Context: an optimization exercise on an open-source flow, tuned for small area, a short achievable clock period and few clock cycles. The choices shown serve that exercise and are no tape-out recipe. At most, simulation tests tie the RTL to the original design; equivalence was not proved. Not every run is shown, and edits may drop behaviour that the tests do not exercise. No functional check of the RTL was part of runs 6, 12 and 13. Power is estimated from default activity; no workload was simulated.

Figure 1. The metal 4 layer (run 1).
Scale: 1 px per um. Supply wires on this layer in gray.
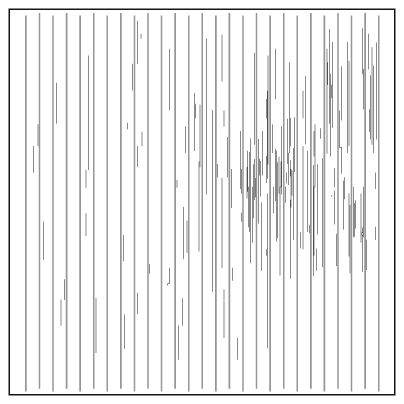
Figure 2. Signal routing as the flow saved it (run 1).
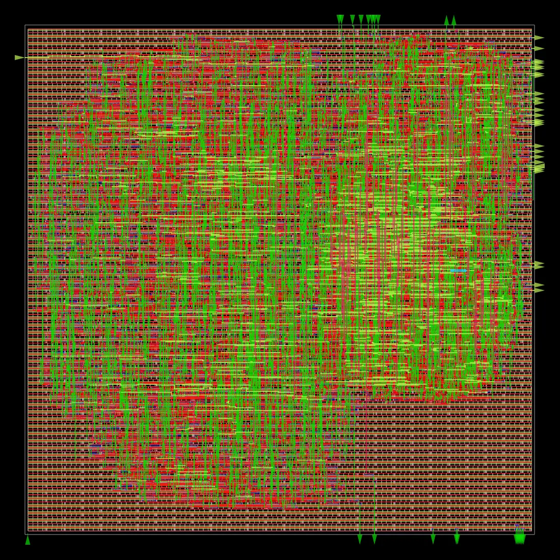
Figure 3. Sequential cells grouped by signal name (run 1).
Scale: 1 px per um. Other sequential cells in the stronger gray, the rest of the logic in the fainter gray.
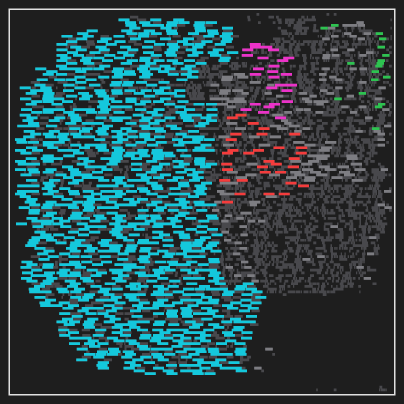
Figure 4. Critical path on the layout (run 1).
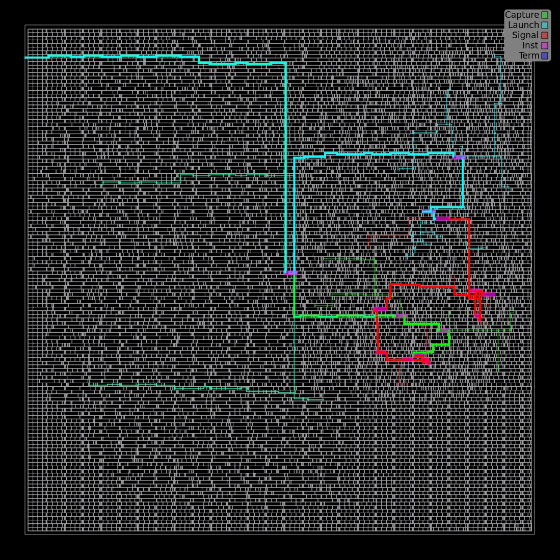
--- flow/run.sh ---
#!/bin/bash
# The standard layout, with faster port buffers and a repair that aims
# further below the clock period. Make's output goes to flow.log.
set -euo pipefail
bash standard.sh "BUFFER_PORTS_ARGS=-buffer_cell sky130_fd_sc_hd__buf_4" \
    SETUP_SLACK_MARGIN=7 finish > flow.log 2>&1
--- standard.sh ---
#!/bin/bash
# synth_recipe.tcl (not shown) runs the flow's synth.tcl, then flattens the netlist and writes it again
# the make line also repeats each setting of config.mk as NAME=value (left out here)
make -C /OpenROAD-flow-scripts/flow DESIGN_CONFIG=/design/flow/config.mk WORK_HOME=/design/flow/orfs CLKGATE_MAP_FILE= SYNTH_SCRIPT=/design/flow/synth_recipe.tcl "${@:-finish}"
--- config.mk ---
export PLATFORM = sky130hd
export DESIGN_NAME = cpu
export DESIGN_NICKNAME = cpu
export VERILOG_FILES = /design/flow/design.v
export SDC_FILE = /design/flow/constraint.sdc
export NUM_CORES = 4
export LEC_CHECK = 0
export ABC_CLOCK_PERIOD_IN_PS = 3000
export CAP_MARGIN = 20
export CORE_MARGIN = 2
export CORE_UTILIZATION = 40
export CTS_CLUSTER_DIAMETER = 60
export CTS_CLUSTER_SIZE = 20
export PLACE_DENSITY = 0.55
export SETUP_SLACK_MARGIN = 5
export SLEW_MARGIN = 20
export TNS_END_PERCENT = 0
--- constraint.sdc ---
create_clock -name core_clock -period 10.0 [get_ports {clk_in}]
set_input_delay 2.0000 -clock core_clock [delete_from_list [all_inputs] [get_ports {clk_in}]]
set_output_delay 2.0000 -clock core_clock [all_outputs]
set_load 0.01 [all_outputs]
--- design.v ---
module cpu(
    input  wire                 clk_in,
    input  wire                 rst_in,
    input  wire                 rdy_in,
    input  wire [ 7:0]          mem_din,
    output reg  [ 7:0]          mem_dout,
    output wire [31:0]          mem_a,
    output reg                  mem_wr
);
    reg [31:0] rf [1:31];
    reg [31:0] A, B, IR;
    reg [31:0] W;          
    reg [14:0] pc;         
    reg [14:0] fpc;        
    reg [1:0]  fstep;      
    reg [17:0] ma;
    assign mem_a = {14'b0, ma};
    reg        iss_f, iss_l, iss_last;
    reg [1:0]  iss_lane;
    reg        cap_f, cap_l, cap_last;
    reg [1:0]  cap_lane;
    reg [1:0]  mrem;       
    reg        dec;        
    reg        ldwb;       
    reg [4:0]  ra;         
    reg        rz;         
    reg        ex_alu, wb_alu, ex_rdnz, ex_sub, ex_arith;
    reg        op_add, op_sll, op_slt, op_sltu, op_xor, op_srx, op_or, op_and;
    reg [4:0]  sh;         
    reg        mis;        
    reg [4:0]  ex_rd;
    reg [2:0]  ex_f3;
    wire rdA = cap_f & (cap_lane == 2'd3);
    wire rdB = cap_f & (cap_lane == 2'd0);
    wire [2:0] f3 = IR[14:12];
    wire [6:0] opc = mem_din[6:0];
    reg is_jb, is_br, is_jalr, is_jal, is_u, is_lui, is_mem, is_st, is_ld, is_alu, is_op, alu_sub, is_sll;
    always @(posedge clk_in) begin
        if (rst_in) begin
            is_jb <= 1'b0; is_br <= 1'b0; is_jalr <= 1'b0; is_jal <= 1'b0;
            is_u <= 1'b0; is_lui <= 1'b0; is_mem <= 1'b0; is_st <= 1'b0;
            is_ld <= 1'b0; is_alu <= 1'b0; is_op <= 1'b0; alu_sub <= 1'b0; is_sll <= 1'b0;
        end else begin
            is_jb   <= rdB & opc[6];                           
            is_br   <= rdB & opc[6] & ~opc[2];
            is_jalr <= rdB & opc[6] & opc[2] & ~opc[3];
            is_jal  <= rdB & opc[6] & opc[3];
            is_u    <= rdB & ~opc[6] & opc[2];                 
            is_lui  <= rdB & ~opc[6] & opc[2] & opc[5];
            is_mem  <= rdB & ~opc[6] & ~opc[4];                
            is_st   <= rdB & ~opc[6] & ~opc[4] & opc[5];
            is_ld   <= rdB & ~opc[6] & ~opc[4] & ~opc[5];
            is_alu  <= rdB & ~opc[6] & opc[4] & ~opc[2];       
            is_op   <= rdB & ~opc[6] & opc[4] & ~opc[2] & opc[5];
            is_sll  <= rdB & ~opc[6] & opc[4] & ~opc[2] & IR[14:12] == 3'b001;
            alu_sub <= rdB & ~opc[6] & opc[4] & ~opc[2] &
                       ((opc[5] & IR[30] & IR[14:12] == 3'b000) | IR[14:13] == 2'b01);
        end
    end
    wire eq  = (A == B);
    wire ltu = (A < B);
    wire lt  = (A[31] ^ B[31]) ? A[31] : ltu;
    wire cond = (f3[2] ? (f3[1] ? ltu : lt) : eq) ^ f3[0];
    wire [11:0] imm12 = is_st ? {IR[31:25], IR[11:7]} : IR[31:20];
    wire [17:0] addr  = A[17:0] + {{6{imm12[11]}}, imm12};
    wire [14:0] ptgt  = pc + {IR[16:12], IR[20], IR[30:22]};
    wire [14:0] btgt0 = pc + {{4{IR[31]}}, IR[31], 1'b0, IR[30:25], IR[11:9]};
    wire [14:0] btgt  = mem_din[7] ? {btgt0[14:9] + 6'd1, btgt0[8:0]} : btgt0;
    wire        early = rdB & mem_din[6] & (~mem_din[2] | mem_din[3]);
    wire [14:0] etgt  = mem_din[3] ? ptgt : btgt;
    wire [14:0] pnext = pc + 15'd1;
    wire [14:0] target = addr[16:2];    
    reg  [31:0] ldext;
    always @(*) begin
        case (ex_f3)
            3'b000: ldext = {{24{B[31]}}, B[31:24]};
            3'b100: ldext = {24'b0, B[31:24]};
            3'b001: ldext = {{16{B[31]}}, B[31:16]};
            3'b101: ldext = {16'b0, B[31:16]};
            default: ldext = B;
        endcase
    end
    wire        we = (wb_alu | ldwb) & ex_rdnz;
    wire [31:0] wd = ldwb ? ldext : W;
    wire        fwd = we & (ex_rd == ra);
    wire [31:0] rdata = fwd ? wd : rz ? 32'b0 : rf[ra];
    always @(posedge clk_in)
        if (we) rf[ex_rd] <= wd;
    wire [31:0] alu_c;
    alu alu(.op_add(op_add), .op_sll(op_sll), .op_slt(op_slt), .op_sltu(op_sltu),
            .op_xor(op_xor), .op_srx(op_srx), .op_or(op_or), .op_and(op_and),
            .sub(ex_sub), .arith(ex_arith), .sh(sh), .a(A), .b(B), .c(alu_c));
    always @(posedge clk_in)
        W <= alu_c;
    function [31:0] rev(input [31:0] x);
        integer i;
        for (i = 0; i < 32; i = i + 1) rev[i] = x[31 - i];
    endfunction
    always @(posedge clk_in) begin
        if (cap_f & ~mis) IR[8*cap_lane +: 8] <= mem_din;
        if (cap_f & cap_lane == 2'd2) begin
            ra <= {mem_din[3:0], IR[15]};
            rz <= {mem_din[3:0], IR[15]} == 5'd0;
        end else if (rdA) begin
            ra <= {mem_din[0], IR[23:20]};
            rz <= {mem_din[0], IR[23:20]} == 5'd0;
        end
        if (rdA) A <= rdata;
        else if (is_u) A <= is_lui ? 32'b0 : {15'b0, pc, 2'b00};
        else if (is_jb) A <= {15'b0, pnext, 2'b00};
        else if (is_sll) A <= rev(A);
        if (rdB) sh <= rdata[4:0];
        else if (is_alu & ~IR[5]) sh <= IR[24:20];
        if (rdB) B <= rdata;
        else if (is_u) B <= {IR[31:12], 12'b0};
        else if (is_jb) B <= 32'b0;
        else if (is_alu) B <= (IR[5] ? B : {{20{IR[31]}}, IR[31:20]}) ^ {32{alu_sub}};
        else if (cap_l | (is_st) | (mrem != 2'd0 & mem_wr)) B <= {mem_din, B[31:8]};
        if (dec) begin
            ex_rd    <= IR[11:7];
            ex_f3    <= f3;
            ex_sub   <= alu_sub;
            ex_arith <= IR[30] & f3 == 3'b101;
            op_add   <= ~is_alu | f3 == 3'b000;
            op_sll   <= is_alu & f3 == 3'b001;
            op_slt   <= is_alu & f3 == 3'b010;
            op_sltu  <= is_alu & f3 == 3'b011;
            op_xor   <= is_alu & f3 == 3'b100;
            op_srx   <= is_alu & f3 == 3'b101;
            op_or    <= is_alu & f3 == 3'b110;
            op_and   <= is_alu & f3 == 3'b111;
        end
        mem_dout <= B[7:0];
    end
    always @(posedge clk_in) begin
        if (rst_in) begin
            ma <= 18'd1;
            mem_wr <= 1'b0;
            iss_f <= 1'b1; iss_lane <= 2'd1; iss_l <= 1'b0; iss_last <= 1'b0;
            cap_f <= 1'b0; cap_l <= 1'b0; cap_last <= 1'b0; cap_lane <= 2'd0;
            fpc <= 15'd0; fstep <= 2'd1; pc <= 15'd0;
            mrem <= 2'd0;
            dec <= 1'b0; ldwb <= 1'b0;
            ex_alu <= 1'b0; wb_alu <= 1'b0; ex_rdnz <= 1'b0; mis <= 1'b0;
        end else begin
            mis <= is_br & ~cond;
            cap_f <= iss_f & ~mis; cap_lane <= iss_lane; cap_l <= iss_l; cap_last <= iss_last;
            dec <= rdB;
            ldwb <= cap_l & cap_last;
            ex_alu <= dec & ~is_mem & ~is_br;
            wb_alu <= ex_alu;
            if (dec) ex_rdnz <= (IR[11:7] != 5'd0);
            if (fstep == 2'd3 & mrem == 2'd0) begin
                pc <= fpc;
                fpc <= fpc + 15'd1;
            end
            if (dec & ~is_br & ~is_jal) begin
                if (is_jb) begin
                    ma <= {1'b0, target, 2'b01};
                    iss_f <= 1'b1; iss_lane <= 2'd1; iss_l <= 1'b0;
                    fpc <= target; fstep <= 2'd1;
                end else if (is_mem) begin
                    ma <= addr;
                    mem_wr <= is_st;
                    iss_f <= 1'b0; iss_l <= is_ld;
                    iss_last <= (f3[1:0] == 2'b00);
                    mrem <= {f3[1], f3[1] | f3[0]};
                end else begin
                    ma[1:0] <= 2'd3;
                    iss_lane <= 2'd3;
                    fstep <= 2'd3;
                end
            end else if (mis) begin
                ma <= {1'b0, pnext, 2'b10};
                iss_lane <= 2'd2;
                fpc <= pnext; fstep <= 2'd2;
            end else if (mrem != 2'd0) begin
                ma[1:0] <= ma[1:0] + 2'd1;
                mrem <= mrem - 2'd1;
                iss_last <= (mrem == 2'd1);
            end else begin
                ma <= {1'b0, fpc, fstep + 2'd1};
                mem_wr <= 1'b0;
                iss_f <= 1'b1; iss_lane <= fstep + 2'd1; iss_l <= 1'b0;
                fstep <= fstep + 2'd1;
            end
            if (early) begin
                ma[16:0] <= {etgt, 2'b01};
                iss_lane <= 2'd1;
                fpc <= etgt; fstep <= 2'd1;
            end
        end
    end
endmodule
module alu(
    input  wire        op_add, op_sll, op_slt, op_sltu, op_xor, op_srx, op_or, op_and,
    input  wire        sub,     
    input  wire        arith,   
    input  wire [4:0]  sh,      
    input  wire [31:0] a,
    input  wire [31:0] b,
    output wire [31:0] c
);
    wire [33:0] s2  = {1'b0, a, 1'b1} + {1'b0, b, sub};
    wire [32:0] sum = s2[33:1];
    wire ltu = ~sum[32];
    wire lt  = (a[31] == b[31]) ? a[31] : sum[31];
    function [31:0] rev(input [31:0] x);
        integer i;
        for (i = 0; i < 32; i = i + 1) rev[i] = x[31 - i];
    endfunction
    wire        fill = arith & a[31];
    wire [31:0] h0  = sh[0] ? {fill, a[31:1]} : a;
    wire [31:0] h1  = sh[1] ? {{2{fill}}, h0[31:2]} : h0;
    wire [31:0] h2  = sh[2] ? {{4{fill}}, h1[31:4]} : h1;
    wire [31:0] h3  = sh[3] ? {{8{fill}}, h2[31:8]} : h2;
    wire [31:0] shr = sh[4] ? {{16{fill}}, h3[31:16]} : h3;
    assign c = ({32{op_add}} & sum[31:0]) |
               ({32{op_sll}} & rev(shr)) |
               ({32{op_srx}} & shr) |
               {31'b0, (op_slt & lt) | (op_sltu & ltu)} |
               ({32{op_xor}} & (a ^ b)) |
               ({32{op_or}}  & (a | b)) |
               ({32{op_and}} & (a & b));
endmodule
==> results.txt, run 1 <==
* Die height at ~380 um
* Hold_buf cts at 0
* Compound-Gate Fraction of Synth Area at 9.88%
* DRT antenna net count at 0
* Clk root buf: clkbuf_16
* Crit path to: W[30]
* H-Tree Depth at 3
* Switching power share of the total at 33.8%
* WP data arrival at ~4.1 ns
* Buffers on Ports at 36
* Hold_sp: iss_l
* Sw Pwr at 5120 uW
* Core ar. at 143000 sq um
* CP endpoint kind: register
* Met3 usage at under 10%
* Total gr overflow at 0
* # setup viols final at 0
* RSZ-0062 raised after global routing: yes
* Synth warnings at 2
* Seq/Total Area, Yosys at ~62%
* GR peak layer: met2
* Setup TNS at 0 ns
* Clock skew at ~0.085 ns
* Power Total at about 15000 uW
* Top-level port count at 52
* Comb. pwr at between 4000 and 5000 uW
* # rows at around 140
* Status: no timing/DRC/antenna violations
* VDD IR max at 163 uV
* Worst EP required at 10.61 ns
* Max-cap viol count at 0
* Total CTS buffers at between 100 and 150
* Post-synthesis cell type count at between 80 and 90
* Ratio of cells with drive above 1 in the final layout at about 20%
* Fin crit share at between 30% and 40%
* Routed wl met2 at ~85000 um
* RR Endpoint: W[30]
* Initial antenna violation count at 1
Testbench counts for the RTL of run 1, summed over its fixed seeds: cycles 818,495.
## Picture notes: Figure 1
The layer holds 3.7% of the routed length. The longest straight run is 182 um.
drt total wl: 182000 um
vias: 36600

## Picture notes: Figure 2
Global Route Usage Sum: 24.5%
DR WL met3: 13300 um
average wire per standard cell: 29.8 um
Top Metal Used: met5
M1 WL: 76500 um

## Picture notes: Figure 3
Key: magenta = IR [placed flops 26]; cyan = rf [placed flops 992]; red = B [placed flops 32]; green = ma [placed flops 18, where north-east]
sequential power: 6700 uW
area occupied by registers: 35800 sq um
sequential share of cell area: 55.1%
final core utilization: 45.4%

## Picture notes: Figure 4
Setup WS post-layout: 6.53 ns
crit path time final: 3.47 ns

-- run 1: through the flow --
stage	cell area [sq um]	hold slack [ns]	cells
floorplan	57800	0.406	4055
global placement	60500	0.436	5821
detailed placement	60500	0.448	5821
CTS	64700	0.458	6066
global route	65100	0.488	6097
finish	65100	0.462	6099
-- run 1: what timing repair did --
item	in CTS	in global routing
resized for setup	48	24
setup endpoints to repair	274	456
cloned	5	0
pin swaps	4	7
setup buffers	43	30
-- run 1: worst max-delay path, cell delays in order, from the launching register on --
cell	delay, ns
edfxtp_1	0.63
inv_1	0.11
ha_1	0.43
a21o_1	0.19
a21o_1	0.16
a21oi_1	0.25
o41ai_4	0.21
a2111oi_4	0.54
o22ai_4	0.16
a31oi_4	0.21
mux2_4	0.32
o21ai_2	0.11
-- run 1: synthesized netlist by cell type, types with 10 or more instances --
cell type | number | area [sq um]
a211oi_1 | 80 | 601
a21o_1 | 25 | 188
a21oi_1 | 287 | 1440
a221oi_1 | 37 | 324
a22oi_1 | 21 | 158
and2_1 | 14 | 87.6
and3_1 | 20 | 125
buf_1 | 29 | 109
buf_2 | 40 | 200
buf_4 | 23 | 173
clkbuf_1 | 181 | 679
dfxtp_1 | 123 | 2460
edfxtp_1 | 1111 | 33400
ha_1 | 146 | 1830
inv_1 | 141 | 529
mux2_2 | 25 | 282
mux2i_1 | 136 | 1360
mux4_2 | 288 | 6490
nand2_1 | 319 | 1200
nand2b_1 | 16 | 100
nand3_1 | 46 | 230
nand4_1 | 12 | 75.1
nor2_1 | 232 | 871
nor2b_1 | 20 | 125
nor3_1 | 37 | 185
nor4_1 | 11 | 68.8
o211ai_1 | 49 | 368
o21a_1 | 19 | 143
o21ai_0 | 213 | 1070
o21ai_1 | 15 | 75.1
o21bai_1 | 10 | 75.1
o221ai_1 | 14 | 123
o22ai_1 | 20 | 125
o2bb2ai_1 | 14 | 123
xnor2_1 | 86 | 753
xor2_1 | 38 | 333
-- run 1: final cells by class --
| type | instances | area (sq um) |
|---|---|---|
| Antenna cell | 2 | 5.00 |
| Clock buffer | 111 | 2650 |
| Clock inverter | 86 | 891 |
| Fill cell | 12600 | 78400 |
| Inverter | 145 | 548 |
| Multi-Input combinational cell | 2402 | 20900 |
| Sequential cell | 1234 | 35800 |
| Tap cell | 1903 | 2380 |
| Timing Repair Buffer | 216 | 1920 |
Figure 5. Drive-strength map (run 1).
Scale: 2 px per um.
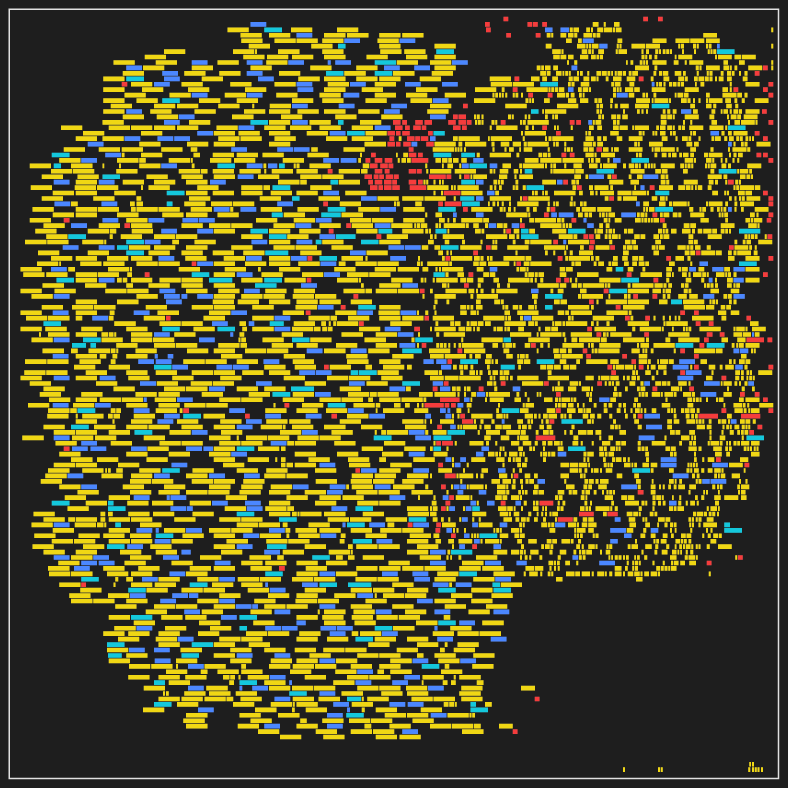

==> run 2, diff against run 1 <==
--- a/design.v
+++ b/design.v
@@ -111,9 +111,9 @@
         else if (is_sll) A <= rev(A);
         if (rdB) sh <= rdata[4:0];
-        else if (is_alu & ~IR[5]) sh <= IR[24:20];
+        else if (is_alu & ~is_op) sh <= IR[24:20];
         if (rdB) B <= rdata;
         else if (is_u) B <= {IR[31:12], 12'b0};
         else if (is_jb) B <= 32'b0;
-        else if (is_alu) B <= (IR[5] ? B : {{20{IR[31]}}, IR[31:20]}) ^ {32{alu_sub}};
+        else if (is_alu) B <= (is_op ? B : {{20{IR[31]}}, IR[31:20]}) ^ {32{alu_sub}};
         else if (cap_l | (is_st) | (mrem != 2'd0 & mem_wr)) B <= {mem_din, B[31:8]};
         if (dec) begin
--- a/config.mk
+++ b/config.mk
@@ -10,6 +10,6 @@
 export CORE_MARGIN = 2
 export CORE_UTILIZATION = 40
-export CTS_CLUSTER_DIAMETER = 60
-export CTS_CLUSTER_SIZE = 20
+export CTS_CLUSTER_DIAMETER = 70
+export CTS_CLUSTER_SIZE = 30
 export PLACE_DENSITY = 0.55
 export SETUP_SLACK_MARGIN = 5
Figure 6. Drive-strength map (run 2).
Scale: 2 px per um.
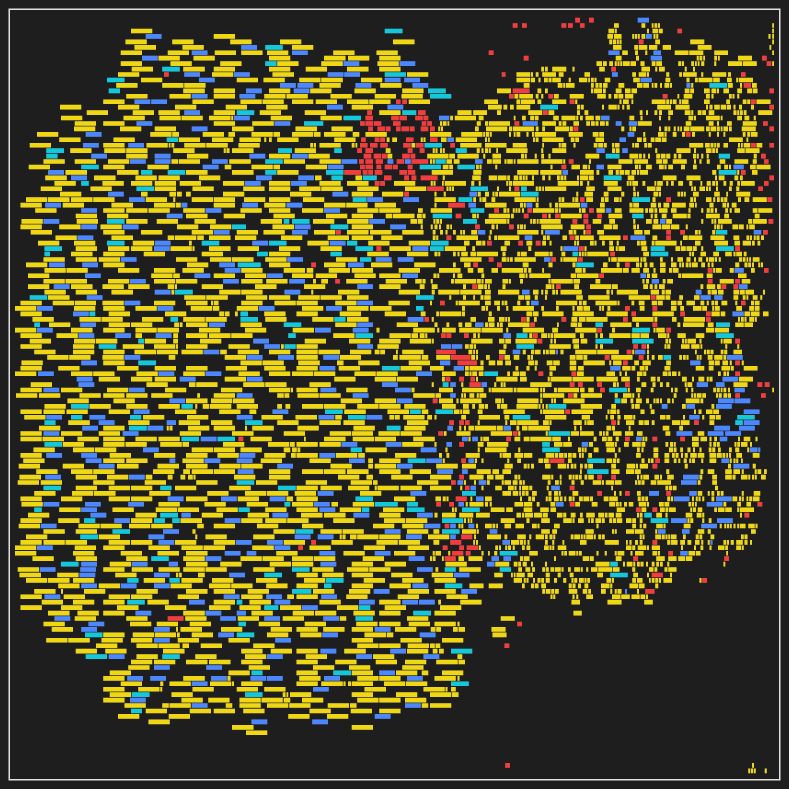
Key: blue = _2 cells [cells 404, share 9.7%]; cyan = _6 and larger [cells 188, share 4.5%]; red = _3 and _4 cells [cells 272, share 6.5%]; yellow = _0 and _1 cells [cells 3315, share 79%]
area grow syn2layout: 12.9%
Non-Clock Buffer Count: 239
Setup WS post-layout: 6.62 ns

Figure 7. Metal 1 (run 2).
Scale: 1.5 px per um. Supply wires on this layer in gray.
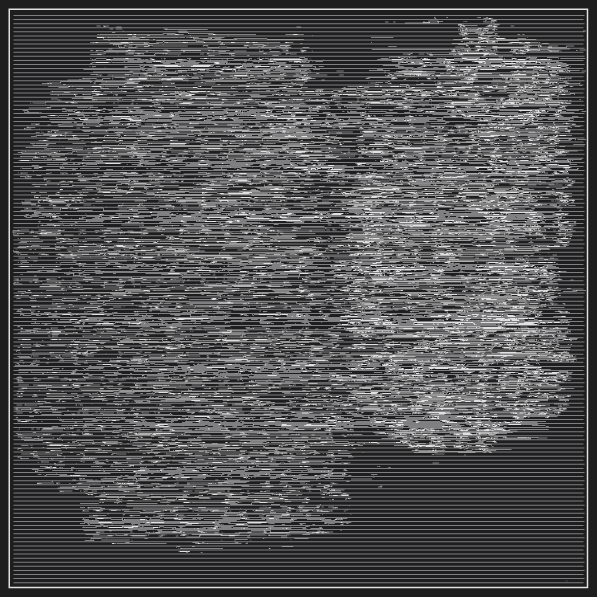
The wires run mostly horizontal. The layer carries 76.1 mm of wire. The layer holds 42% of the routed length.
drt total wl: 181000 um
met1 Track Usage GR: 33.7%
vias: 36200

==> run 2 against run 1 <==
Still clean. Die area up 0.30%. Critical path depth stayed put. Setup slack improved by 0.093 ns. Routed wire length shrank 0.57%. Flip-flop and latch count did not move. Design area increased by 0.40%. Combinational power barely moved. Via count is 1.1% lower. Critical endpoint is now W[27].
==> results.txt, run 2 <==
* DRT antenna net count at 0 (unchanged)
* Power Total at 15100 uW (-0.17%)
* First-pass GRT wire length at between 200000 and 300000 um
* H-Tree Depth at 3 (unchanged)
* Clock skew at 0.0638 ns (-0.0211 ns)
* Die area at ~150000 sq um
* Ant diodes at 0 (-2)
* # rows at 139 (unchanged)
* Top-level port count at 52 (unchanged)
* Drt drc at 0
* Worst EP required at 10.56 ns (-0.05 ns)
* Yosys top cell by area: edfxtp_1
* WP data arrival at 3.94 ns (-0.15 ns)
* Worst Hold Class: reg2reg
* Slew margin rel. at 25.3%
* Switching power share of the total at 35.0% (+1.2 points)
* Clk root buf: clkbuf_16
* Worst Path Buf+Inv at 1 (unchanged)
* Synth area leaders: edfxtp_1, mux4_2, dfxtp_1
* Synth top cells by count: edfxtp_1, nand2_1, mux4_2
* Setup TNS at 0 ns (unchanged)
* Worst path slowest cell: edfxtp_1
* CTS max path bufs at 3
* Initial antenna violation count at 5 (+4)
* Seq/Total Area, Yosys at 61.8% (-0.20 points)
* Core ar. at 144000 sq um (+0.12%)
* Critical path type: reg2reg
* Placed instance area at 60600 sq um (+0.18%)
* Total CTS buffers at 91 (-13%)
* Critical path's top delay family: compound AO/OA/AOI/OAI gates
* Fin crit share at 33.8% (-0.93 points)
* Most used cell, CP: nand2_1
* Sw Pwr at 5290 uW (+3.3%)
* Status: no timing/DRC/antenna violations
* Global Route Usage Sum at 24.2% (-0.38 points)
* Levels on crit path at 11 (unchanged)
* Crit path time final at 3.38 ns (-0.0929 ns)
* # setup viols final at 0 (unchanged)
* CP endpoint kind: register
* Clk slew on worst S/H paths at 0.10 ns
* Hold Slack at 0.481 ns (+0.0193 ns)
* RSZ-0062 raised after global routing: yes
* Total gr overflow at 0 (unchanged)
* Ratio of cells with drive above 1 in the final layout at 20.7% (+0.53 points)
* Max incr delay on CP at 0.67 ns (+0.04 ns)
* Max-cap viol count at 0 (unchanged)
* Synth warnings at 2 (unchanged)
* VDD IR max at 159 uV (-2.6%)
* Worst-margin pin slew at 1.12 ns
* Post-Layout Inst Area at 65400 sq um (+0.40%)
Testbench counts for the RTL of run 2, summed over its fixed seeds: cycles 818,495.
Figure 8. The metal 4 layer (run 2).
Scale: 1 px per um. Supply wires on this layer in gray.
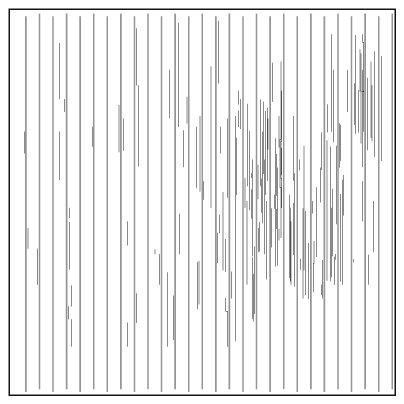
The layer holds 4.1% of the routed length. The longest straight run is 225 um. 85 nets have wire on it. The wires run mostly vertical.

run 2: metal layers:
metal / vias up / track usage, % / wire length [um]
met5: - / 0 / 0
met3: 302 / 3.24 / 11800
met2: 1444 / 39.0 / 85500
li1: 15700 / - / -
met4: 0 / 8.18 / 7430
met1: 18700 / 33.7 / 76100
run 2: final cells by class:
| cell class | count | area (sq um) |
|---|---|---|
| repair buffers | 239 | 2080 |
| clock inverters | 74 | 1200 |
| clock buffers | 95 | 2310 |
| well taps | 1903 | 2380 |
| flip-flops and latches | 1234 | 35800 |
| inverters | 141 | 536 |
| fillers | 12700 | 78300 |
| multi-input cells | 2396 | 21000 |
run 2: power groups by stage:
stage	clock network [uW]	logic, uW	registers (uW)
after floorplan	0	2610	6620
after global routing	4490	4500	6710
after detailed placement	0	3810	6870
final	4230	4190	6700
after CTS	4310	3980	6720
after global placement	0	3780	6870
run 2: logic make-up after synthesis:
| group | Yosys count | share of synthesized area [%] |
|---|---|---|
| XOR/XNOR | 120 | 1.84 |
| adder cells (fa/ha/maj) | 150 | 3.29 |
| multiplexers | 468 | 14.5 |
| buffers and inverters | 409 | 3.14 |
| flip-flops | 1234 | 61.8 |
| AO/OA/AOI/OAI | 868 | 9.49 |
| AND/OR/NAND/NOR | 776 | 5.87 |
| other | 1 | 0.00648 |
run 2: worst paths after layout:
path / startpoint / endpoint
setup / recovery: B[4] / W[27]
hold / removal: iss_last / cap_last
setup reg to reg: B[4] / W[27]
hold reg to reg: iss_last / cap_last
run 2: repair_timing:
| item | 4_1_cts | 5_1_grt |
|---|---|---|
| buffers inserted | 23 | 70 |
| gates cloned | 2 | 1 |
| endpoints found under the hold margin | 0 | 0 |
| gates resized for setup | 37 | 53 |
| endpoints found under the setup margin | 272 | 352 |
| pin swaps | 2 | 11 |
run 2: stage by stage:
step | setup WS [ns] | cells | utilization (%)
floorplan | 6.82 | 4039 | -
global placement | 5.41 | 5817 | 42.2
detailed placement | 5.39 | 5817 | 42.2
CTS | 6.49 | 6011 | 44.9
global route | 6.57 | 6082 | 45.5
finish | 6.62 | 6082 | 45.5
Figure 9. Critical path on the layout (run 2).
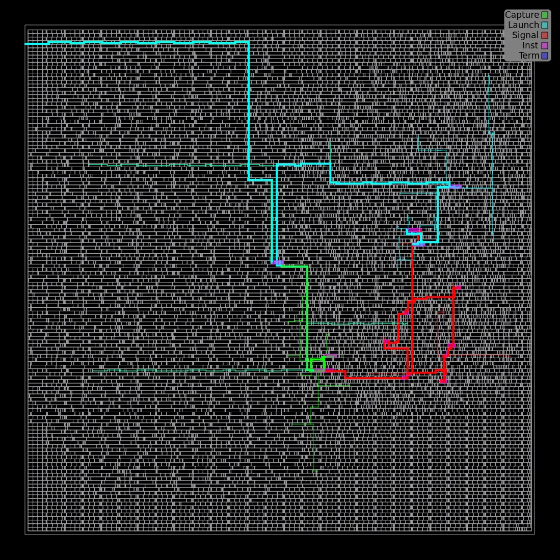

==> run 3, diff against run 2 <==
--- a/config.mk
+++ b/config.mk
@@ -9,8 +9,8 @@
 export CAP_MARGIN = 20
 export CORE_MARGIN = 2
-export CORE_UTILIZATION = 40
+export CORE_UTILIZATION = 55
 export CTS_CLUSTER_DIAMETER = 70
 export CTS_CLUSTER_SIZE = 30
-export PLACE_DENSITY = 0.55
+export PLACE_DENSITY = 0.65
 export SETUP_SLACK_MARGIN = 5
 export SLEW_MARGIN = 20
Figure 10. Critical path on the layout (run 3).
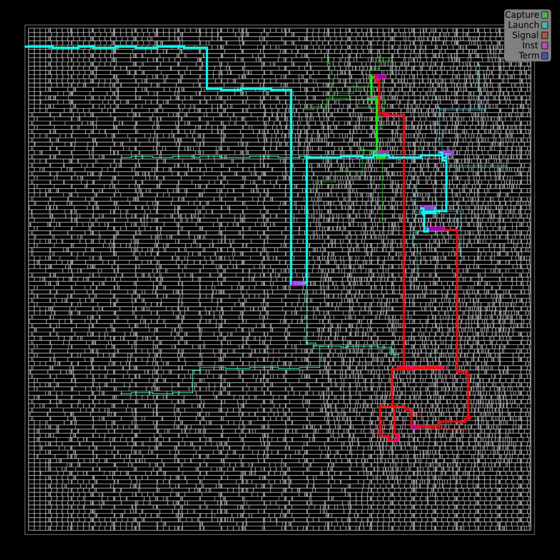
final core utilization: 61.0%
setup TNS: 0 ns

Figure 11. Sequential cells grouped by signal name (run 3).
Scale: 1.5 px per um. Other sequential cells in the stronger gray, the rest of the logic in the fainter gray.
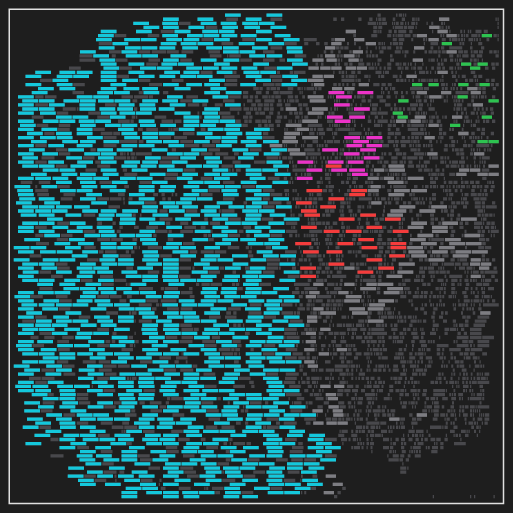
Key: red = B [placed flops 32]; cyan = rf [placed flops 992]; green = ma [placed flops 18, where north-east]; magenta = IR [placed flops 25]
Another 167 sequential cells are not colored.
area occupied by registers: 35800 sq um
sequential power: 6670 uW
sequential share of cell area: 56.1%

Figure 12. Drive-strength map (run 3).
Scale: 2 px per um.
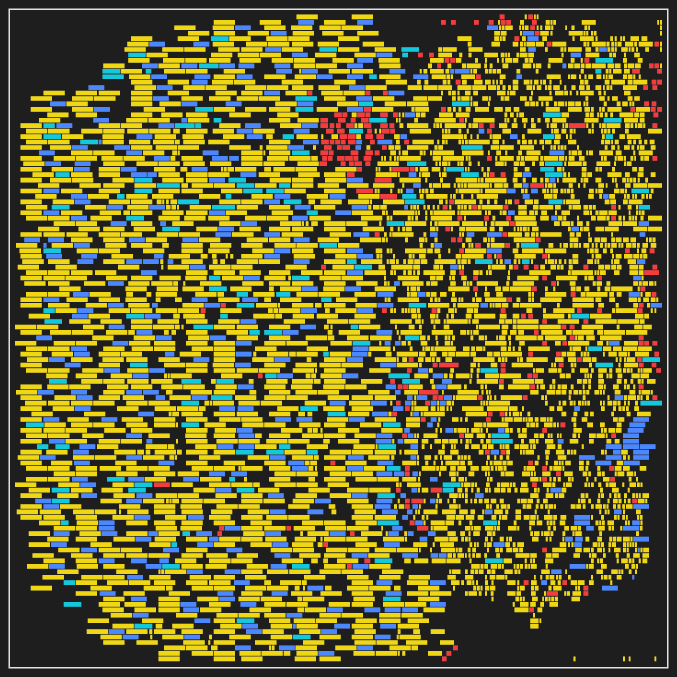
Key: blue = _2 cells [cells 422, share 10%]; yellow = _0 and _1 cells [cells 3310, share 80%]; red = _3 and _4 cells [cells 259, share 6.3%]; cyan = _6 and larger [cells 143, share 3.5%]
Setup WS post-layout: 6.56 ns
area grow syn2layout: 10.4%
Post-Layout Inst Area: 63900 sq um

==> run 3 against run 2 <==
Still clean on timing, DRC and antenna. Area after synthesis stayed put. Clock power decreased by 15%. Total power fell by 4.8%. Design area is 2.2% lower. Critical path depth decreased by 2. Non-clock buffer count shrank 10. Core utilization is 15 points higher.
==> results.txt, run 3 <==
* Clk slew on worst S/H paths at 0.09 ns (about the same)
* Synth warnings at 2 (unchanged)
* RR Endpoint: mis
* Seq/Total Area, Yosys at 61.8% (unchanged)
* # setup viols final at 0 (unchanged)
* VDD IR max at 214 uV (+34%)
* Drt total wl at 167000 um (-7.8%)
* H-Tree Depth at 3 (unchanged)
* Worst Hold Class: reg2reg
* Max incr delay on CP at 0.67 ns (about the same)
* Clk root buf: clkbuf_16
* Die area at 108000 sq um (-27%)
* Post-synthesis cell type count at a little over 80
* Fin crit share at 34.4% (+0.57 points)
* DRT antenna net count at 0 (unchanged)
* Crit path time final at 3.44 ns (+0.0572 ns)
* Hold path endpoint: wb_alu
* CTS max path bufs at 3 (unchanged)
* Clock skew at 0.0437 ns (-0.0201 ns)
* RSZ-0062 raised after global routing: yes
* Global Route Usage Sum at 30.7% (+6.5 points)
* Core ar. at 105000 sq um (-27%)
* CP endpoint kind: register
* Total gr overflow at 0 (unchanged)
* Synth area leaders: edfxtp_1, mux4_2, dfxtp_1
* Synth top cells by count: edfxtp_1, nand2_1, mux4_2
* Status: no timing/DRC/antenna violations
* Slew margin rel. at 25.9% (+0.66 points)
* Reg2reg start: A[26]
* Yosys top cell by area: edfxtp_1
* Vias at 36200 (+0.17%)
* First-pass GRT wire length at 239000 um (-7.3%)
* Worst-margin pin slew at 1.11 ns (-0.0121 ns)
* Drt drc at 0 (unchanged)
* Pleak at between 0.02 and 0.025 uW
* # rows at 119 (-14%)
* Max-cap viol count at 0 (unchanged)
* WP data arrival at 4.03 ns (+0.09 ns)
* Hold_sp: ex_alu
* Ratio of cells with drive above 1 in the final layout at 19.9% (-0.74 points)
* Initial antenna violation count at 4 (-1)
[run 3: cell types whose count changed in the layout (fill, tap and decap cells not counted), sizes merged]
cell / change
buf: -11
inv: -18
clkinvlp: -1
diode: +1
clkinv: -1
clkbuf: -15
bufinv: +1
[run 3: logic make-up after synthesis]
family,count (synthesis),share of synthesized area (%)
other,1,0.00648
muxes,468,14.5
xor gates and xnor gates,120,1.84
and+or+nand+nor,776,5.87
adders and majority gates,150,3.29
buffers and inverters,409,3.14
AOI/OAI and AO/OA,868,9.49
DFF,1234,61.8
[run 3: final cells by class]
class                      count  area [sq um]
antenna                        1          2.50
clock buffer                  79          1920
clock inverter                55           872
fill                        7904         40900
inverter                     141           532
multi-input combinational   2396         21000
sequential                  1234         35800
tap                         1391          1740
timing repair buffer         229          2010
[run 3: worst max path at each step]
stage | startpoint | to
6_report | A[26] | mis
3_3_place_gp | register | A[18]
4_1_cts | register | A[18]
2_1_floorplan | mem_din[3] | fpc[7]
5_1_grt | register | B[22]
3_5_place_dp | register | B[17]
[run 3: critical path: cells and delay by family, from the launching register on]
kind	cells	cell delay [ns]
simple gates	4	1.25
flops	1	0.67
compound gates	2	0.62
fa+ha+maj	1	0.47
buf+inv	1	0.18
xor+xnor	1	0.16
[run 3: repair_timing]
action | in CTS | in global routing
setup endpoints to repair | 313 | 319
pin swaps | 4 | 6
setup buffers | 26 | 59
gates cloned | 3 | 2
gates resized for setup | 52 | 27
[run 3: power breakdown]
group          switching (uW)  internal, uW  leakage [uW]
Clock                    1990          1620       0.00134
Sequential                331          6340        0.0109
Combinational            2580          1530       0.00907
Total                    4900          9490        0.0213
[run 3: stage by stage]
stage | worst slack (ns) | area (sq um) | total power [uW] | hold slack, ns | instances
after global placement | 5.23 | 59900 | 10500 | 0.444 | 5301
after global routing | 6.54 | 63900 | 14900 | 0.472 | 5525
after CTS | 6.61 | 63300 | 14200 | 0.464 | 5464
after floorplan | 6.82 | 58000 | 9230 | 0.406 | 4039
after detailed placement | 5.23 | 59900 | 10600 | 0.452 | 5301
final | 6.56 | 63900 | 14400 | 0.459 | 5526
[run 3: layer usage]
layer | share of wire [%] | GRT usage (%) | vias up
met1 | 39 | 41.5 | 18400
li1 | - | - | 15700
met2 | 48 | 49.6 | 1743
met3 | 7.4 | 4.38 | 372
met4 | 5.3 | 14.4 | 8
met5 | 0.032 | 0 | -
Figure 13. The metal 4 layer (run 3).
Scale: 1 px per um. Supply wires on this layer in gray.
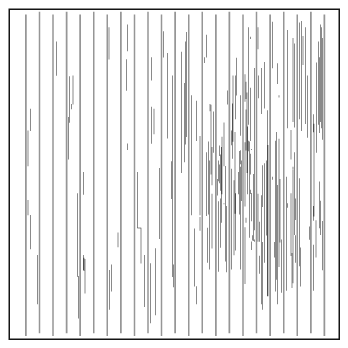

==> run 4, diff against run 3 <==
--- a/config.mk
+++ b/config.mk
@@ -9,8 +9,8 @@
 export CAP_MARGIN = 20
 export CORE_MARGIN = 2
-export CORE_UTILIZATION = 55
+export CORE_UTILIZATION = 65
 export CTS_CLUSTER_DIAMETER = 70
 export CTS_CLUSTER_SIZE = 30
-export PLACE_DENSITY = 0.65
+export PLACE_DENSITY = 0.75
 export SETUP_SLACK_MARGIN = 5
 export SLEW_MARGIN = 20
Figure 14. The metal 4 layer (run 4).
Scale: 1 px per um. Supply wires on this layer in gray.
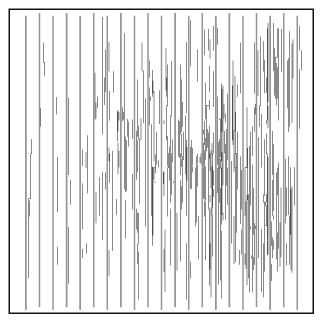
The layer carries 11800 um of wire. 190 nets have wire on it.
drt total wl: 175000 um
vias: 37800

Figure 15. Sequential cells grouped by signal name (run 4).
Scale: 1.5 px per um. Other sequential cells in the stronger gray, the rest of the logic in the fainter gray.
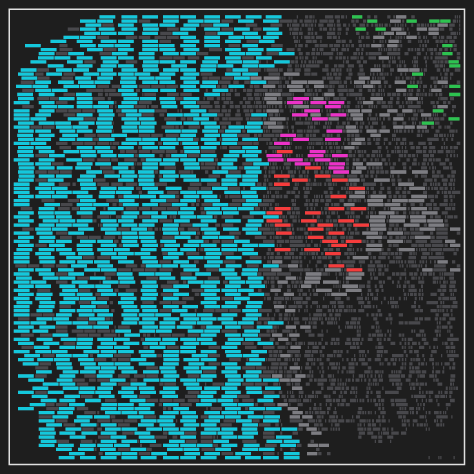
Key: green = ma [placed flops 18, where north-east]; cyan = rf [placed flops 992]; red = B [placed flops 32]; magenta = IR [placed flops 25]
Another 167 sequential cells are not colored.
area occupied by registers: 35900 sq um
sequential share of cell area: 56.7%
final core utilization: 71.5%
sequential power: 6640 uW

==> run 4 against run 3 <==
Flip-flop and latch count stayed put. Via count is 4.3% higher. Core utilization is 11 points higher. Critical endpoint unchanged. Register-to-register slack better by 0.20 ns. Maximum frequency is 6.0% higher. Synthesized cell count stayed put. Combinational power is 6.6% higher. Non-clock buffer count is 12 higher.
==> results.txt, run 4 <==
* Status: no timing/DRC/antenna violations
* CTS Sinks at approximately 1200
* DRT antenna net count at 0 (unchanged)
* Largest register FFs at between 900 and 1000
* Clock skew at 0.0437 ns (-0.0000106 ns)
* Area grow syn2layout at 9.16%
* Highest-count cells in the layout ignoring fill and taps: edfxtp_1, nand2_1, mux4_2, a21oi_1, buf_4
* Synth warnings at 2 (unchanged)
* # rows at 109 (-8.4%)
* Post-synthesis cell type count at 83 (unchanged)
* Core ar. at 88400 sq um (-16%)
* Cell Count Post-Placement at 5073 (-4.3%)
* Global Route Usage Sum at 37.6% (+6.9 points)
* RSZ-0062 raised after global routing: yes
* Critical Path Source: B[31]
* Fin crit share at 32.4% (-2.0 points)
* Clk root buf: clkbuf_16
* Seq/Total Area, Yosys at 61.8% (unchanged)
* # setup viols final at 0 (unchanged)
* CTS max path bufs at 3 (unchanged)
* CP endpoint kind: register
* Crit path time final at 3.24 ns (-0.195 ns)
* # fillers at 5657 (-28%)
* Drt drc at 0 (unchanged)
* Max-cap viol count at 0 (unchanged)
* Clk slew on worst S/H paths at 0.10 ns (about the same)
* Worst Hold Class: reg2reg
* Yosys top cell by area: edfxtp_1
* Ratio of cells with drive above 1 in the final layout at 20.8% (+0.91 points)
* Total gr overflow at 0 (unchanged)
* Hold_sp: ex_alu
* Pleak at 0.0210 uW (-1.4%)
* WP data arrival at 3.84 ns (-0.19 ns)
* VDD IR max at 219 uV (+2.2%)
* Slew margin rel. at 21.9% (-4.0 points)
* First-pass GRT wire length at 245000 um (+2.7%)
* Slew Limit Fails at 0
* Initial antenna violation count at 5 (+1)
* Fin cells at 5269 (-4.7%)
* Die area at 91500 sq um (-15%)
* Worst EP required at 10.60 ns
* Worst-margin pin slew at 1.17 ns (+0.0617 ns)
* Synth top cells by count: edfxtp_1, nand2_1, mux4_2
* H-Tree Depth at 2 (-1)
* Reg2reg start: B[31]
* Setup TNS at 0 ns (unchanged)
* Synth area leaders: edfxtp_1, mux4_2, dfxtp_1
Figure 16. Metal 1 (run 4).
Scale: 2 px per um. Supply wires on this layer in gray.
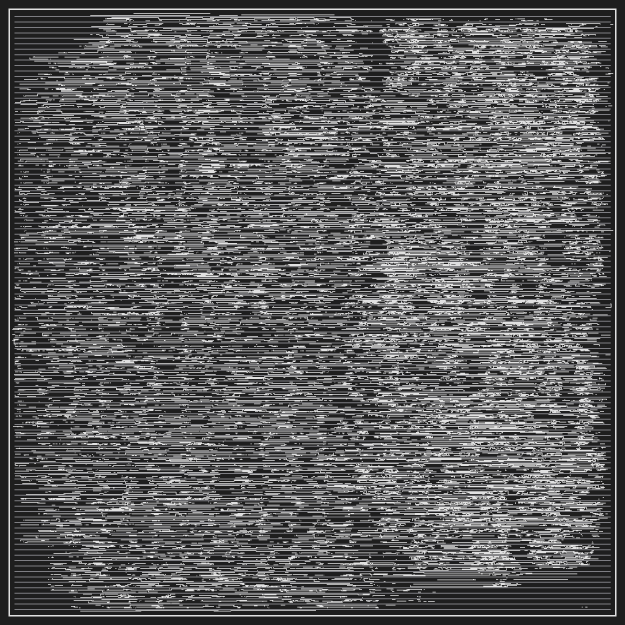
The layer holds 35% of the routed length. The layer carries 62.2 mm of wire. The wires run mostly horizontal. The longest straight run is 97.5 um. 4021 nets have wire on it.
met1 Track Usage GR: 50.6%

-- run 4: cell counts after synthesis --
Identical to the previous run, type by type.
-- run 4: layout make-up --
cell class	count	area [sq um]	share of cell area [%]
flip-flops and latches	1234	35900	56.7
inverters	141	536	0.847
well taps	1165	1460	2.31
clock buffers	61	1430	2.26
multi-input cells	2397	21300	33.7
clock inverters	28	380	0.602
diodes	2	5.00	0.00792
repair buffers	241	2230	3.53
-- run 4: timing repair --
| action | 4_1_cts | 5_1_grt |
|---|---|---|
| resized for setup | 94 | 82 |
| cloned | 5 | 4 |
| pin swaps | 6 | 21 |
| buffers inserted | 48 | 48 |
| setup endpoints to repair | 767 | 367 |
-- run 4: where the power goes --
group / switching (uW) / leakage, uW / internal [uW]
sequential: 293 / 0.0109 / 6340
combinational: 2770 / 0.00923 / 1610
clock: 1650 / 0.000880 / 1140
total: 4720 / 0.0210 / 9090
-- run 4: routing by layer --
metal  track usage (%)  vias up  wire, um  part of all wire (%)
met3              6.87      607     19200                    11
li1                  -    15600         -                     -
met2              60.0     2762     82200                    47
met4              18.7        6     11800                   6.7
met5                 0        -        41                 0.023
met1              50.6    18800     62200                    35
-- run 4: stage by stage --
step	hold WS (ns)	power, uW	cell area, sq um	setup slack (ns)
6_report	0.450	13800	63200	6.76
4_1_cts	0.450	13500	62400	6.81
3_5_place_dp	0.435	10600	59600	5.79
3_3_place_gp	0.431	10500	59600	5.84
2_1_floorplan	0.406	9230	58000	6.82
5_1_grt	0.465	14200	63200	6.75
-- run 4: final timing paths --
kind / end / slack [ns]
max: mis / 6.76
min: wb_alu / 0.45
max reg2reg: mis / 6.76
min reg2reg: wb_alu / 0.45
-- run 4: kinds of logic (layout without fill, tap and decap cells) --
group | Yosys count | count (layout) | share of synthesized area (%)
AO/OA/AOI/OAI | 868 | 869 | 9.49
XOR/XNOR | 120 | 120 | 1.84
adder cells (fa/ha/maj) | 150 | 150 | 3.29
buffers and inverters | 409 | 471 | 3.14
flip-flops | 1234 | 1234 | 61.8
multiplexers | 468 | 468 | 14.5
other | 1 | 16 | 0.00648
AND/OR/NAND/NOR | 776 | 776 | 5.87
-- run 4: worst max-delay path, cell delays in order (launching register included) --
cell,delay (ns)
edfxtp_1,0.60
inv_1,0.22
ha_1,0.44
or4_1,0.53
nor2_1,0.23
and3_1,0.26
o31ai_1,0.13
a31oi_2,0.44
xnor2_1,0.12
nor3b_1,0.19
Figure 17. Critical path on the layout (run 4).
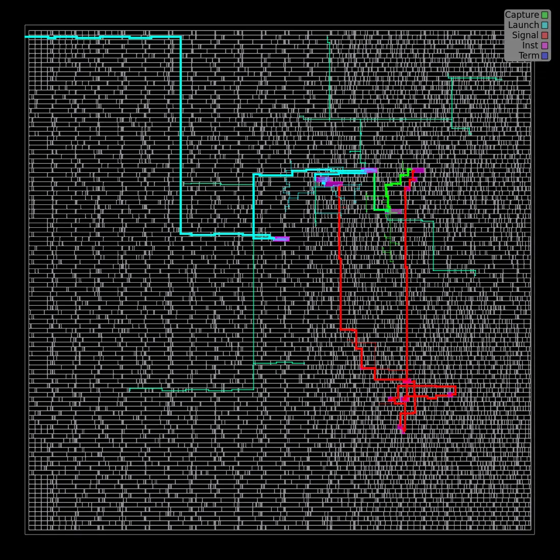

==> run 5, diff against run 4 <==
--- a/config.mk
+++ b/config.mk
@@ -10,6 +10,6 @@
 export CORE_MARGIN = 2
 export CORE_UTILIZATION = 65
-export CTS_CLUSTER_DIAMETER = 70
-export CTS_CLUSTER_SIZE = 30
+export CTS_CLUSTER_DIAMETER = 60
+export CTS_CLUSTER_SIZE = 25
 export PLACE_DENSITY = 0.75
 export SETUP_SLACK_MARGIN = 5
Figure 18. Critical path on the layout (run 5).
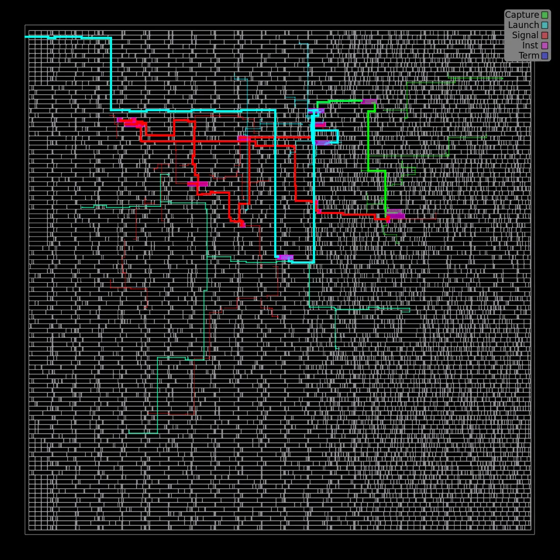
Setup WS post-layout: 6.69 ns
crit path time final: 3.31 ns

Figure 19. Signal routing as the flow saved it (run 5).
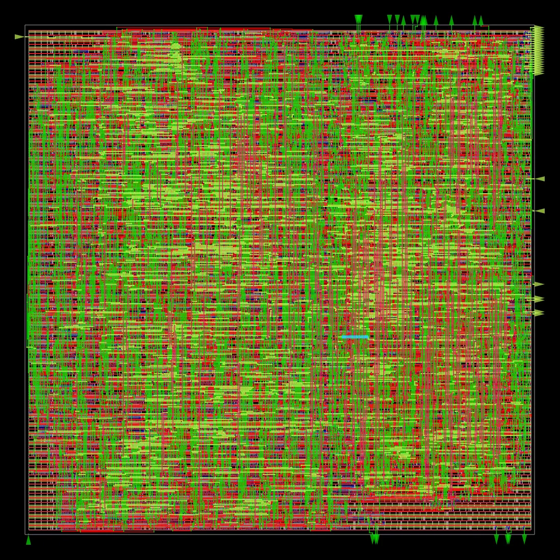
routed wl met2: 85400 um
M1 WL: 62700 um
average wire per standard cell: 34.0 um
Global Route Usage Sum: 39.6%
DR WL met3: 20200 um

Figure 20. Sequential cells grouped by signal name (run 5).
Scale: 1.5 px per um. Other sequential cells in the stronger gray, the rest of the logic in the fainter gray.
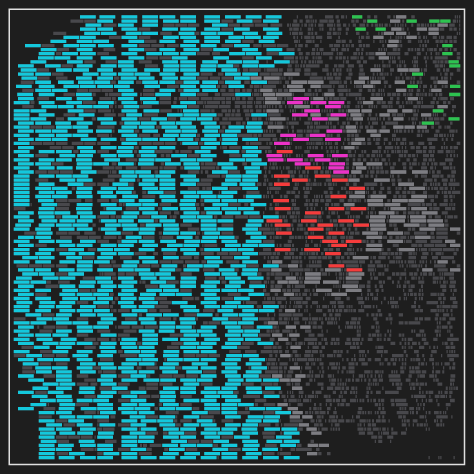
Key: magenta = IR [placed flops 25]; cyan = rf [placed flops 992]; green = ma [placed flops 18, where north-east]; red = B [placed flops 32]
sequential power: 6650 uW
final core utilization: 72.2%
area occupied by registers: 35900 sq um
sequential share of cell area: 56.2%

==> run 5 against run 4 <==
Critical path type unchanged. Clock power rose by 35%. Clock-buffer cell count up 26. Worst hold slack got worse by 0.013 ns. Clock skew about the same. Core utilization up 0.71 points. Critical endpoint is now B[28]. Still clean on timing, DRC and antenna. Sequential power barely moved. Maximum frequency fell by 2.0%.
==> results.txt, run 5 <==
* Status: no timing/DRC/antenna violations
* Fin crit share at 33.1% (+0.65 points)
* Critical path's top delay family: compound AO/OA/AOI/OAI gates
* CTS Sinks at 1234 (unchanged)
* Hold path endpoint: wb_alu
* Slew margin rel. at 22.4% (+0.46 points)
* Worst path slowest cell: mux4_2
* Slew Limit Fails at 0 (unchanged)
* Area grow syn2layout at 10.2%
* Seq/Total Area, Yosys at 61.8% (unchanged)
* Setup TNS at 0 ns (unchanged)
* Pleak at 0.0213 uW (+1.7%)
* Worst EP required at 10.42 ns (-0.18 ns)
* Clk slew on worst S/H paths at 0.09 ns (about the same)
* H-Tree Depth at 3 (+1)
* Drt drc at 0 (unchanged)
* CTS max path bufs at 3 (unchanged)
* R2R Setup Slk at 6.69 ns (-0.06 ns)
* Synth warnings at 2 (unchanged)
* Yosys top cell by area: edfxtp_1
* # rows at 109 (unchanged)
* Post-synthesis cell type count at 83 (unchanged)
* RR Endpoint: B[28]
* Max-cap viol count at 0 (unchanged)
* Crit-path cells: buf_12 > buf_4 > bufbuf_16 > mux4_2 > a211oi_1 > a211oi_1 > a21oi_2 > nor2_1 > a21oi_1 > a21oi_1
* Die area at 91500 sq um (unchanged)
* # fillers at 5545 (-2.0%)
* RSZ-0062 raised after global routing: yes
* Initial antenna violation count at 4 (-1)
* Synth top cells by count: edfxtp_1, nand2_1, mux4_2
* Worst Path Buf+Inv at 3 (+2)
* CP endpoint kind: register
* Max incr delay on CP at 0.53 ns (-0.07 ns)
-- run 5: metrics by stage --
stage / total power (uW) / area [sq um] / cells / setup WS (ns) / util (%)
final: 14700 / 63800 / 5297 / 6.69 / 72.2
after global routing: 15100 / 63800 / 5296 / 6.65 / 72.2
after CTS: 14500 / 63600 / 5280 / 6.82 / 71.9
after detailed placement: 10600 / 59600 / 5073 / 5.79 / 67.5
after global placement: 10500 / 59600 / 5073 / 5.84 / 67.5
after floorplan: 9230 / 58000 / 4039 / 6.82 / -
-- run 5: per-layer routing --
metal	GRT usage, %	vias up	part of all wire (%)
li1	-	15700	-
met1	52.3	18900	35
met2	62.6	2997	47
met3	7.51	628	11
met4	22.4	2	6.6
met5	0	-	0.0072
-- run 5: worst register-to-register path: stages (launching register included) --
cell       delay [ns]
dfxtp_4          0.40
buf_12           0.18
buf_4            0.20
bufbuf_16        0.39
mux4_2           0.54
a211oi_1         0.29
a211oi_1         0.11
a21oi_2          0.34
nor2_1           0.08
a21oi_1          0.39
a21oi_1          0.12
-- run 5: worst max path at each step --
stage,slack [ns],depth (start not counted),to
final,6.69,10,B[28]
after global routing,6.65,10,fpc[14]
after CTS,6.82,1,mem_a[0]
after detailed placement,5.79,7,B[4]
after global placement,5.84,7,B[4]
after floorplan,6.82,9,fpc[7]
-- run 5: report_power, final --
part           switching, uW  total (uW)  internal [uW]
sequential               313        6650           6340
combinational           2730        4280           1550
clock                   2040        3770           1730
total                   5080       14700           9630
-- run 5: logic make-up after synthesis --
| group | synth area share (%) |
|---|---|
| xor+xnor | 1.84 |
| simple gates | 5.87 |
| buf+inv | 3.14 |
| fa+ha+maj | 3.29 |
| other cells | 0.00648 |
| compound gates | 9.49 |
| flops | 61.8 |
| mux | 14.5 |
-- run 5: timing repair --
| item | 4_1_cts | 5_1_grt |
|---|---|---|
| hold buffers | 0 | 0 |
| cloned | 7 | 0 |
| resized for setup | 88 | 29 |
| pin swaps | 6 | 7 |
| buffers inserted | 49 | 16 |
| endpoints found under the setup margin | 810 | 405 |
-- run 5: final cells by class --
class | instances | share of cell area (%)
clock buffers | 87 | 3.36
diodes | 1 | 0.00392
inverters | 141 | 0.833
flip-flops and latches | 1234 | 56.2
clock inverters | 64 | 1.25
well taps | 1165 | 2.28
multi-input cells | 2396 | 33.1
repair buffers | 209 | 3.03
Figure 21. Metal 1 (run 5).
Scale: 2 px per um. Supply wires on this layer in gray.
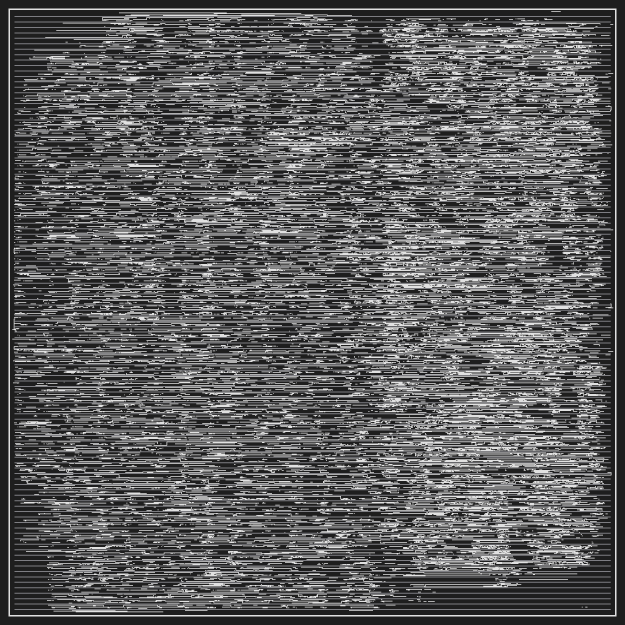

==> run 6, diff against run 5 <==
--- a/design.v
+++ b/design.v
@@ -24,5 +24,5 @@
     reg        ldwb;       
     reg [4:0]  ra;         
-    reg        rz;         
+    reg [31:1] rsel;       
     reg        ex_alu, wb_alu, ex_rdnz, ex_sub, ex_arith;
     reg        op_add, op_sll, op_slt, op_sltu, op_xor, op_srx, op_or, op_and;
@@ -84,5 +84,12 @@
     wire [31:0] wd = ldwb ? ldext : W;
     wire        fwd = we & (ex_rd == ra);
-    wire [31:0] rdata = fwd ? wd : rz ? 32'b0 : rf[ra];
+    reg  [31:0] rfo;
+    integer k;
+    always @(*) begin
+        rfo = 32'b0;
+        for (k = 1; k < 32; k = k + 1)
+            rfo = rfo | ({32{rsel[k]}} & rf[k]);
+    end
+    wire [31:0] rdata = fwd ? wd : rfo;
     always @(posedge clk_in)
         if (we) rf[ex_rd] <= wd;
@@ -101,8 +108,8 @@
         if (cap_f & cap_lane == 2'd2) begin
             ra <= {mem_din[3:0], IR[15]};
-            rz <= {mem_din[3:0], IR[15]} == 5'd0;
+            rsel <= {31'b0, 1'b1} << {mem_din[3:0], IR[15]} >> 1;
         end else if (rdA) begin
             ra <= {mem_din[0], IR[23:20]};
-            rz <= {mem_din[0], IR[23:20]} == 5'd0;
+            rsel <= {31'b0, 1'b1} << {mem_din[0], IR[23:20]} >> 1;
         end
         if (rdA) A <= rdata;
--- a/config.mk
+++ b/config.mk
@@ -9,8 +9,8 @@
 export CAP_MARGIN = 20
 export CORE_MARGIN = 2
-export CORE_UTILIZATION = 65
+export CORE_UTILIZATION = 70
 export CTS_CLUSTER_DIAMETER = 60
 export CTS_CLUSTER_SIZE = 25
-export PLACE_DENSITY = 0.75
+export PLACE_DENSITY = 0.8
 export SETUP_SLACK_MARGIN = 5
 export SLEW_MARGIN = 20
Figure 22. Metal 1 (run 6).
Scale: 2 px per um. Supply wires on this layer in gray.
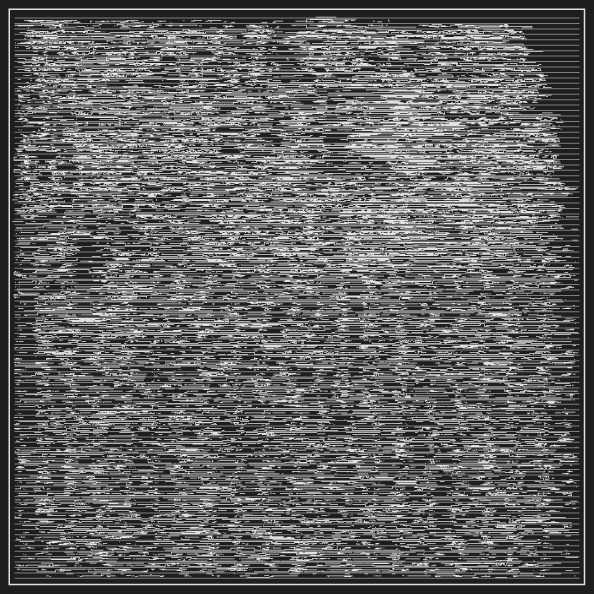
The longest straight run is 92.5 um. 4170 nets have wire on it. The wires run mostly horizontal. The layer carries 64.0 mm of wire. The layer holds 33% of the routed length.
vias: 41400
drt total wl: 194000 um
met1 Track Usage GR: 63.3%

Figure 23. Sequential cells grouped by signal name (run 6).
Scale: 1.5 px per um. Other sequential cells in the stronger gray, the rest of the logic in the fainter gray.
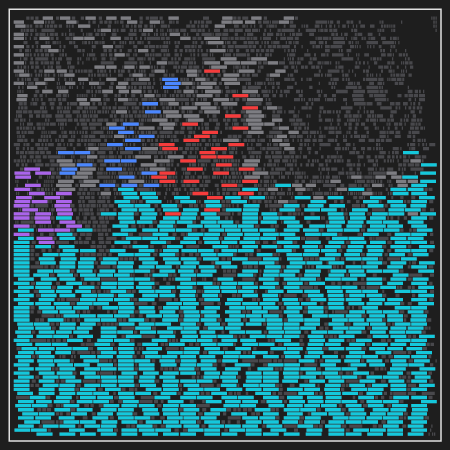
Key: red = B [placed flops 32]; cyan = rf [placed flops 992]; purple = rsel [placed flops 31, where west]; blue = IR [placed flops 25]
sequential share of cell area: 60.2%
final core utilization: 76.9%

==> run 6 against run 5 <==
Setup slack worse by 0.32 ns. Via count up 8.4%. Routed wire length up 7.7%. Non-clock buffer count down 20. Critical endpoint is now mis. Design area down 4.7%. Global-route usage up 7.2 points. Critical path depth unchanged. Synthesized cell count up 4.7%. Core utilization up 4.7 points. Cell count up 0.49%. Total power down 10%. Highest routed layer unchanged.
==> results.txt, run 6 <==
* Power Total at 13200 uW (-10%)
* Worst Path Buf+Inv at 1 (-2)
* CTS max path bufs at 3 (unchanged)
* Setup TNS at 0 ns (unchanged)
* Top Metal Used: met5
* Yosys top cell by area: edfxtp_1
* Crit path time final at 3.63 ns (+0.324 ns)
* Initial antenna violation count at 8 (+4)
* Critical path's top delay family: compound AO/OA/AOI/OAI gates
* RSZ-0062 raised after global routing: yes
* Slew margin rel. at 21.0% (-1.4 points)
* CTS Sinks at 1259 (+2.0%)
* Max incr delay on CP at 0.73 ns (+0.20 ns)
* Status: no timing/DRC/antenna violations
* Met2 Use GR at 66.1% (+3.5 points)
* Routed wl met2 at 81200 um (-5.0%)
* Fin crit share at 36.3% (+3.2 points)
* Setup WS pre-CTS at 5.85 ns (+0.0598 ns)
* Synth top cells by count: edfxtp_1, nand2_1, a21oi_1
* Global Route Usage Sum at 46.7% (+7.2 points)
* Post-synthesis cell type count at 89 (+7.2%)
* CTS tree: yes
* H-Tree Depth at 3 (unchanged)
* Die area at 82300 sq um (-10%)
* Hold_buf cts at 0 (unchanged)
* # rows at 103 (-5.5%)
* Slew Limit Fails at 0 (unchanged)
* M1 WL at 64000 um (+2.0%)
* Crit-path cells: inv_1 > ha_1 > nand2b_1 > a21oi_1 > o21ai_0 > a311oi_1 > nor3b_1 > a21boi_2 > a21oi_1 > a31o_2
* Worst EP required at 10.57 ns (+0.15 ns)
* Achievable Freq at 275 MHz
* Worst path slowest cell: edfxtp_1
* Average wire per standard cell at 36.5 um (+7.2%)
* CP endpoint kind: register
* Clock skew at a little over 0.08 ns
* Primary FF master, synth: edfxtp_1
* Synthesized cell area at 56000 sq um
* Clk slew on worst S/H paths at 0.09 ns (about the same)
* GR peak layer: met2
* DR WL met3 at 35800 um (+77%)
* Drt drc at 0 (unchanged)
* Max-cap viol count at 0 (unchanged)
Figure 24. Drive-strength map (run 6).
Scale: 3 px per um.
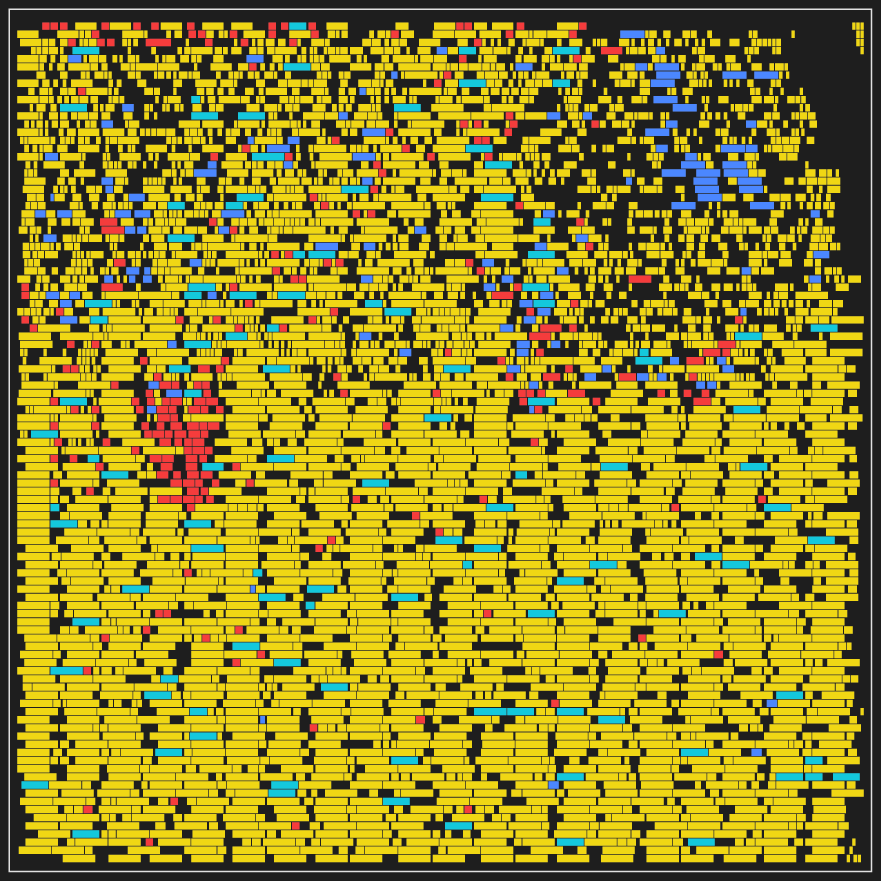
Key: red = _3 and _4 cells [cells 244, share 5.7%]; yellow = _0 and _1 cells [cells 3792, share 89%]; blue = _2 cells [cells 122, share 2.9%]; cyan = _6 and larger [cells 111, share 2.6%]
area grow syn2layout: 8.63%
Post-Layout Inst Area: 60900 sq um
Setup WS post-layout: 6.37 ns
Non-Clock Buffer Count: 189

==> run 6: changes by cell type in the layout (fill, tap and decap cells not counted), moves of 23 or more <==
cell      delta
mux4_2     -273
a22oi_1    +166
a22o_1     +149
a221oi_1   +138
nand4_1     +52
mux2i_1     -51
nand2_1     -48
o21ai_1     -40
nand3_1     +36
a222oi_1    +31
edfxtp_1    +30
a211oi_1    -27
nor3_1      +23
==> run 6: where the power goes <==
part           internal, uW  switching, uW  total [uW]
Sequential             6400            312        6710
Clock                  1610           1830        3440
Combinational           950           2130        3080
Total                  8960           4280       13200
==> run 6: final cells by class <==
type | count | area (sq um)
Multi-Input combinational cell | 2542 | 18300
Timing Repair Buffer | 189 | 1440
Inverter | 152 | 571
Sequential cell | 1259 | 36600
Clock buffer | 81 | 1960
Tap cell | 1050 | 1310
Antenna cell | 4 | 10.0
Fill cell | 4710 | 18300
Clock inverter | 46 | 612
==> run 6: cell families (layout without fill, tap and decap cells) <==
| family | count (synthesis) | after routing | synth area share [%] |
|---|---|---|---|
| multiplexers | 130 | 130 | 2.87 |
| other | 1 | 18 | 0.00669 |
| buffers and inverters | 428 | 468 | 3.03 |
| XOR/XNOR | 123 | 123 | 1.92 |
| flip-flops | 1259 | 1259 | 65.4 |
| adder cells (fa/ha/maj) | 150 | 150 | 3.40 |
| AND/OR/NAND/NOR | 877 | 877 | 7.37 |
| AO/OA/AOI/OAI | 1248 | 1248 | 16.0 |
==> run 6: path summary, 6_finish.rpt <==
kind,from,to,slack [ns],cells past startpoint
worst min-delay path,iss_l,cap_l,0.46,1
worst min register to register,iss_l,cap_l,0.46,1
worst max register to register,B[25],mis,6.37,10
worst max-delay path,B[25],mis,6.37,10
==> run 6: repair_timing <==
action                                  CTS  global route
gates resized for setup                  30             1
pin swaps                                 1             1
buffers inserted                         29             2
endpoints found under the setup margin  407           805
==> run 6: worst register-to-register path: stages, from the launching register on <==
cell and delay, ns:
edfxtp_1 0.73, inv_1 0.38, ha_1 0.51, nand2b_1 0.20
a21oi_1 0.15, o21ai_0 0.13, a311oi_1 0.55, nor3b_1 0.17
a21boi_2 0.36, a21oi_1 0.11, a31o_2 0.22
==> run 6: through the flow <==
| step | cell area [sq um] | instances |
|---|---|---|
| after CTS | 60800 | 5317 |
| after global placement | 57800 | 5161 |
| after floorplan | 56100 | 4229 |
| final | 60900 | 5323 |
| after global routing | 60800 | 5319 |
| after detailed placement | 57900 | 5161 |
Figure 25. The metal 4 layer (run 6).
Scale: 1 px per um. Supply wires on this layer in gray.
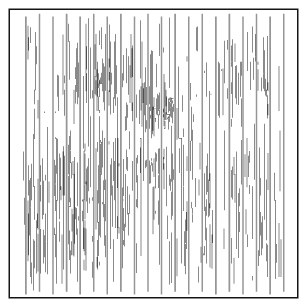

==> run 7, diff against run 6 <==
--- a/design.v
+++ b/design.v
@@ -92,4 +92,6 @@
     end
     wire [31:0] rdata = fwd ? wd : rfo;
+    wire [4:0]  rs1n  = {(cap_f & cap_lane == 2'd2) ? mem_din[3:0] : IR[19:16], IR[15]};
+    wire [4:0]  rnext = (iss_f & iss_lane == 2'd3) ? rs1n : {mem_din[0], IR[23:20]};
     always @(posedge clk_in)
         if (we) rf[ex_rd] <= wd;
@@ -106,11 +108,6 @@
     always @(posedge clk_in) begin
         if (cap_f & ~mis) IR[8*cap_lane +: 8] <= mem_din;
-        if (cap_f & cap_lane == 2'd2) begin
-            ra <= {mem_din[3:0], IR[15]};
-            rsel <= {31'b0, 1'b1} << {mem_din[3:0], IR[15]} >> 1;
-        end else if (rdA) begin
-            ra <= {mem_din[0], IR[23:20]};
-            rsel <= {31'b0, 1'b1} << {mem_din[0], IR[23:20]} >> 1;
-        end
+        ra <= rnext;
+        rsel <= {31'b0, 1'b1} << rnext >> 1;
         if (rdA) A <= rdata;
         else if (is_u) A <= is_lui ? 32'b0 : {15'b0, pc, 2'b00};
--- a/config.mk
+++ b/config.mk
@@ -9,8 +9,8 @@
 export CAP_MARGIN = 20
 export CORE_MARGIN = 2
-export CORE_UTILIZATION = 70
+export CORE_UTILIZATION = 65
 export CTS_CLUSTER_DIAMETER = 60
 export CTS_CLUSTER_SIZE = 25
-export PLACE_DENSITY = 0.8
+export PLACE_DENSITY = 0.75
 export SETUP_SLACK_MARGIN = 5
 export SLEW_MARGIN = 20
Figure 26. The metal 4 layer (run 7).
Scale: 1 px per um. Supply wires on this layer in gray.
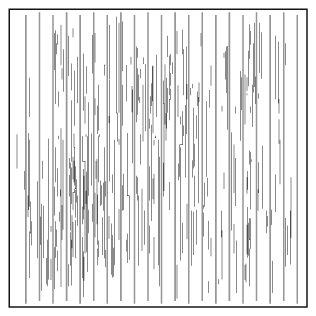
The layer holds 5.3% of the routed length. The longest straight run is 158 um. 169 nets have wire on it. The wires run mostly vertical.
vias: 40500
drt total wl: 192000 um

Figure 27. Signal routing as the flow saved it (run 7).
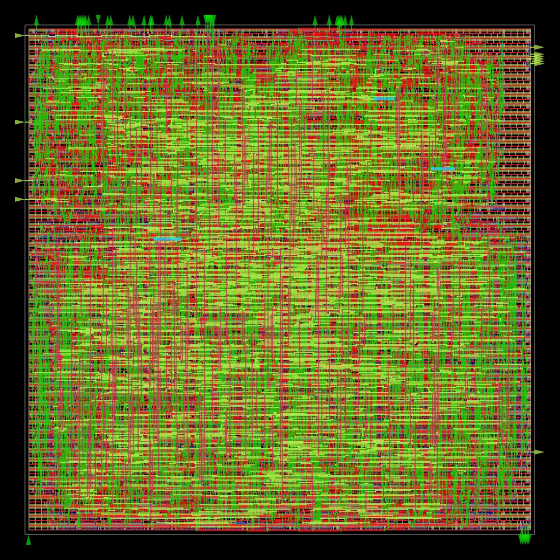
M1 WL: 66600 um
average wire per standard cell: 35.2 um

==> run 7 against run 6 <==
Sequential power is 3.1% higher. Design area is 0.48% lower. Maximum frequency is 2.1% higher. Via count is 2.2% lower. Clock skew is 0.038 ns lower. Still clean on timing, DRC and antenna. Routed wire length is 1.2% lower. Core utilization is 5.6 points lower. Critical endpoint is now A[14]. Worst hold slack worse by 0.0079 ns. Clock power is 2% higher.
==> results.txt, run 7 <==
* CP endpoint kind: register
* H-Tree Depth at 3 (unchanged)
* Max-cap viol count at 0 (unchanged)
* Critical Path Source: B[31]
* Crit path time final at 3.56 ns (-0.0746 ns)
* Area grow syn2layout at 9.16%
* Clk pwr share at 23.1% (-2.9 points)
* Sw Pwr at 5670 uW (+32%)
* # fillers at 5807 (+23%)
* Die area at 87700 sq um (+6.6%)
* Drt drc at 0 (unchanged)
* Switching power share of the total at 37.2% (+4.9 points)
* CTS Sinks at 1259 (unchanged)
* Sequential power share at 45.4% (-5.3 points)
* Clk slew on worst S/H paths at 0.09 ns (about the same)
* Levels on crit path at 7 (-3)
* Max incr delay on CP at 0.82 ns (+0.09 ns)
* Logic pwr share at 31.5% (+8.2 points)
* Initial antenna violation count at 3 (-5)
* Reg2reg start: B[31]
* Slew Limit Fails at 0 (unchanged)
* Status: no timing/DRC/antenna violations
* Worst path slowest cell: o31ai_2
* RR Endpoint: A[14]
* Internal power at 9560 uW (+6.7%)
* Fin crit share at 35.6% (-0.75 points)
* R2R Setup Slk at 6.44 ns (+0.07 ns)
* Power Total at 15200 uW (+15%)
Testbench counts for the RTL of run 7, summed over its fixed seeds: cycles 818,495.
Figure 28. Sequential cells grouped by signal name (run 7).
Scale: 1.5 px per um. Other sequential cells in the stronger gray, the rest of the logic in the fainter gray.
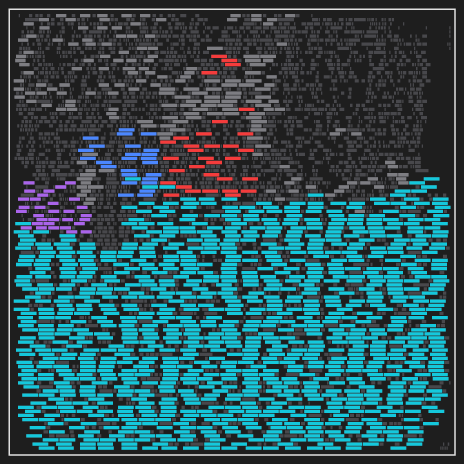
Key: blue = IR [placed flops 25]; cyan = rf [placed flops 992]; red = B [placed flops 32]; purple = rsel [placed flops 31, where west]
sequential share of cell area: 59.9%
area occupied by registers: 36300 sq um
sequential power: 6920 uW
final core utilization: 71.4%

-- run 7: worst min path at each step --
stage	slack [ns]	to	startpoint
3_5_place_dp	0.45	iss_l	is_ld
5_1_grt	0.48	wb_alu	ex_alu
2_1_floorplan	0.41	ex_sub	alu_sub
3_3_place_gp	0.44	iss_l	is_ld
4_1_cts	0.46	wb_alu	ex_alu
6_report	0.46	wb_alu	ex_alu
-- run 7: through the flow --
step                      area [sq um]  hold WS [ns]  std cells  setup WS [ns]  utilization [%]
after floorplan                  55500         0.406       4235           6.57                -
after global placement           57400         0.443       5256           5.66             67.6
after detailed placement         57400         0.446       5256           5.64             67.6
after CTS                        60200         0.457       5408           6.55             70.9
after global routing             60600         0.481       5446           6.48             71.4
final                            60600         0.456       5446           6.44             71.4
-- run 7: power by group through the flow --
stage,combinational (uW),sequential (uW),clock [uW]
detailed placement,4440,7040,0
CTS,4520,6900,3490
global route,4990,6910,3650
floorplan,2710,6800,0
global placement,4380,7040,0
finish,4800,6920,3510
-- run 7: kinds of logic after synthesis --
kind of cell | Yosys count | synth area share, %
adders and majority gates | 150 | 3.44
other | 1 | 0.00676
and+or+nand+nor | 858 | 7.14
muxes | 127 | 2.62
DFF | 1259 | 65.3
buffers and inverters | 448 | 3.18
xor gates and xnor gates | 124 | 2.00
AOI/OAI and AO/OA | 1255 | 16.3
-- run 7: layer usage --
layer  up-vias  share of wire (%)  track usage, %
li1      16500                  -               -
met1     19600                 35            62.0
met2      3765                 43            62.7
met3       607                 17            12.2
met4         6                5.3            19.4
met5         -              0.018               0
-- run 7: layout make-up --
type / instances / share of cell area, %
flip-flops and latches: 1259 / 59.9
multi-input cells: 2528 / 29.7
clock buffers: 89 / 3.38
repair buffers: 209 / 2.61
well taps: 1144 / 2.36
inverters: 173 / 1.07
clock inverters: 44 / 0.957
-- run 7: what timing repair did --
action,CTS,global route
setup buffers,19,38
endpoints found under the hold margin,0,0
pin swaps,1,3
resized for setup,9,11
endpoints found under the setup margin,439,702
Figure 29. Critical path on the layout (run 7).
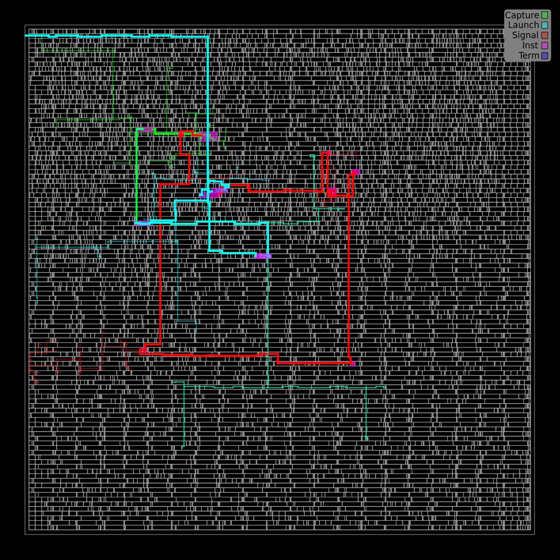

==> run 8, diff against run 7 <==
--- a/flow/run.sh
+++ b/flow/run.sh
@@ -4,3 +4,3 @@
 set -euo pipefail
 bash standard.sh "BUFFER_PORTS_ARGS=-buffer_cell sky130_fd_sc_hd__buf_4" \
-    SETUP_SLACK_MARGIN=7 finish > flow.log 2>&1
+    SETUP_SLACK_MARGIN=9 finish > flow.log 2>&1
Figure 30. Critical path on the layout (run 8).
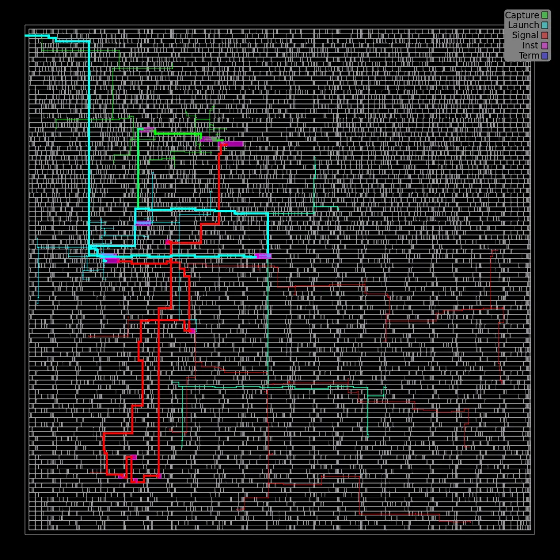
fin cells: 5535
Setup WS post-layout: 6.80 ns
final core utilization: 72.8%
crit path time final: 3.20 ns

Figure 31. Metal 1 (run 8).
Scale: 2 px per um. Supply wires on this layer in gray.
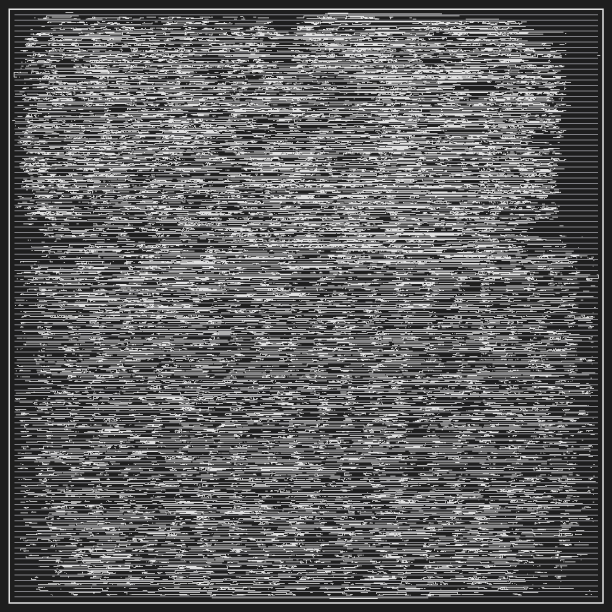
4253 nets have wire on it. The longest straight run is 108 um. The layer carries 66.9 mm of wire. The wires run mostly horizontal.
met1 Track Usage GR: 62.6%
drt total wl: 197000 um
vias: 41000

Figure 32. Drive-strength map (run 8).
Scale: 2 px per um.
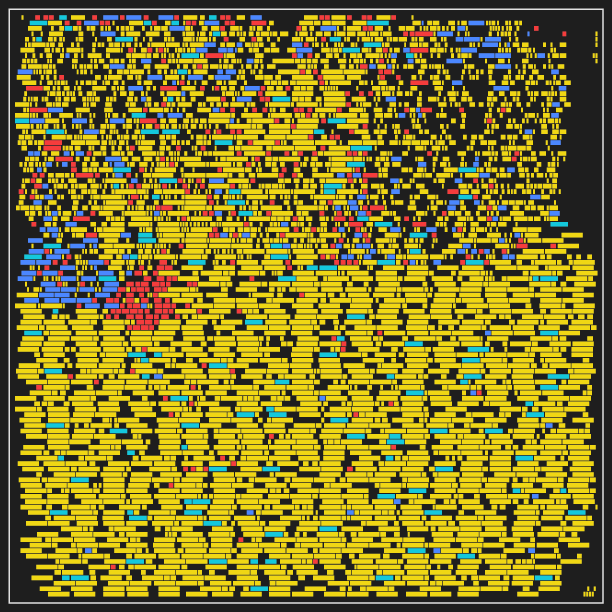
Key: yellow = _0 and _1 cells [cells 3710, share 84%]; red = _3 and _4 cells [cells 347, share 7.9%]; blue = _2 cells [cells 201, share 4.6%]; cyan = _6 and larger [cells 133, share 3.0%]
Post-Layout Inst Area: 61800 sq um
area grow syn2layout: 11.3%
Non-Clock Buffer Count: 296

==> run 8 against run 7 <==
Still clean on timing, DRC and antenna. Core utilization up 1.4 points. Area after synthesis unchanged. Combinational power up 7.7%. Flip-flop and latch count unchanged. Clock power about the same. Clock skew down 0.0038 ns. Design area up 2.0%. Setup slack better by 0.35 ns. Cell count up 1.6%. Routed wire length up 2.6%. First-iteration DRC count down 6.4%. Critical path type unchanged. Highest routed layer unchanged.
==> results.txt, run 8 <==
* Global Route Usage Sum at 44.4%
* # setup viols final at 0
* Reg2reg start: rsel[6]
* Synth warnings at 2
* Via-to-Cell Ratio at around 7.4
* Hold Slack at 0.459 ns (+0.00228 ns)
* CP endpoint kind: register
* Highest-count cells in the layout ignoring fill and taps: edfxtp_1, buf_4, nand2_1, nor2_1, a21oi_1
* CP max FO at 21
* Drt drc at 0 (unchanged)
* Largest net degree at the start of global routing at 65
* Mapped Cells at roughly 4200
* CTS Sinks at 1259 (unchanged)
* DRT iter0 DRCs at between 8000 and 9000
* First-pass GRT wire length at 272000 um
* Fin crit share at 32.0% (-3.5 points)
* VDD IR max at 244 uV
* Die area at 87700 sq um (unchanged)
* Initial antenna violation count at 6 (+3)
* Status: no timing/DRC/antenna violations
* RR Endpoint: A[30]
* Average wire per standard cell at 35.6 um (+0.96%)
* Layout Nets at between 4000 and 5000
* Max-cap viol count at 0 (unchanged)
* Post-synth EDFFs at between 1000 and 1500
* Pleak at ~0.021 uW
* Vias in the first global route at around 37000
* Synth area leaders: edfxtp_1, dfxtp_1, ha_1
* Total CTS buffers at 77
* H-Tree Depth at 3 (unchanged)
* Critical Path Source: rsel[6]
* Clk slew on worst S/H paths at 0.09 ns (about the same)
* R2R Setup Slk at 6.80 ns (+0.35 ns)
* Hold_buf cts at 0
* Slew margin rel. at 23.5%
* Buffers on Ports at 36
* Dpl hpwl at 112000 um
* Setup WS pre-CTS at 5.64 ns (unchanged)
* Seq/Total Area, Yosys at between 60% and 70%
* #FFs+latches synth at 1259
* Cell Count Post-Placement at 5256 (unchanged)
* Async SR Flop Fraction at 0%
* WP data arrival at approximately 3.6 ns
* Initial Utilization at between 60 and 70%
* Avg Cell Area, Syn at around 13 sq um
* Worst-margin pin slew at approximately 1.1 ns
* Slew Limit Fails at 0 (unchanged)
* DR pass1 iterations at 8
run 8: cell count changes in the layout (fill, tap and decap cells not counted), sizes merged:
cell      before  now
a21oi        248  249
buf          209  296
clkinv        13   12
clkinvlp       2    5
inv          200  199
run 8: worst min path at each step:
stage / start / to / slack [ns] / cells after the start
after floorplan: alu_sub / ex_sub / 0.41 / 0
after global routing: ex_alu / wb_alu / 0.48 / 1
final: ex_alu / wb_alu / 0.46 / 1
after global placement: is_ld / iss_l / 0.44 / 2
after detailed placement: is_ld / iss_l / 0.45 / 2
after CTS: ex_alu / wb_alu / 0.46 / 1
run 8: power breakdown:
part	internal (uW)	switching (uW)
registers	6500	339
logic	1600	3570
clock network	1620	1890
run 8: final cells by class:
cell class	count	area, sq um
sequential	1259	36300
fill	5626	23100
multi-input combinational	2529	18400
timing repair buffer	296	2310
clock buffer	89	2050
tap	1144	1430
inverter	173	659
clock inverter	44	579
timing repair inverter	1	5.00
run 8: cell families after synthesis:
| kind of cell | count (synthesis) | synth area share (%) |
|---|---|---|
| flip-flops | 1259 | 65.3 |
| AO/OA/AOI/OAI | 1255 | 16.3 |
| AND/OR/NAND/NOR | 858 | 7.14 |
| buffers and inverters | 448 | 3.18 |
| adder cells (fa/ha/maj) | 150 | 3.44 |
| multiplexers | 127 | 2.62 |
| XOR/XNOR | 124 | 2.00 |
| other | 1 | 0.00676 |
run 8: repair_timing:
item,in CTS,in global routing
resized for setup,70,91
setup endpoints to repair,2376,2377
cloned,0,2
pin swaps,17,31
setup buffers,80,64
run 8: metal layers:
layer	routed length [um]	share of wire, %	global-route usage (%)	vias up
met1	66900	34	62.6	19800
met2	83300	42	63.6	3850
met3	35200	18	13.9	704
met4	11400	5.8	20.2	10
li1	-	-	-	16600
met5	69	0.035	0	-
run 8: critical path, stage by stage (launching register included):
cell and delay, ns:
dfxtp_2 0.50, buf_4 0.39, a22o_1 0.31, a221oi_1 0.26
nand4_1 0.16, nor3_1 0.68, a21oi_1 0.36, a22o_1 0.28
run 8: metrics by stage:
stage,instance area [sq um],power (uW)
2_1_floorplan,55500,9510
3_3_place_gp,57400,11400
3_5_place_dp,57400,11500
4_1_cts,60900,15100
5_1_grt,61800,15800
6_report,61800,15500
==> run 9, diff against run 8 <==
--- a/flow/run.sh
+++ b/flow/run.sh
@@ -4,3 +4,3 @@
 set -euo pipefail
 bash standard.sh "BUFFER_PORTS_ARGS=-buffer_cell sky130_fd_sc_hd__buf_4" \
-    SETUP_SLACK_MARGIN=9 finish > flow.log 2>&1
+    SETUP_SLACK_MARGIN=8 finish > flow.log 2>&1
Figure 33. Signal routing as the flow saved it (run 9).
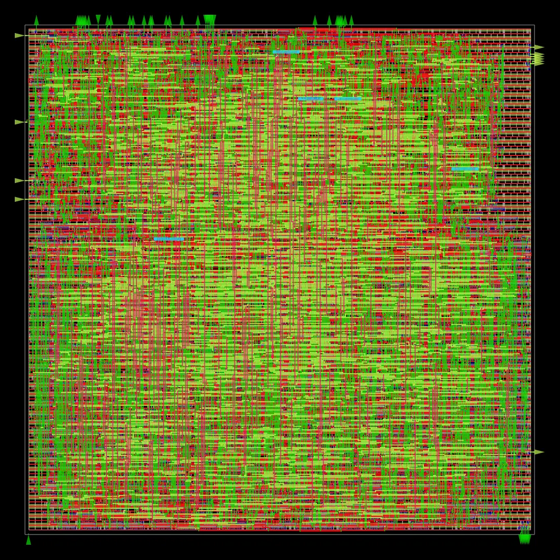
Global Route Usage Sum: 44.4%
M1 WL: 66900 um

Figure 34. Sequential cells grouped by signal name (run 9).
Scale: 1.5 px per um. Other sequential cells in the stronger gray, the rest of the logic in the fainter gray.
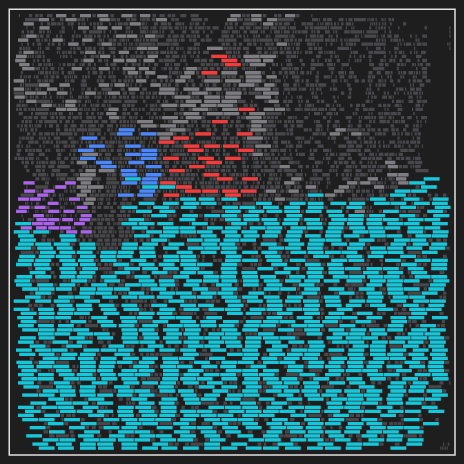
Key: cyan = rf [placed flops 992]; purple = rsel [placed flops 31, where west]; blue = IR [placed flops 25]; red = B [placed flops 32]
sequential power: 6840 uW
sequential share of cell area: 58.8%
area occupied by registers: 36300 sq um

Figure 35. The metal 4 layer (run 9).
Scale: 1 px per um. Supply wires on this layer in gray.
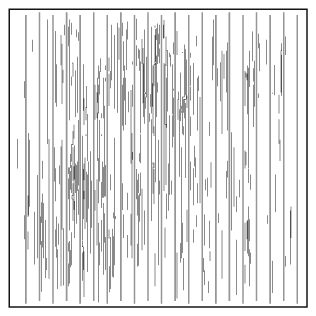
203 nets have wire on it. The longest straight run is 139 um. The layer holds 5.8% of the routed length.

==> run 9 against run 8 <==
Core utilization unchanged. Setup slack unchanged. First-iteration DRC count unchanged. Highest routed layer unchanged. Critical endpoint unchanged. Worst hold slack unchanged. Largest power group unchanged. Clock power about the same. Still clean on timing, DRC and antenna. Critical path type unchanged. Clock skew unchanged. Maximum frequency unchanged.
==> results.txt, run 9 <==
* Status: no timing/DRC/antenna violations
* Fin crit share at 32.0% (unchanged)
* First-pass GRT wire length at 272000 um (unchanged)
* Worst reg2reg path depth at 7
* Slew Limit Fails at 0 (unchanged)
* Largest net degree at the start of global routing at 65 (unchanged)
* Slew margin rel. at 23.5% (unchanged)
* Pleak at 0.0209 uW (unchanged)
* Max-cap viol count at 0 (unchanged)
* Average wire per standard cell at 35.6 um (unchanged)
* Synth warnings at 2 (unchanged)
* Buffers on Ports at 36 (unchanged)
* Total CTS buffers at 77 (unchanged)
* Synth area leaders: edfxtp_1, dfxtp_1, ha_1
* Hold_sp: ex_alu
* Via-to-Cell Ratio at 7.42 (unchanged)
* CP max FO at 21 (unchanged)
* Die area at 87700 sq um (unchanged)
* Dpl hpwl at 112000 um (unchanged)
* CTS Sinks at 1259 (unchanged)
* Reg2reg start: rsel[6]
* Setup WS pre-CTS at 5.64 ns (unchanged)
* Highest-count cells in the layout ignoring fill and taps: edfxtp_1, buf_4, nand2_1, nor2_1, a21oi_1
* Avg Cell Area, Syn at 13.1 sq um (unchanged)
* DRT iter0 DRCs at 8535 (unchanged)
* Cell Count Post-Placement at 5256 (unchanged)
* Worst-margin pin slew at 1.15 ns (unchanged)
* Drt total wl at 197000 um (unchanged)
* Drt drc at 0 (unchanged)
* Vias at 41000 (unchanged)
* VDD IR max at 244 uV (unchanged)
* Initial antenna violation count at 6 (unchanged)
* Seq/Total Area, Yosys at 65.3% (unchanged)
* Post-synth EDFFs at 1104 (unchanged)
* Initial Utilization at 65.4% (unchanged)
* Hold Crit Depth at 1 (unchanged)
* WP data arrival at 3.63 ns (about the same)
* Setup WS post-layout at 6.80 ns (unchanged)
* Clk slew on worst S/H paths at 0.09 ns (about the same)
* Hold path endpoint: wb_alu
* # fillers at 5626 (unchanged)
* # setup viols final at 0 (unchanged)
* Fin cells at 5535 (unchanged)
* Async SR Flop Fraction at 0% (unchanged)
* Mapped Cells at 4222 (unchanged)
* Area taken by multi-input logic gates at 18400 sq um (unchanged)
* R2R Setup Slk at 6.80 ns (about the same)
* H-Tree Depth at 3 (unchanged)
* RR Endpoint: A[30]
* Top-level port count at 52
* Vias in the first global route at 37300 (unchanged)
run 9: cell counts in the layout (fill, tap and decap cells not counted):
No cell type changed its count.
run 9: final cells by class:
type | count | area share (%)
Clock buffer | 89 | 3.31
Clock inverter | 44 | 0.938
Multi-Input combinational cell | 2529 | 29.8
Timing Repair Buffer | 296 | 3.74
Inverter | 173 | 1.07
Tap cell | 1144 | 2.32
Timing Repair inverter | 1 | 0.00810
Sequential cell | 1259 | 58.8
run 9: logic make-up after synthesis:
kind of cell,count (synthesis),share of synthesized area (%)
flip-flops,1259,65.3
AO/OA/AOI/OAI,1255,16.3
AND/OR/NAND/NOR,858,7.14
buffers and inverters,448,3.18
adder cells (fa/ha/maj),150,3.44
multiplexers,127,2.62
XOR/XNOR,124,2.00
other,1,0.00676
run 9: metrics by stage:
step	hold WS [ns]	cell area (sq um)	total power (uW)	utilization (%)
2_1_floorplan	0.406	55500	9510	-
3_3_place_gp	0.443	57400	11400	67.6
3_5_place_dp	0.446	57400	11500	67.6
4_1_cts	0.457	60900	15100	71.7
5_1_grt	0.484	61800	15800	72.8
6_report	0.459	61800	15500	72.8
run 9: power by group:
| group | switching [uW] | leakage [uW] | total [uW] | internal, uW |
|---|---|---|---|---|
| Combinational | 3570 | 0.00853 | 5170 | 1600 |
| Clock | 1890 | 0.00127 | 3510 | 1620 |
| Sequential | 339 | 0.0111 | 6840 | 6500 |
| Total | 5800 | 0.0209 | 15500 | 9720 |
run 9: per-layer routing:
metal  GRT usage (%)  routed length [um]
met2            63.6               83300
met4            20.2               11400
met5               0                  69
met3            13.9               35200
met1            62.6               66900
run 9: timing repair:
| item | in CTS | in global routing |
|---|---|---|
| cloned | 0 | 2 |
| endpoints found under the setup margin | 1760 | 2319 |
| pin swaps | 17 | 31 |
| gates resized for setup | 70 | 91 |
| hold buffers | 0 | 0 |
| setup buffers | 80 | 64 |
run 9: critical path, stage by stage (launching register included):
cell and delay [ns]:
dfxtp_2 0.50, buf_4 0.39, a22o_1 0.31, a221oi_1 0.26
nand4_1 0.16, nor3_1 0.68, a21oi_1 0.36, a22o_1 0.28
run 9: worst max path at each step:
stage / cells after the start / endpoint / start
finish: 7 / A[30] / rsel[6]
global placement: 7 / ma[14] / mem_din[3]
detailed placement: 7 / ma[14] / mem_din[3]
CTS: 1 / mem_a[11] / ma[11]
floorplan: 10 / fpc[7] / mem_din[3]
global route: 12 / fpc[9] / IR[23]
==> run 10, diff against run 9 <==
--- a/config.mk
+++ b/config.mk
@@ -6,5 +6,5 @@
 export NUM_CORES = 4
 export LEC_CHECK = 0
-export ABC_CLOCK_PERIOD_IN_PS = 3000
+export ABC_CLOCK_PERIOD_IN_PS = 2500
 export CAP_MARGIN = 20
 export CORE_MARGIN = 2
==> run 10 against run 9 <==
First-iteration DRC count unchanged. Flip-flop and latch count unchanged. Clock power is essentially flat. Critical path type unchanged. Core utilization did not move.
==> results.txt, run 10 <==
* Status: no timing/DRC/antenna violations
* Buffers on Ports at 36 (unchanged)
* Initial antenna violation count at 6 (unchanged)
* VDD IR max at 244 uV (unchanged)
* Synth warnings at 2 (unchanged)
* Pleak at 0.0209 uW (unchanged)
* Worst reg2reg path depth at 7 (unchanged)
* Avg Cell Area, Syn at 13.1 sq um (unchanged)
* WP data arrival at 3.63 ns (about the same)
* Vias at 41000 (unchanged)
* Fin crit share at 32.0% (unchanged)
* Vias in the first global route at 37300 (unchanged)
* Slew margin rel. at 23.5% (unchanged)
* Slew Limit Fails at 0 (unchanged)
* Clk pwr share at 22.6% (about the same)
* Die area at 87700 sq um (unchanged)
* # fillers at 5626 (unchanged)
* Hold Crit Depth at 1 (unchanged)
* CTS Sinks at 1259 (unchanged)
* Placed instance area at 57400 sq um (unchanged)
* CP max FO at 21 (unchanged)
* # setup viols final at 0 (unchanged)
* Internal power at 9720 uW (unchanged)
* Worst-margin pin slew at 1.15 ns (unchanged)
* Highest-count cells in the layout ignoring fill and taps: edfxtp_1, buf_4, nand2_1, nor2_1, a21oi_1
* Dpl hpwl at 112000 um (unchanged)
* Switching power share of the total at 37.4% (unchanged)
* Max-cap viol count at 0 (unchanged)
* Post-synth EDFFs at 1104 (unchanged)
* DRT iter0 DRCs at 8535 (unchanged)
* Cell Count Post-Placement at 5256 (unchanged)
* Initial Utilization at 65.4% (unchanged)
* First-pass GRT wire length at 272000 um (unchanged)
* Synth area leaders: edfxtp_1, dfxtp_1, ha_1
* R2R Setup Slk at 6.80 ns (about the same)
* Fin cells at 5535 (unchanged)
* Clk slew on worst S/H paths at 0.09 ns (about the same)
* Hold Slack at 0.459 ns (unchanged)
* Mapped Cells at 4222 (unchanged)
* Hold_buf cts at 0 (unchanged)
* Seq/Total Area, Yosys at 65.3% (unchanged)
run 10: cell counts after synthesis:
Identical to the previous run, type by type.
run 10: metrics by stage:
stage	util, %	power, uW	worst slack, ns
after floorplan	-	9510	6.57
after global placement	67.6	11400	5.66
after detailed placement	67.6	11500	5.64
after CTS	71.7	15100	6.85
after global routing	72.8	15800	6.80
final	72.8	15500	6.80
run 10: worst paths after layout:
path / startpoint / endpoint
worst min-delay path: ex_alu / wb_alu
worst max-delay path: rsel[6] / A[30]
worst max register to register: rsel[6] / A[30]
worst min register to register: ex_alu / wb_alu
run 10: repair_timing:
action,4_1_cts,5_1_grt
cloned,0,2
setup buffers,80,64
endpoints found under the setup margin,1760,2319
resized for setup,70,91
pin swaps,17,31
run 10: power by group through the flow:
stage / clock [uW] / combinational [uW] / sequential (uW)
floorplan: 0 / 2710 / 6800
global placement: 0 / 4380 / 7040
detailed placement: 0 / 4440 / 7040
CTS: 3490 / 4720 / 6850
global route: 3650 / 5340 / 6840
finish: 3510 / 5170 / 6840
run 10: final cells by class:
type,count,share of cell area [%]
Clock inverter,44,0.938
Inverter,173,1.07
Multi-Input combinational cell,2529,29.8
Tap cell,1144,2.32
Timing Repair Buffer,296,3.74
Timing Repair inverter,1,0.00810
Sequential cell,1259,58.8
Clock buffer,89,3.31
run 10: critical path, stage by stage (launching register included):
cell and delay [ns]:
dfxtp_2 0.50, buf_4 0.39, a22o_1 0.31, a221oi_1 0.26, nand4_1 0.16, nor3_1 0.68
a21oi_1 0.36, a22o_1 0.28
run 10: per-layer routing:
metal	part of all wire [%]	vias to the layer above	GRT usage, %
met5	0.035	-	0
met4	5.8	10	20.2
met3	18	704	13.9
met2	42	3850	63.6
met1	34	19800	62.6
li1	-	16600	-
run 10: kinds of logic (layout without fill, tap and decap cells):
kind of cell	after synthesis	in the layout	synth area share [%]
other	1	14	0.00676
AOI/OAI and AO/OA	1255	1256	16.3
and+or+nand+nor	858	858	7.14
muxes	127	127	2.62
xor gates and xnor gates	124	124	2.00
adders and majority gates	150	150	3.44
buffers and inverters	448	603	3.18
DFF	1259	1259	65.3
==> run 11, diff against run 10 <==
--- a/config.mk
+++ b/config.mk
@@ -6,11 +6,11 @@
 export NUM_CORES = 4
 export LEC_CHECK = 0
-export ABC_CLOCK_PERIOD_IN_PS = 2500
+export ABC_CLOCK_PERIOD_IN_PS = 3000
 export CAP_MARGIN = 20
 export CORE_MARGIN = 2
-export CORE_UTILIZATION = 65
+export CORE_UTILIZATION = 60
 export CTS_CLUSTER_DIAMETER = 60
 export CTS_CLUSTER_SIZE = 25
-export PLACE_DENSITY = 0.75
+export PLACE_DENSITY = 0.7
 export SETUP_SLACK_MARGIN = 5
 export SLEW_MARGIN = 20
Figure 36. Drive-strength map (run 11).
Scale: 2 px per um.
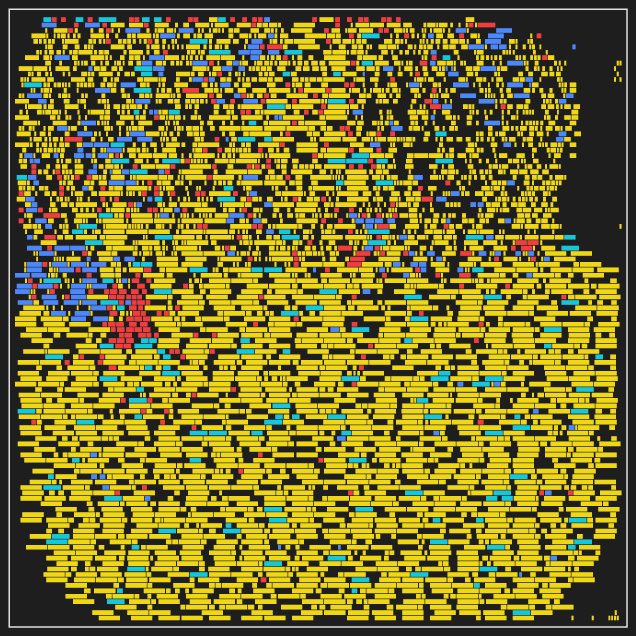
Key: blue = _2 cells [cells 211, share 4.8%]; cyan = _6 and larger [cells 155, share 3.5%]; red = _3 and _4 cells [cells 301, share 6.9%]; yellow = _0 and _1 cells [cells 3715, share 85%]
Non-Clock Buffer Count: 259
Post-Layout Inst Area: 61900 sq um
area grow syn2layout: 11.6%

Figure 37. Metal 1 (run 11).
Scale: 2 px per um. Supply wires on this layer in gray.
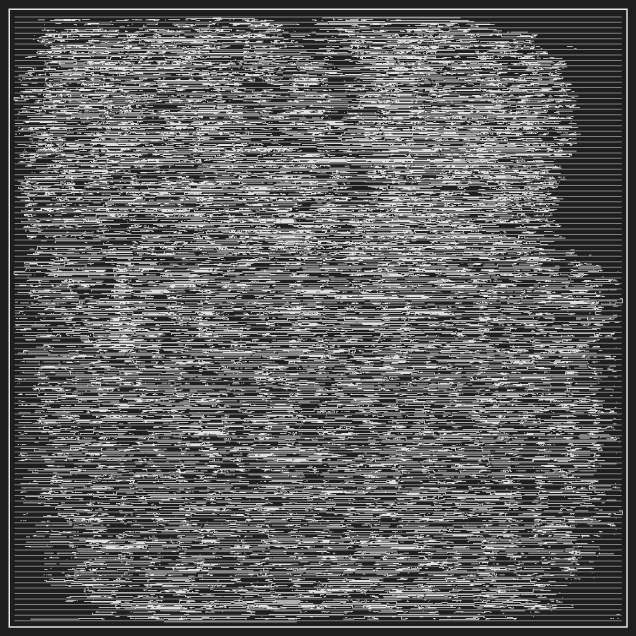
The longest straight run is 89.0 um. 4252 nets have wire on it. The layer carries 70.7 mm of wire. The layer holds 35% of the routed length.
met1 Track Usage GR: 58.3%
drt total wl: 200000 um
vias: 41100

Figure 38. Signal routing as the flow saved it (run 11).
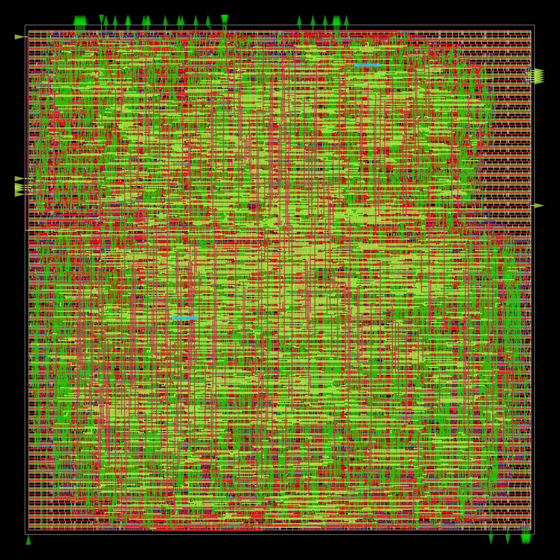
DR WL met3: 33900 um
routed wl met2: 84600 um
M1 WL: 70700 um

==> run 11 against run 10 <==
Global-route usage fell by 3.5 points. Design area up 0.20%. Cell count rose by 0.70%. Critical endpoint is now A[28]. First-iteration DRC count decreased by 3.6%. Via count grew 0.19%. Non-clock buffer count shrank 37. Register-to-register slack worse by 0.19 ns. Core utilization shrank 5.3 points. Worst hold slack better by 0.0032 ns.
==> results.txt, run 11 <==
* Synth Area in Adders at 3.44% (unchanged)
* Post-synth EDFFs at 1104 (unchanged)
* Synth area leaders: edfxtp_1, dfxtp_1, ha_1
* Hold Slack at 0.462 ns (+0.00321 ns)
* Mapped Cells at 4222 (unchanged)
* VDD IR max at 211 uV (-13%)
* Hold_buf cts at 0 (unchanged)
* Most used cell, CP: a22o_1
* Max-cap viol count at 0 (unchanged)
* DRT iter0 DRCs at 8229 (-3.6%)
* Fin crit share at 34.0% (+1.9 points)
* Simple-gate share of the synthesized area at 7.14% (unchanged)
* Status: no timing/DRC/antenna violations
* Max incr delay on CP at 0.86 ns (+0.18 ns)
* First-pass GRT wire length at 272000 um (+0.18%)
* Mux contribution to synthesized area at 2.62% (unchanged)
* Seq/Total Area, Yosys at 65.3% (unchanged)
* Vias in the first global route at 37100 (-0.48%)
* Worst-margin pin slew at 1.43 ns (+0.283 ns)
* Worst Path Buf+Inv at 1 (unchanged)
* Slew margin rel. at 4.30% (-19 points)
* Initial antenna violation count at 7 (+1)
* Highest-count cells in the layout ignoring fill and taps: edfxtp_1, nand2_1, buf_4, nor2_1, a21oi_1
* Placed instance area at 57500 sq um (+0.21%)
* WP data arrival at 3.83 ns (+0.20 ns)
* Buffers on Ports at 36 (unchanged)
run 11: metal layers:
layer	part of all wire, %	global-route usage, %	vias to the layer above
met1	35	58.3	20200
met4	5.4	18.5	4
met2	42	58.8	3634
met3	17	11.2	610
met5	0.013	0	-
li1	-	-	16700
run 11: where the power goes:
group          internal (uW)  switching (uW)
clock network           1790            2040
logic                   1560            3590
registers               6500             360
run 11: final cells by class:
cell class | count | area, sq um
Inverter | 173 | 658
Fill cell | 6662 | 29800
Tap cell | 1186 | 1480
Multi-Input combinational cell | 2533 | 18400
Clock buffer | 96 | 2220
Antenna cell | 6 | 15.0
Clock inverter | 62 | 800
Timing Repair Buffer | 259 | 2020
Sequential cell | 1259 | 36300
run 11: worst reg2reg max path, stage by stage (launching register included):
cell,delay (ns)
dfxtp_2,0.49
buf_4,0.39
a22o_1,0.31
a221oi_1,0.28
nand3_1,0.12
nor3_1,0.86
a21oi_1,0.40
a22o_1,0.28
run 11: cell families after synthesis:
group,Yosys count
other,1
DFF,1259
buffers and inverters,448
and+or+nand+nor,858
muxes,127
AOI/OAI and AO/OA,1255
adders and majority gates,150
xor gates and xnor gates,124
run 11: repair_timing:
action,CTS,global route
cloned,0,5
setup endpoints to repair,2160,2319
resized for setup,60,76
pin swaps,15,31
buffers inserted,53,51
run 11: through the flow:
stage / setup WS, ns / std cells / power [uW] / util, %
after floorplan: 6.57 / 4235 / 9510 / -
after global placement: 5.69 / 5301 / 11500 / 62.7
after detailed placement: 5.68 / 5301 / 11500 / 62.8
after CTS: 6.82 / 5512 / 15400 / 66.7
after global routing: 6.73 / 5568 / 16200 / 67.5
final: 6.60 / 5574 / 15800 / 67.5
run 11: path summary, 6_finish.rpt:
check           start     to  slack [ns]  cells past startpoint
max reg2reg  rsel[19]  A[28]        6.60                      7
max          rsel[19]  A[28]        6.60                      7
min reg2reg     is_ld  iss_l        0.46                      2
min             is_ld  iss_l        0.46                      2
Figure 39. Critical path on the layout (run 11).
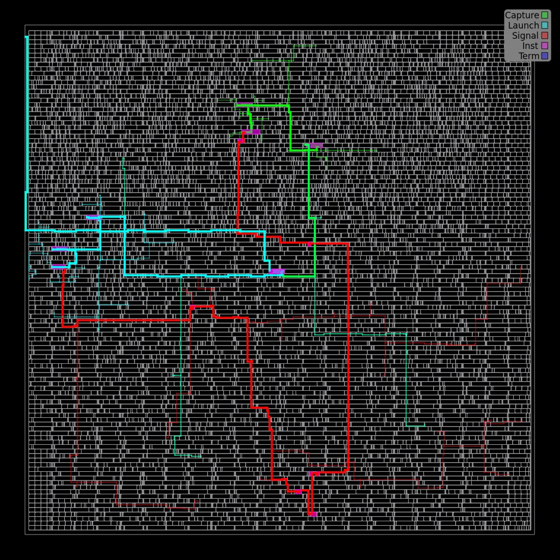

==> run 12, diff against run 11 <==
--- a/design.v
+++ b/design.v
@@ -24,5 +24,5 @@
     reg        ldwb;       
     reg [4:0]  ra;         
-    reg [31:1] rsel;       
+    reg        rz;         
     reg        ex_alu, wb_alu, ex_rdnz, ex_sub, ex_arith;
     reg        op_add, op_sll, op_slt, op_sltu, op_xor, op_srx, op_or, op_and;
@@ -67,8 +67,7 @@
     wire [14:0] btgt0 = pc + {{4{IR[31]}}, IR[31], 1'b0, IR[30:25], IR[11:9]};
     wire [14:0] btgt  = mem_din[7] ? {btgt0[14:9] + 6'd1, btgt0[8:0]} : btgt0;
-    wire        early = rdB & mem_din[6] & (~mem_din[2] | mem_din[3]);
-    wire [14:0] etgt  = mem_din[3] ? ptgt : btgt;
+    wire        early = rdB & mem_din[6] & ~mem_din[2];
     wire [14:0] pnext = pc + 15'd1;
-    wire [14:0] target = addr[16:2];    
+    wire [14:0] target = is_jalr ? addr[16:2] : ptgt;
     reg  [31:0] ldext;
     always @(*) begin
@@ -84,14 +83,5 @@
     wire [31:0] wd = ldwb ? ldext : W;
     wire        fwd = we & (ex_rd == ra);
-    reg  [31:0] rfo;
-    integer k;
-    always @(*) begin
-        rfo = 32'b0;
-        for (k = 1; k < 32; k = k + 1)
-            rfo = rfo | ({32{rsel[k]}} & rf[k]);
-    end
-    wire [31:0] rdata = fwd ? wd : rfo;
-    wire [4:0]  rs1n  = {(cap_f & cap_lane == 2'd2) ? mem_din[3:0] : IR[19:16], IR[15]};
-    wire [4:0]  rnext = (iss_f & iss_lane == 2'd3) ? rs1n : {mem_din[0], IR[23:20]};
+    wire [31:0] rdata = fwd ? wd : rz ? 32'b0 : rf[ra];
     always @(posedge clk_in)
         if (we) rf[ex_rd] <= wd;
@@ -108,16 +98,21 @@
     always @(posedge clk_in) begin
         if (cap_f & ~mis) IR[8*cap_lane +: 8] <= mem_din;
-        ra <= rnext;
-        rsel <= {31'b0, 1'b1} << rnext >> 1;
+        if (cap_f & cap_lane == 2'd2) begin
+            ra <= {mem_din[3:0], IR[15]};
+            rz <= {mem_din[3:0], IR[15]} == 5'd0;
+        end else if (rdA) begin
+            ra <= {mem_din[0], IR[23:20]};
+            rz <= {mem_din[0], IR[23:20]} == 5'd0;
+        end
         if (rdA) A <= rdata;
         else if (is_u) A <= is_lui ? 32'b0 : {15'b0, pc, 2'b00};
-        else if (is_jb) A <= {15'b0, pnext, 2'b00};
+        else if (is_jb) A <= {15'b0, fpc, 2'b00};
         else if (is_sll) A <= rev(A);
         if (rdB) sh <= rdata[4:0];
-        else if (is_alu & ~is_op) sh <= IR[24:20];
+        else if (is_alu & ~IR[5]) sh <= IR[24:20];
         if (rdB) B <= rdata;
         else if (is_u) B <= {IR[31:12], 12'b0};
         else if (is_jb) B <= 32'b0;
-        else if (is_alu) B <= (is_op ? B : {{20{IR[31]}}, IR[31:20]}) ^ {32{alu_sub}};
+        else if (is_alu) B <= (IR[5] ? B : {{20{IR[31]}}, IR[31:20]}) ^ {32{alu_sub}};
         else if (cap_l | (is_st) | (mrem != 2'd0 & mem_wr)) B <= {mem_din, B[31:8]};
         if (dec) begin
@@ -135,5 +130,5 @@
             op_and   <= is_alu & f3 == 3'b111;
         end
-        mem_dout <= B[7:0];
+        if ((is_st) | (mrem != 2'd0 & mem_wr)) mem_dout <= B[7:0];
     end
     always @(posedge clk_in) begin
@@ -159,5 +154,5 @@
                 fpc <= fpc + 15'd1;
             end
-            if (dec & ~is_br & ~is_jal) begin
+            if (dec & ~is_br) begin
                 if (is_jb) begin
                     ma <= {1'b0, target, 2'b01};
@@ -190,7 +185,7 @@
             end
             if (early) begin
-                ma[16:0] <= {etgt, 2'b01};
+                ma[16:0] <= {btgt, 2'b01};
                 iss_lane <= 2'd1;
-                fpc <= etgt; fstep <= 2'd1;
+                fpc <= btgt; fstep <= 2'd1;
             end
         end
@@ -214,10 +209,5 @@
         for (i = 0; i < 32; i = i + 1) rev[i] = x[31 - i];
     endfunction
-    wire        fill = arith & a[31];
-    wire [31:0] h0  = sh[0] ? {fill, a[31:1]} : a;
-    wire [31:0] h1  = sh[1] ? {{2{fill}}, h0[31:2]} : h0;
-    wire [31:0] h2  = sh[2] ? {{4{fill}}, h1[31:4]} : h1;
-    wire [31:0] h3  = sh[3] ? {{8{fill}}, h2[31:8]} : h2;
-    wire [31:0] shr = sh[4] ? {{16{fill}}, h3[31:16]} : h3;
+    wire [31:0] shr = $signed({arith & a[31], a}) >>> sh;
     assign c = ({32{op_add}} & sum[31:0]) |
                ({32{op_sll}} & rev(shr)) |
--- a/flow/run.sh
+++ b/flow/run.sh
@@ -4,3 +4,3 @@
 set -euo pipefail
 bash standard.sh "BUFFER_PORTS_ARGS=-buffer_cell sky130_fd_sc_hd__buf_4" \
-    SETUP_SLACK_MARGIN=8 finish > flow.log 2>&1
+    SETUP_SLACK_MARGIN=7 finish > flow.log 2>&1
--- a/config.mk
+++ b/config.mk
@@ -9,8 +9,6 @@
 export CAP_MARGIN = 20
 export CORE_MARGIN = 2
-export CORE_UTILIZATION = 60
-export CTS_CLUSTER_DIAMETER = 60
-export CTS_CLUSTER_SIZE = 25
-export PLACE_DENSITY = 0.7
+export CORE_UTILIZATION = 40
+export PLACE_DENSITY = 0.55
 export SETUP_SLACK_MARGIN = 5
 export SLEW_MARGIN = 20
Figure 40. Critical path on the layout (run 12).
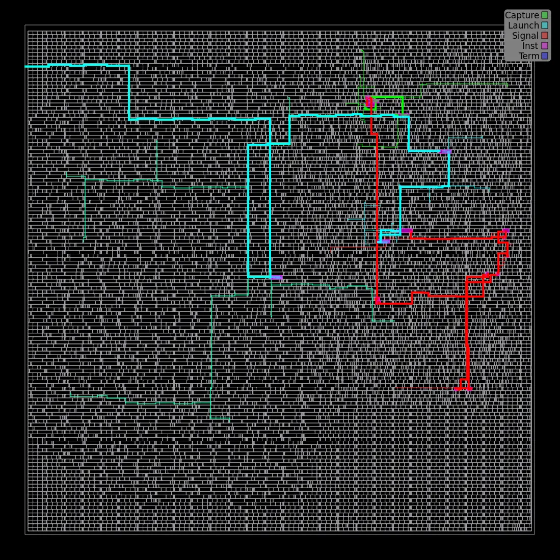
final core utilization: 46.0%
crit path time final: 3.55 ns
fin cells: 6148
Setup WS post-layout: 6.45 ns

Figure 41. The metal 4 layer (run 12).
Scale: 1 px per um. Supply wires on this layer in gray.
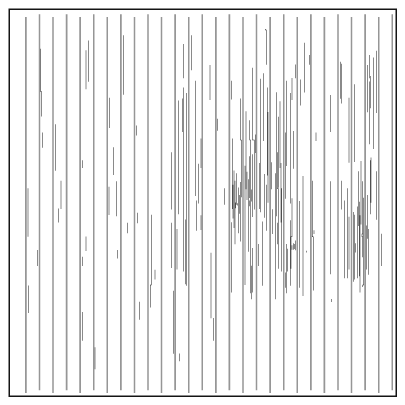
The layer holds 4.1% of the routed length. The longest straight run is 192 um. The layer carries 7640 um of wire.
vias: 37100
drt total wl: 187000 um

Figure 42. Metal 1 (run 12).
Scale: 1.5 px per um. Supply wires on this layer in gray.
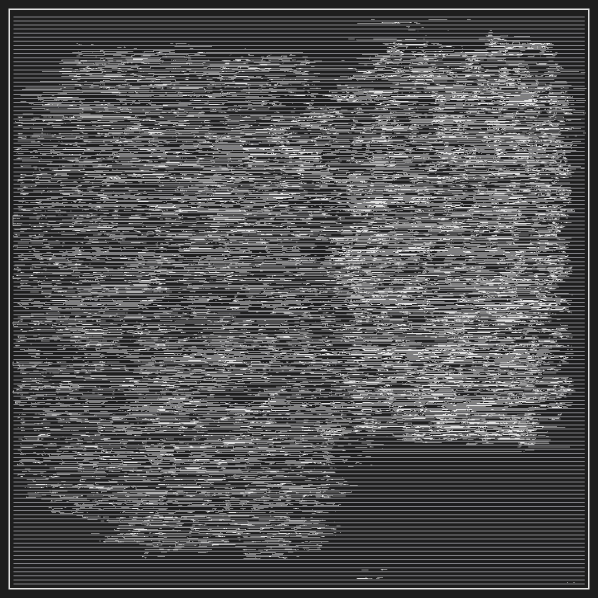
The layer carries 78.0 mm of wire. The longest straight run is 137 um. 4071 nets have wire on it. The layer holds 42% of the routed length. The wires run mostly horizontal.
met1 Track Usage GR: 34.6%

==> run 12 against run 11 <==
Die area rose by 56%. Largest power group unchanged. Global-route usage shrank 16 points. Sequential share of layout area down 4.4 points. Cell count increased by 10%. Setup slack worse by 0.16 ns. Flip-flop and latch count decreased by 25. Routed wire length shrank 6.5%. Area after synthesis up 4.9%. Register-to-register slack worse by 0.16 ns. Non-clock buffer count decreased by 44.
==> results.txt, run 12 <==
* CP max FO at 9
* Core ar. at roughly 140000 sq um
* Average wire per standard cell at just over 30 um
* Total gr overflow at 0
* Highest-count cells in the layout ignoring fill and taps: edfxtp_1, nand2_1, mux4_2, a21oi_1, nor2_1
* Seq/Total Area, Yosys at 61.7% (-3.6 points)
* Placed instance area at 60900 sq um (+5.8%)
* VDD IR max at 155 uV (-26%)
* Final Wtd Congestion at 0.945
* # setup viols final at 0
* Worst-margin pin slew at 1.13 ns (-0.304 ns)
* Achievable Freq at 281 MHz
* Largest register by flop count: rf
* RSZ-0062 raised after global routing: yes
* Clk slew on worst S/H paths at ~0.06 ns
* CP endpoint kind: register
* Status: no timing/DRC/antenna violations
* PD cells at 237 nW/um^2
* Buffers on Ports at 36 (unchanged)
* CTS tree: yes
* Die height at between 300 and 400 um
* Largest register FFs at 992
* Largest net degree at the start of global routing at 75
* Startpoint types: register
* Slew margin rel. at 24.7% (+20 points)
* Area taken by multi-input logic gates at 21200 sq um (+16%)
* Area occupied by registers at 35900 sq um (-1.1%)
* Setup TNS at 0 ns
* Post-Layout Inst Area at 66200 sq um (+7.0%)
* CTS Sinks at 1234
* Clock skew at a little under 0.03 ns
* Area grow syn2layout at 13.8%
* WP data arrival at 4.26 ns (+0.43 ns)
* # fillers at 12600 (+90%)
* Post-synthesis cell type count at 87
* Max-cap viol count at 0 (unchanged)
* First-pass GRT wire length at 264000 um (-2.9%)
* Fin crit share at 35.5% (+1.6 points)
* Post-synth EDFFs at 1119 (+1.4%)
* Drt drc at 0
* Initial antenna violation count at 8 (+1)
* CTS max path bufs at 3
* DRT iter0 DRCs at 4167 (-49%)
* Clk Latency, worst-skew pair at 0.77 ns
* Mapped Cells at 4040 (-4.3%)
* Vias in the first global route at 35600 (-4.2%)
* Primary FF master, synth: edfxtp_1
* #FFs+latches synth at between 1000 and 1500
* Ratio of cells with drive above 1 in the final layout at just over 20%
* Synth area leaders: edfxtp_1, mux4_2, dfxtp_1
* Async SR Flop Fraction at 0%
* Slew Limit Fails at 0
* Count leader, synth: edfxtp_1
* Critical path type: reg2reg
==> run 12: layout make-up <==
type | instances | area share (%)
diodes | 1 | 0.00378
clock buffers | 167 | 5.44
clock inverters | 72 | 0.915
inverters | 144 | 0.816
multi-input cells | 2412 | 32.1
flip-flops and latches | 1234 | 54.3
well taps | 1903 | 3.60
repair buffers | 215 | 2.90
==> run 12: through the flow <==
step	setup slack, ns	total power, uW	cells	util, %	hold slack (ns)
after detailed placement	5.31	10700	5838	42.3	0.442
after global placement	5.28	10700	5838	42.3	0.439
after global routing	6.53	16300	6147	46.0	0.471
final	6.45	15700	6148	46.0	0.454
after CTS	6.56	15600	6113	45.6	0.457
after floorplan	6.86	9210	4053	-	0.406
==> run 12: cell families (layout without fill, tap and decap cells) <==
family                   count (synthesis)  after routing  share of synthesized area, %
AO/OA/AOI/OAI                          861            861                          9.47
flip-flops                            1234           1234                          61.7
buffers and inverters                  407            598                          3.11
AND/OR/NAND/NOR                        787            787                          5.86
multiplexers                           480            480                          14.7
XOR/XNOR                               120            120                          1.82
adder cells (fa/ha/maj)                150            150                          3.28
other                                    1             15                       0.00645
==> run 12: where the power goes <==
| group | internal, uW | leakage [uW] | switching [uW] | total, uW |
|---|---|---|---|---|
| combinational | 1540 | 0.00920 | 2700 | 4240 |
| sequential | 6340 | 0.0109 | 335 | 6670 |
| clock | 2680 | 0.00205 | 2110 | 4790 |
| total | 10600 | 0.0221 | 5140 | 15700 |
==> run 12: worst max-delay path: stages, from the launching register on <==
cell      delay, ns
edfxtp_1       0.57
inv_1          0.11
ha_1           0.42
nor2_1         0.25
nand4_1        0.32
nor3_2         0.36
a31oi_1        0.29
o21ai_1        0.35
a221oi_1       0.17
a21oi_2        0.40
mux2i_1        0.22
==> run 12: final timing paths <==
kind,start,end,slack [ns],cells past startpoint
setup reg to reg,B[12],mis,6.45,10
hold reg to reg,ex_alu,wb_alu,0.45,1
hold / removal,ex_alu,wb_alu,0.45,1
setup / recovery,B[12],mis,6.45,10
==> run 12: timing repair <==
item,4_1_cts,5_1_grt
hold buffers,0,0
pin swaps,7,5
resized for setup,68,26
setup endpoints to repair,412,413
endpoints found under the hold margin,0,0
setup buffers,35,31
gates cloned,1,2
==> run 12: routing by layer <==
layer  vias up  wire length (um)  GRT usage (%)
li1      15900                 -              -
met1     19200             78000           34.6
met2      1633             88100           39.8
met3       348             13200           3.86
met4         6              7640           9.27
met5         -                37              0
Figure 43. Drive-strength map (run 12).
Scale: 2 px per um.
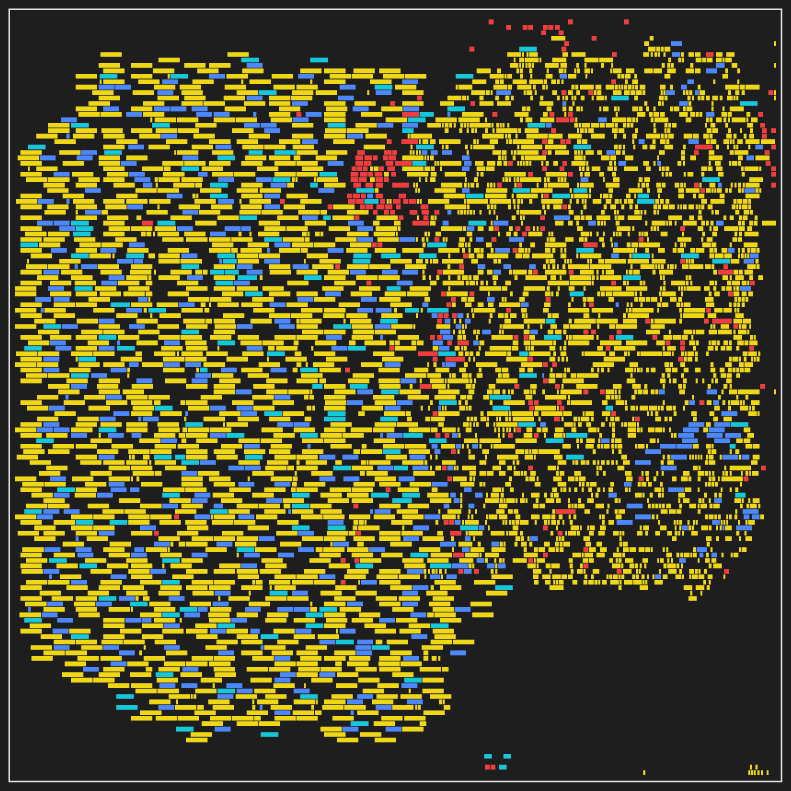

==> run 13, diff against run 12 <==
--- a/design.v
+++ b/design.v
@@ -64,8 +64,7 @@
     wire [11:0] imm12 = is_st ? {IR[31:25], IR[11:7]} : IR[31:20];
     wire [17:0] addr  = A[17:0] + {{6{imm12[11]}}, imm12};
-    wire [14:0] ptgt  = pc + {IR[16:12], IR[20], IR[30:22]};
-    wire [14:0] btgt0 = pc + {{4{IR[31]}}, IR[31], 1'b0, IR[30:25], IR[11:9]};
-    wire [14:0] btgt  = mem_din[7] ? {btgt0[14:9] + 6'd1, btgt0[8:0]} : btgt0;
-    wire        early = rdB & mem_din[6] & ~mem_din[2];
+    wire [14:0] poff  = is_jal ? {IR[16:12], IR[20], IR[30:22]}
+                               : {{4{IR[31]}}, IR[31], IR[7], IR[30:25], IR[11:9]};
+    wire [14:0] ptgt  = pc + poff;
     wire [14:0] pnext = pc + 15'd1;
     wire [14:0] target = is_jalr ? addr[16:2] : ptgt;
@@ -97,5 +96,5 @@
     endfunction
     always @(posedge clk_in) begin
-        if (cap_f & ~mis) IR[8*cap_lane +: 8] <= mem_din;
+        if (cap_f) IR[8*cap_lane +: 8] <= mem_din;
         if (cap_f & cap_lane == 2'd2) begin
             ra <= {mem_din[3:0], IR[15]};
@@ -154,5 +153,5 @@
                 fpc <= fpc + 15'd1;
             end
-            if (dec & ~is_br) begin
+            if (dec) begin
                 if (is_jb) begin
                     ma <= {1'b0, target, 2'b01};
@@ -171,7 +170,7 @@
                 end
             end else if (mis) begin
-                ma <= {1'b0, pnext, 2'b10};
-                iss_lane <= 2'd2;
-                fpc <= pnext; fstep <= 2'd2;
+                ma <= {1'b0, pnext, 2'b11};
+                iss_lane <= 2'd3;
+                fpc <= pnext; fstep <= 2'd3;
             end else if (mrem != 2'd0) begin
                 ma[1:0] <= ma[1:0] + 2'd1;
@@ -183,9 +182,4 @@
                 iss_f <= 1'b1; iss_lane <= fstep + 2'd1; iss_l <= 1'b0;
                 fstep <= fstep + 2'd1;
-            end
-            if (early) begin
-                ma[16:0] <= {btgt, 2'b01};
-                iss_lane <= 2'd1;
-                fpc <= btgt; fstep <= 2'd1;
             end
         end
Figure 44. Drive-strength map (run 13).
Scale: 2 px per um.
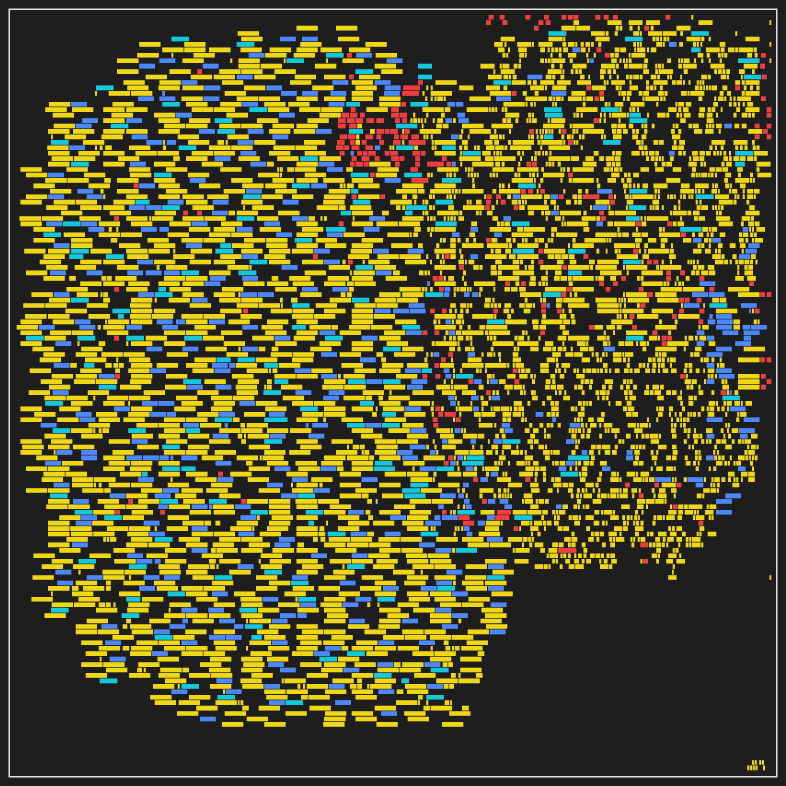
Key: blue = _2 cells [cells 417, share 10%]; yellow = _0 and _1 cells [cells 3337, share 80%]; red = _3 and _4 cells [cells 245, share 5.9%]; cyan = _6 and larger [cells 183, share 4.4%]
area grow syn2layout: 13.9%
Post-Layout Inst Area: 65500 sq um

Figure 45. Sequential cells grouped by signal name (run 13).
Scale: 1 px per um. Other sequential cells in the stronger gray, the rest of the logic in the fainter gray.
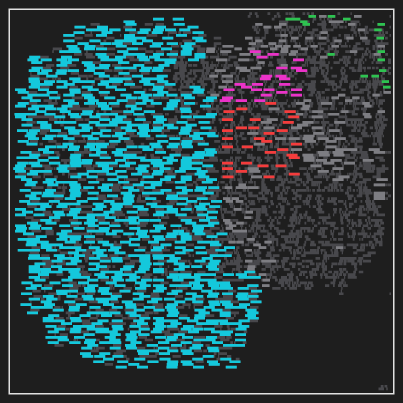
Key: green = ma [placed flops 18, where north-east]; magenta = IR [placed flops 26]; red = B [placed flops 32]; cyan = rf [placed flops 992]
Another 167 sequential cells are not colored.
sequential share of cell area: 54.9%
sequential power: 6780 uW
area occupied by registers: 36000 sq um
final core utilization: 45.7%

Figure 46. Signal routing as the flow saved it (run 13).
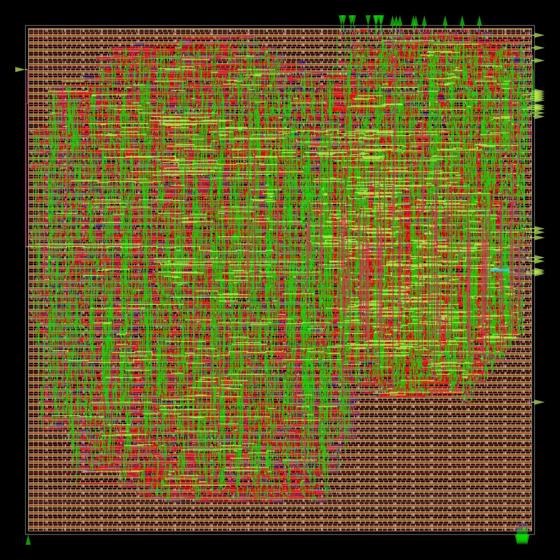
Global Route Usage Sum: 24.6%
M1 WL: 75100 um
average wire per standard cell: 29.9 um
DR WL met3: 12300 um
drt total wl: 182000 um

==> run 13 against run 12 <==
Core utilization is 0.22 points lower. Critical endpoint unchanged. Still clean on timing, DRC and antenna. Cell count fell by 1.0%. Maximum frequency barely moved.
==> results.txt, run 13 <==
* Largest register by flop count: rf
* CTS max path bufs at 3 (unchanged)
* Post-synth EDFFs at 1119 (unchanged)
* Highest-count cells in the layout ignoring fill and taps: edfxtp_1, nand2_1, mux4_2, a21oi_1, o21ai_0
* CP max FO at 9 (unchanged)
* Clk Latency, worst-skew pair at 0.79 ns (+0.02 ns)
* CTS tree: yes
* Slew Limit Fails at 0 (unchanged)
* Crit-path cells: buf_4 > inv_1 > ha_1 > o21bai_1 > a21oi_1 > o311ai_0 > a221oi_1 > o31ai_1 > a41oi_2 > mux2i_1
* Post-synthesis cell type count at 77 (-11%)
* Seq/Total Area, Yosys at 62.5% (+0.80 points)
* Vias at 36200 (-2.3%)
* Max incr delay on CP at 0.60 ns (+0.03 ns)
* DRT iter0 DRCs at 4015 (-3.6%)
* R2R Setup Slk at 6.45 ns (about the same)
* Ratio of cells with drive above 1 in the final layout at 20.2% (-0.48 points)
* Async SR Flop Fraction at 0% (unchanged)
* Fin crit share at 35.5% (about the same)
* Die height at 383 um (-0.61%)
* Primary FF master, synth: edfxtp_1
* WP data arrival at 4.20 ns (-0.06 ns)
* Core ar. at 143000 sq um (-0.60%)
* Largest net degree at the start of global routing at 55 (-27%)
* Count leader, synth: edfxtp_1
* Clk slew on worst S/H paths at 0.06 ns (about the same)
* Routed wl met2 at 87000 um (-1.3%)
* #FFs+latches synth at 1235 (+0.081%)
* Clock skew at 0.0576 ns (+0.0284 ns)
* CP endpoint kind: register
* Status: no timing/DRC/antenna violations
-- run 13: through the flow --
stage          cell area [sq um]  total power (uW)  setup WS, ns  hold slack, ns  utilization, %
4_1_cts                    65300             16400          6.57           0.457            45.6
3_3_place_gp               60300             11400          5.01           0.447            42.1
6_report                   65500             16500          6.45           0.457            45.7
3_5_place_dp               60300             11500          5.01           0.453            42.1
5_1_grt                    65500             17100          6.48           0.470            45.7
2_1_floorplan              57500              9750          6.98           0.406               -
-- run 13: logic make-up after synthesis --
family,Yosys count,share of synthesized area [%]
and+or+nand+nor,759,5.72
DFF,1235,62.5
adders and majority gates,141,3.11
buffers and inverters,415,2.97
other,1,0.00653
xor gates and xnor gates,108,1.65
AOI/OAI and AO/OA,843,9.17
muxes,481,14.9
-- run 13: report_power, final --
group / switching [uW] / internal [uW] / leakage (uW)
clock: 2090 / 2680 / 0.00202
sequential: 367 / 6410 / 0.0109
combinational: 3170 / 1760 / 0.00904
total: 5620 / 10900 / 0.0219
-- run 13: layer usage --
metal | vias up | global-route usage, %
met2 | 1514 | 39.8
met1 | 18700 | 33.5
met3 | 329 | 3.53
met4 | 2 | 9.41
met5 | - | 0
li1 | 15600 | -
-- run 13: cell type report --
cell class	count	area, sq um
fill	12600	77700
sequential	1235	36000
multi-input combinational	2346	20400
clock buffer	164	3520
tap	1903	2380
timing repair buffer	224	1970
clock inverter	66	662
inverter	147	552
-- run 13: worst paths after layout --
kind	from	endpoint	cells after the start
max	A[10]	mis	10
min	is_ld	iss_l	2
max reg2reg	A[10]	mis	10
min reg2reg	is_ld	iss_l	2
-- run 13: timing repair --
action,4_1_cts,5_1_grt
resized for setup,69,12
pin swaps,1,4
setup buffers,46,22
cloned,1,0
endpoints found under the setup margin,348,783

Re-timed with assumed drivers on the ports (clkbuf_16 on the clock, buf_2 on other inputs), run 13 has 6.448 ns of setup slack against 6.448 ns with ideal ports, and 6.430 ns once port delays also move by the mid clock arrival of 0.823 ns.
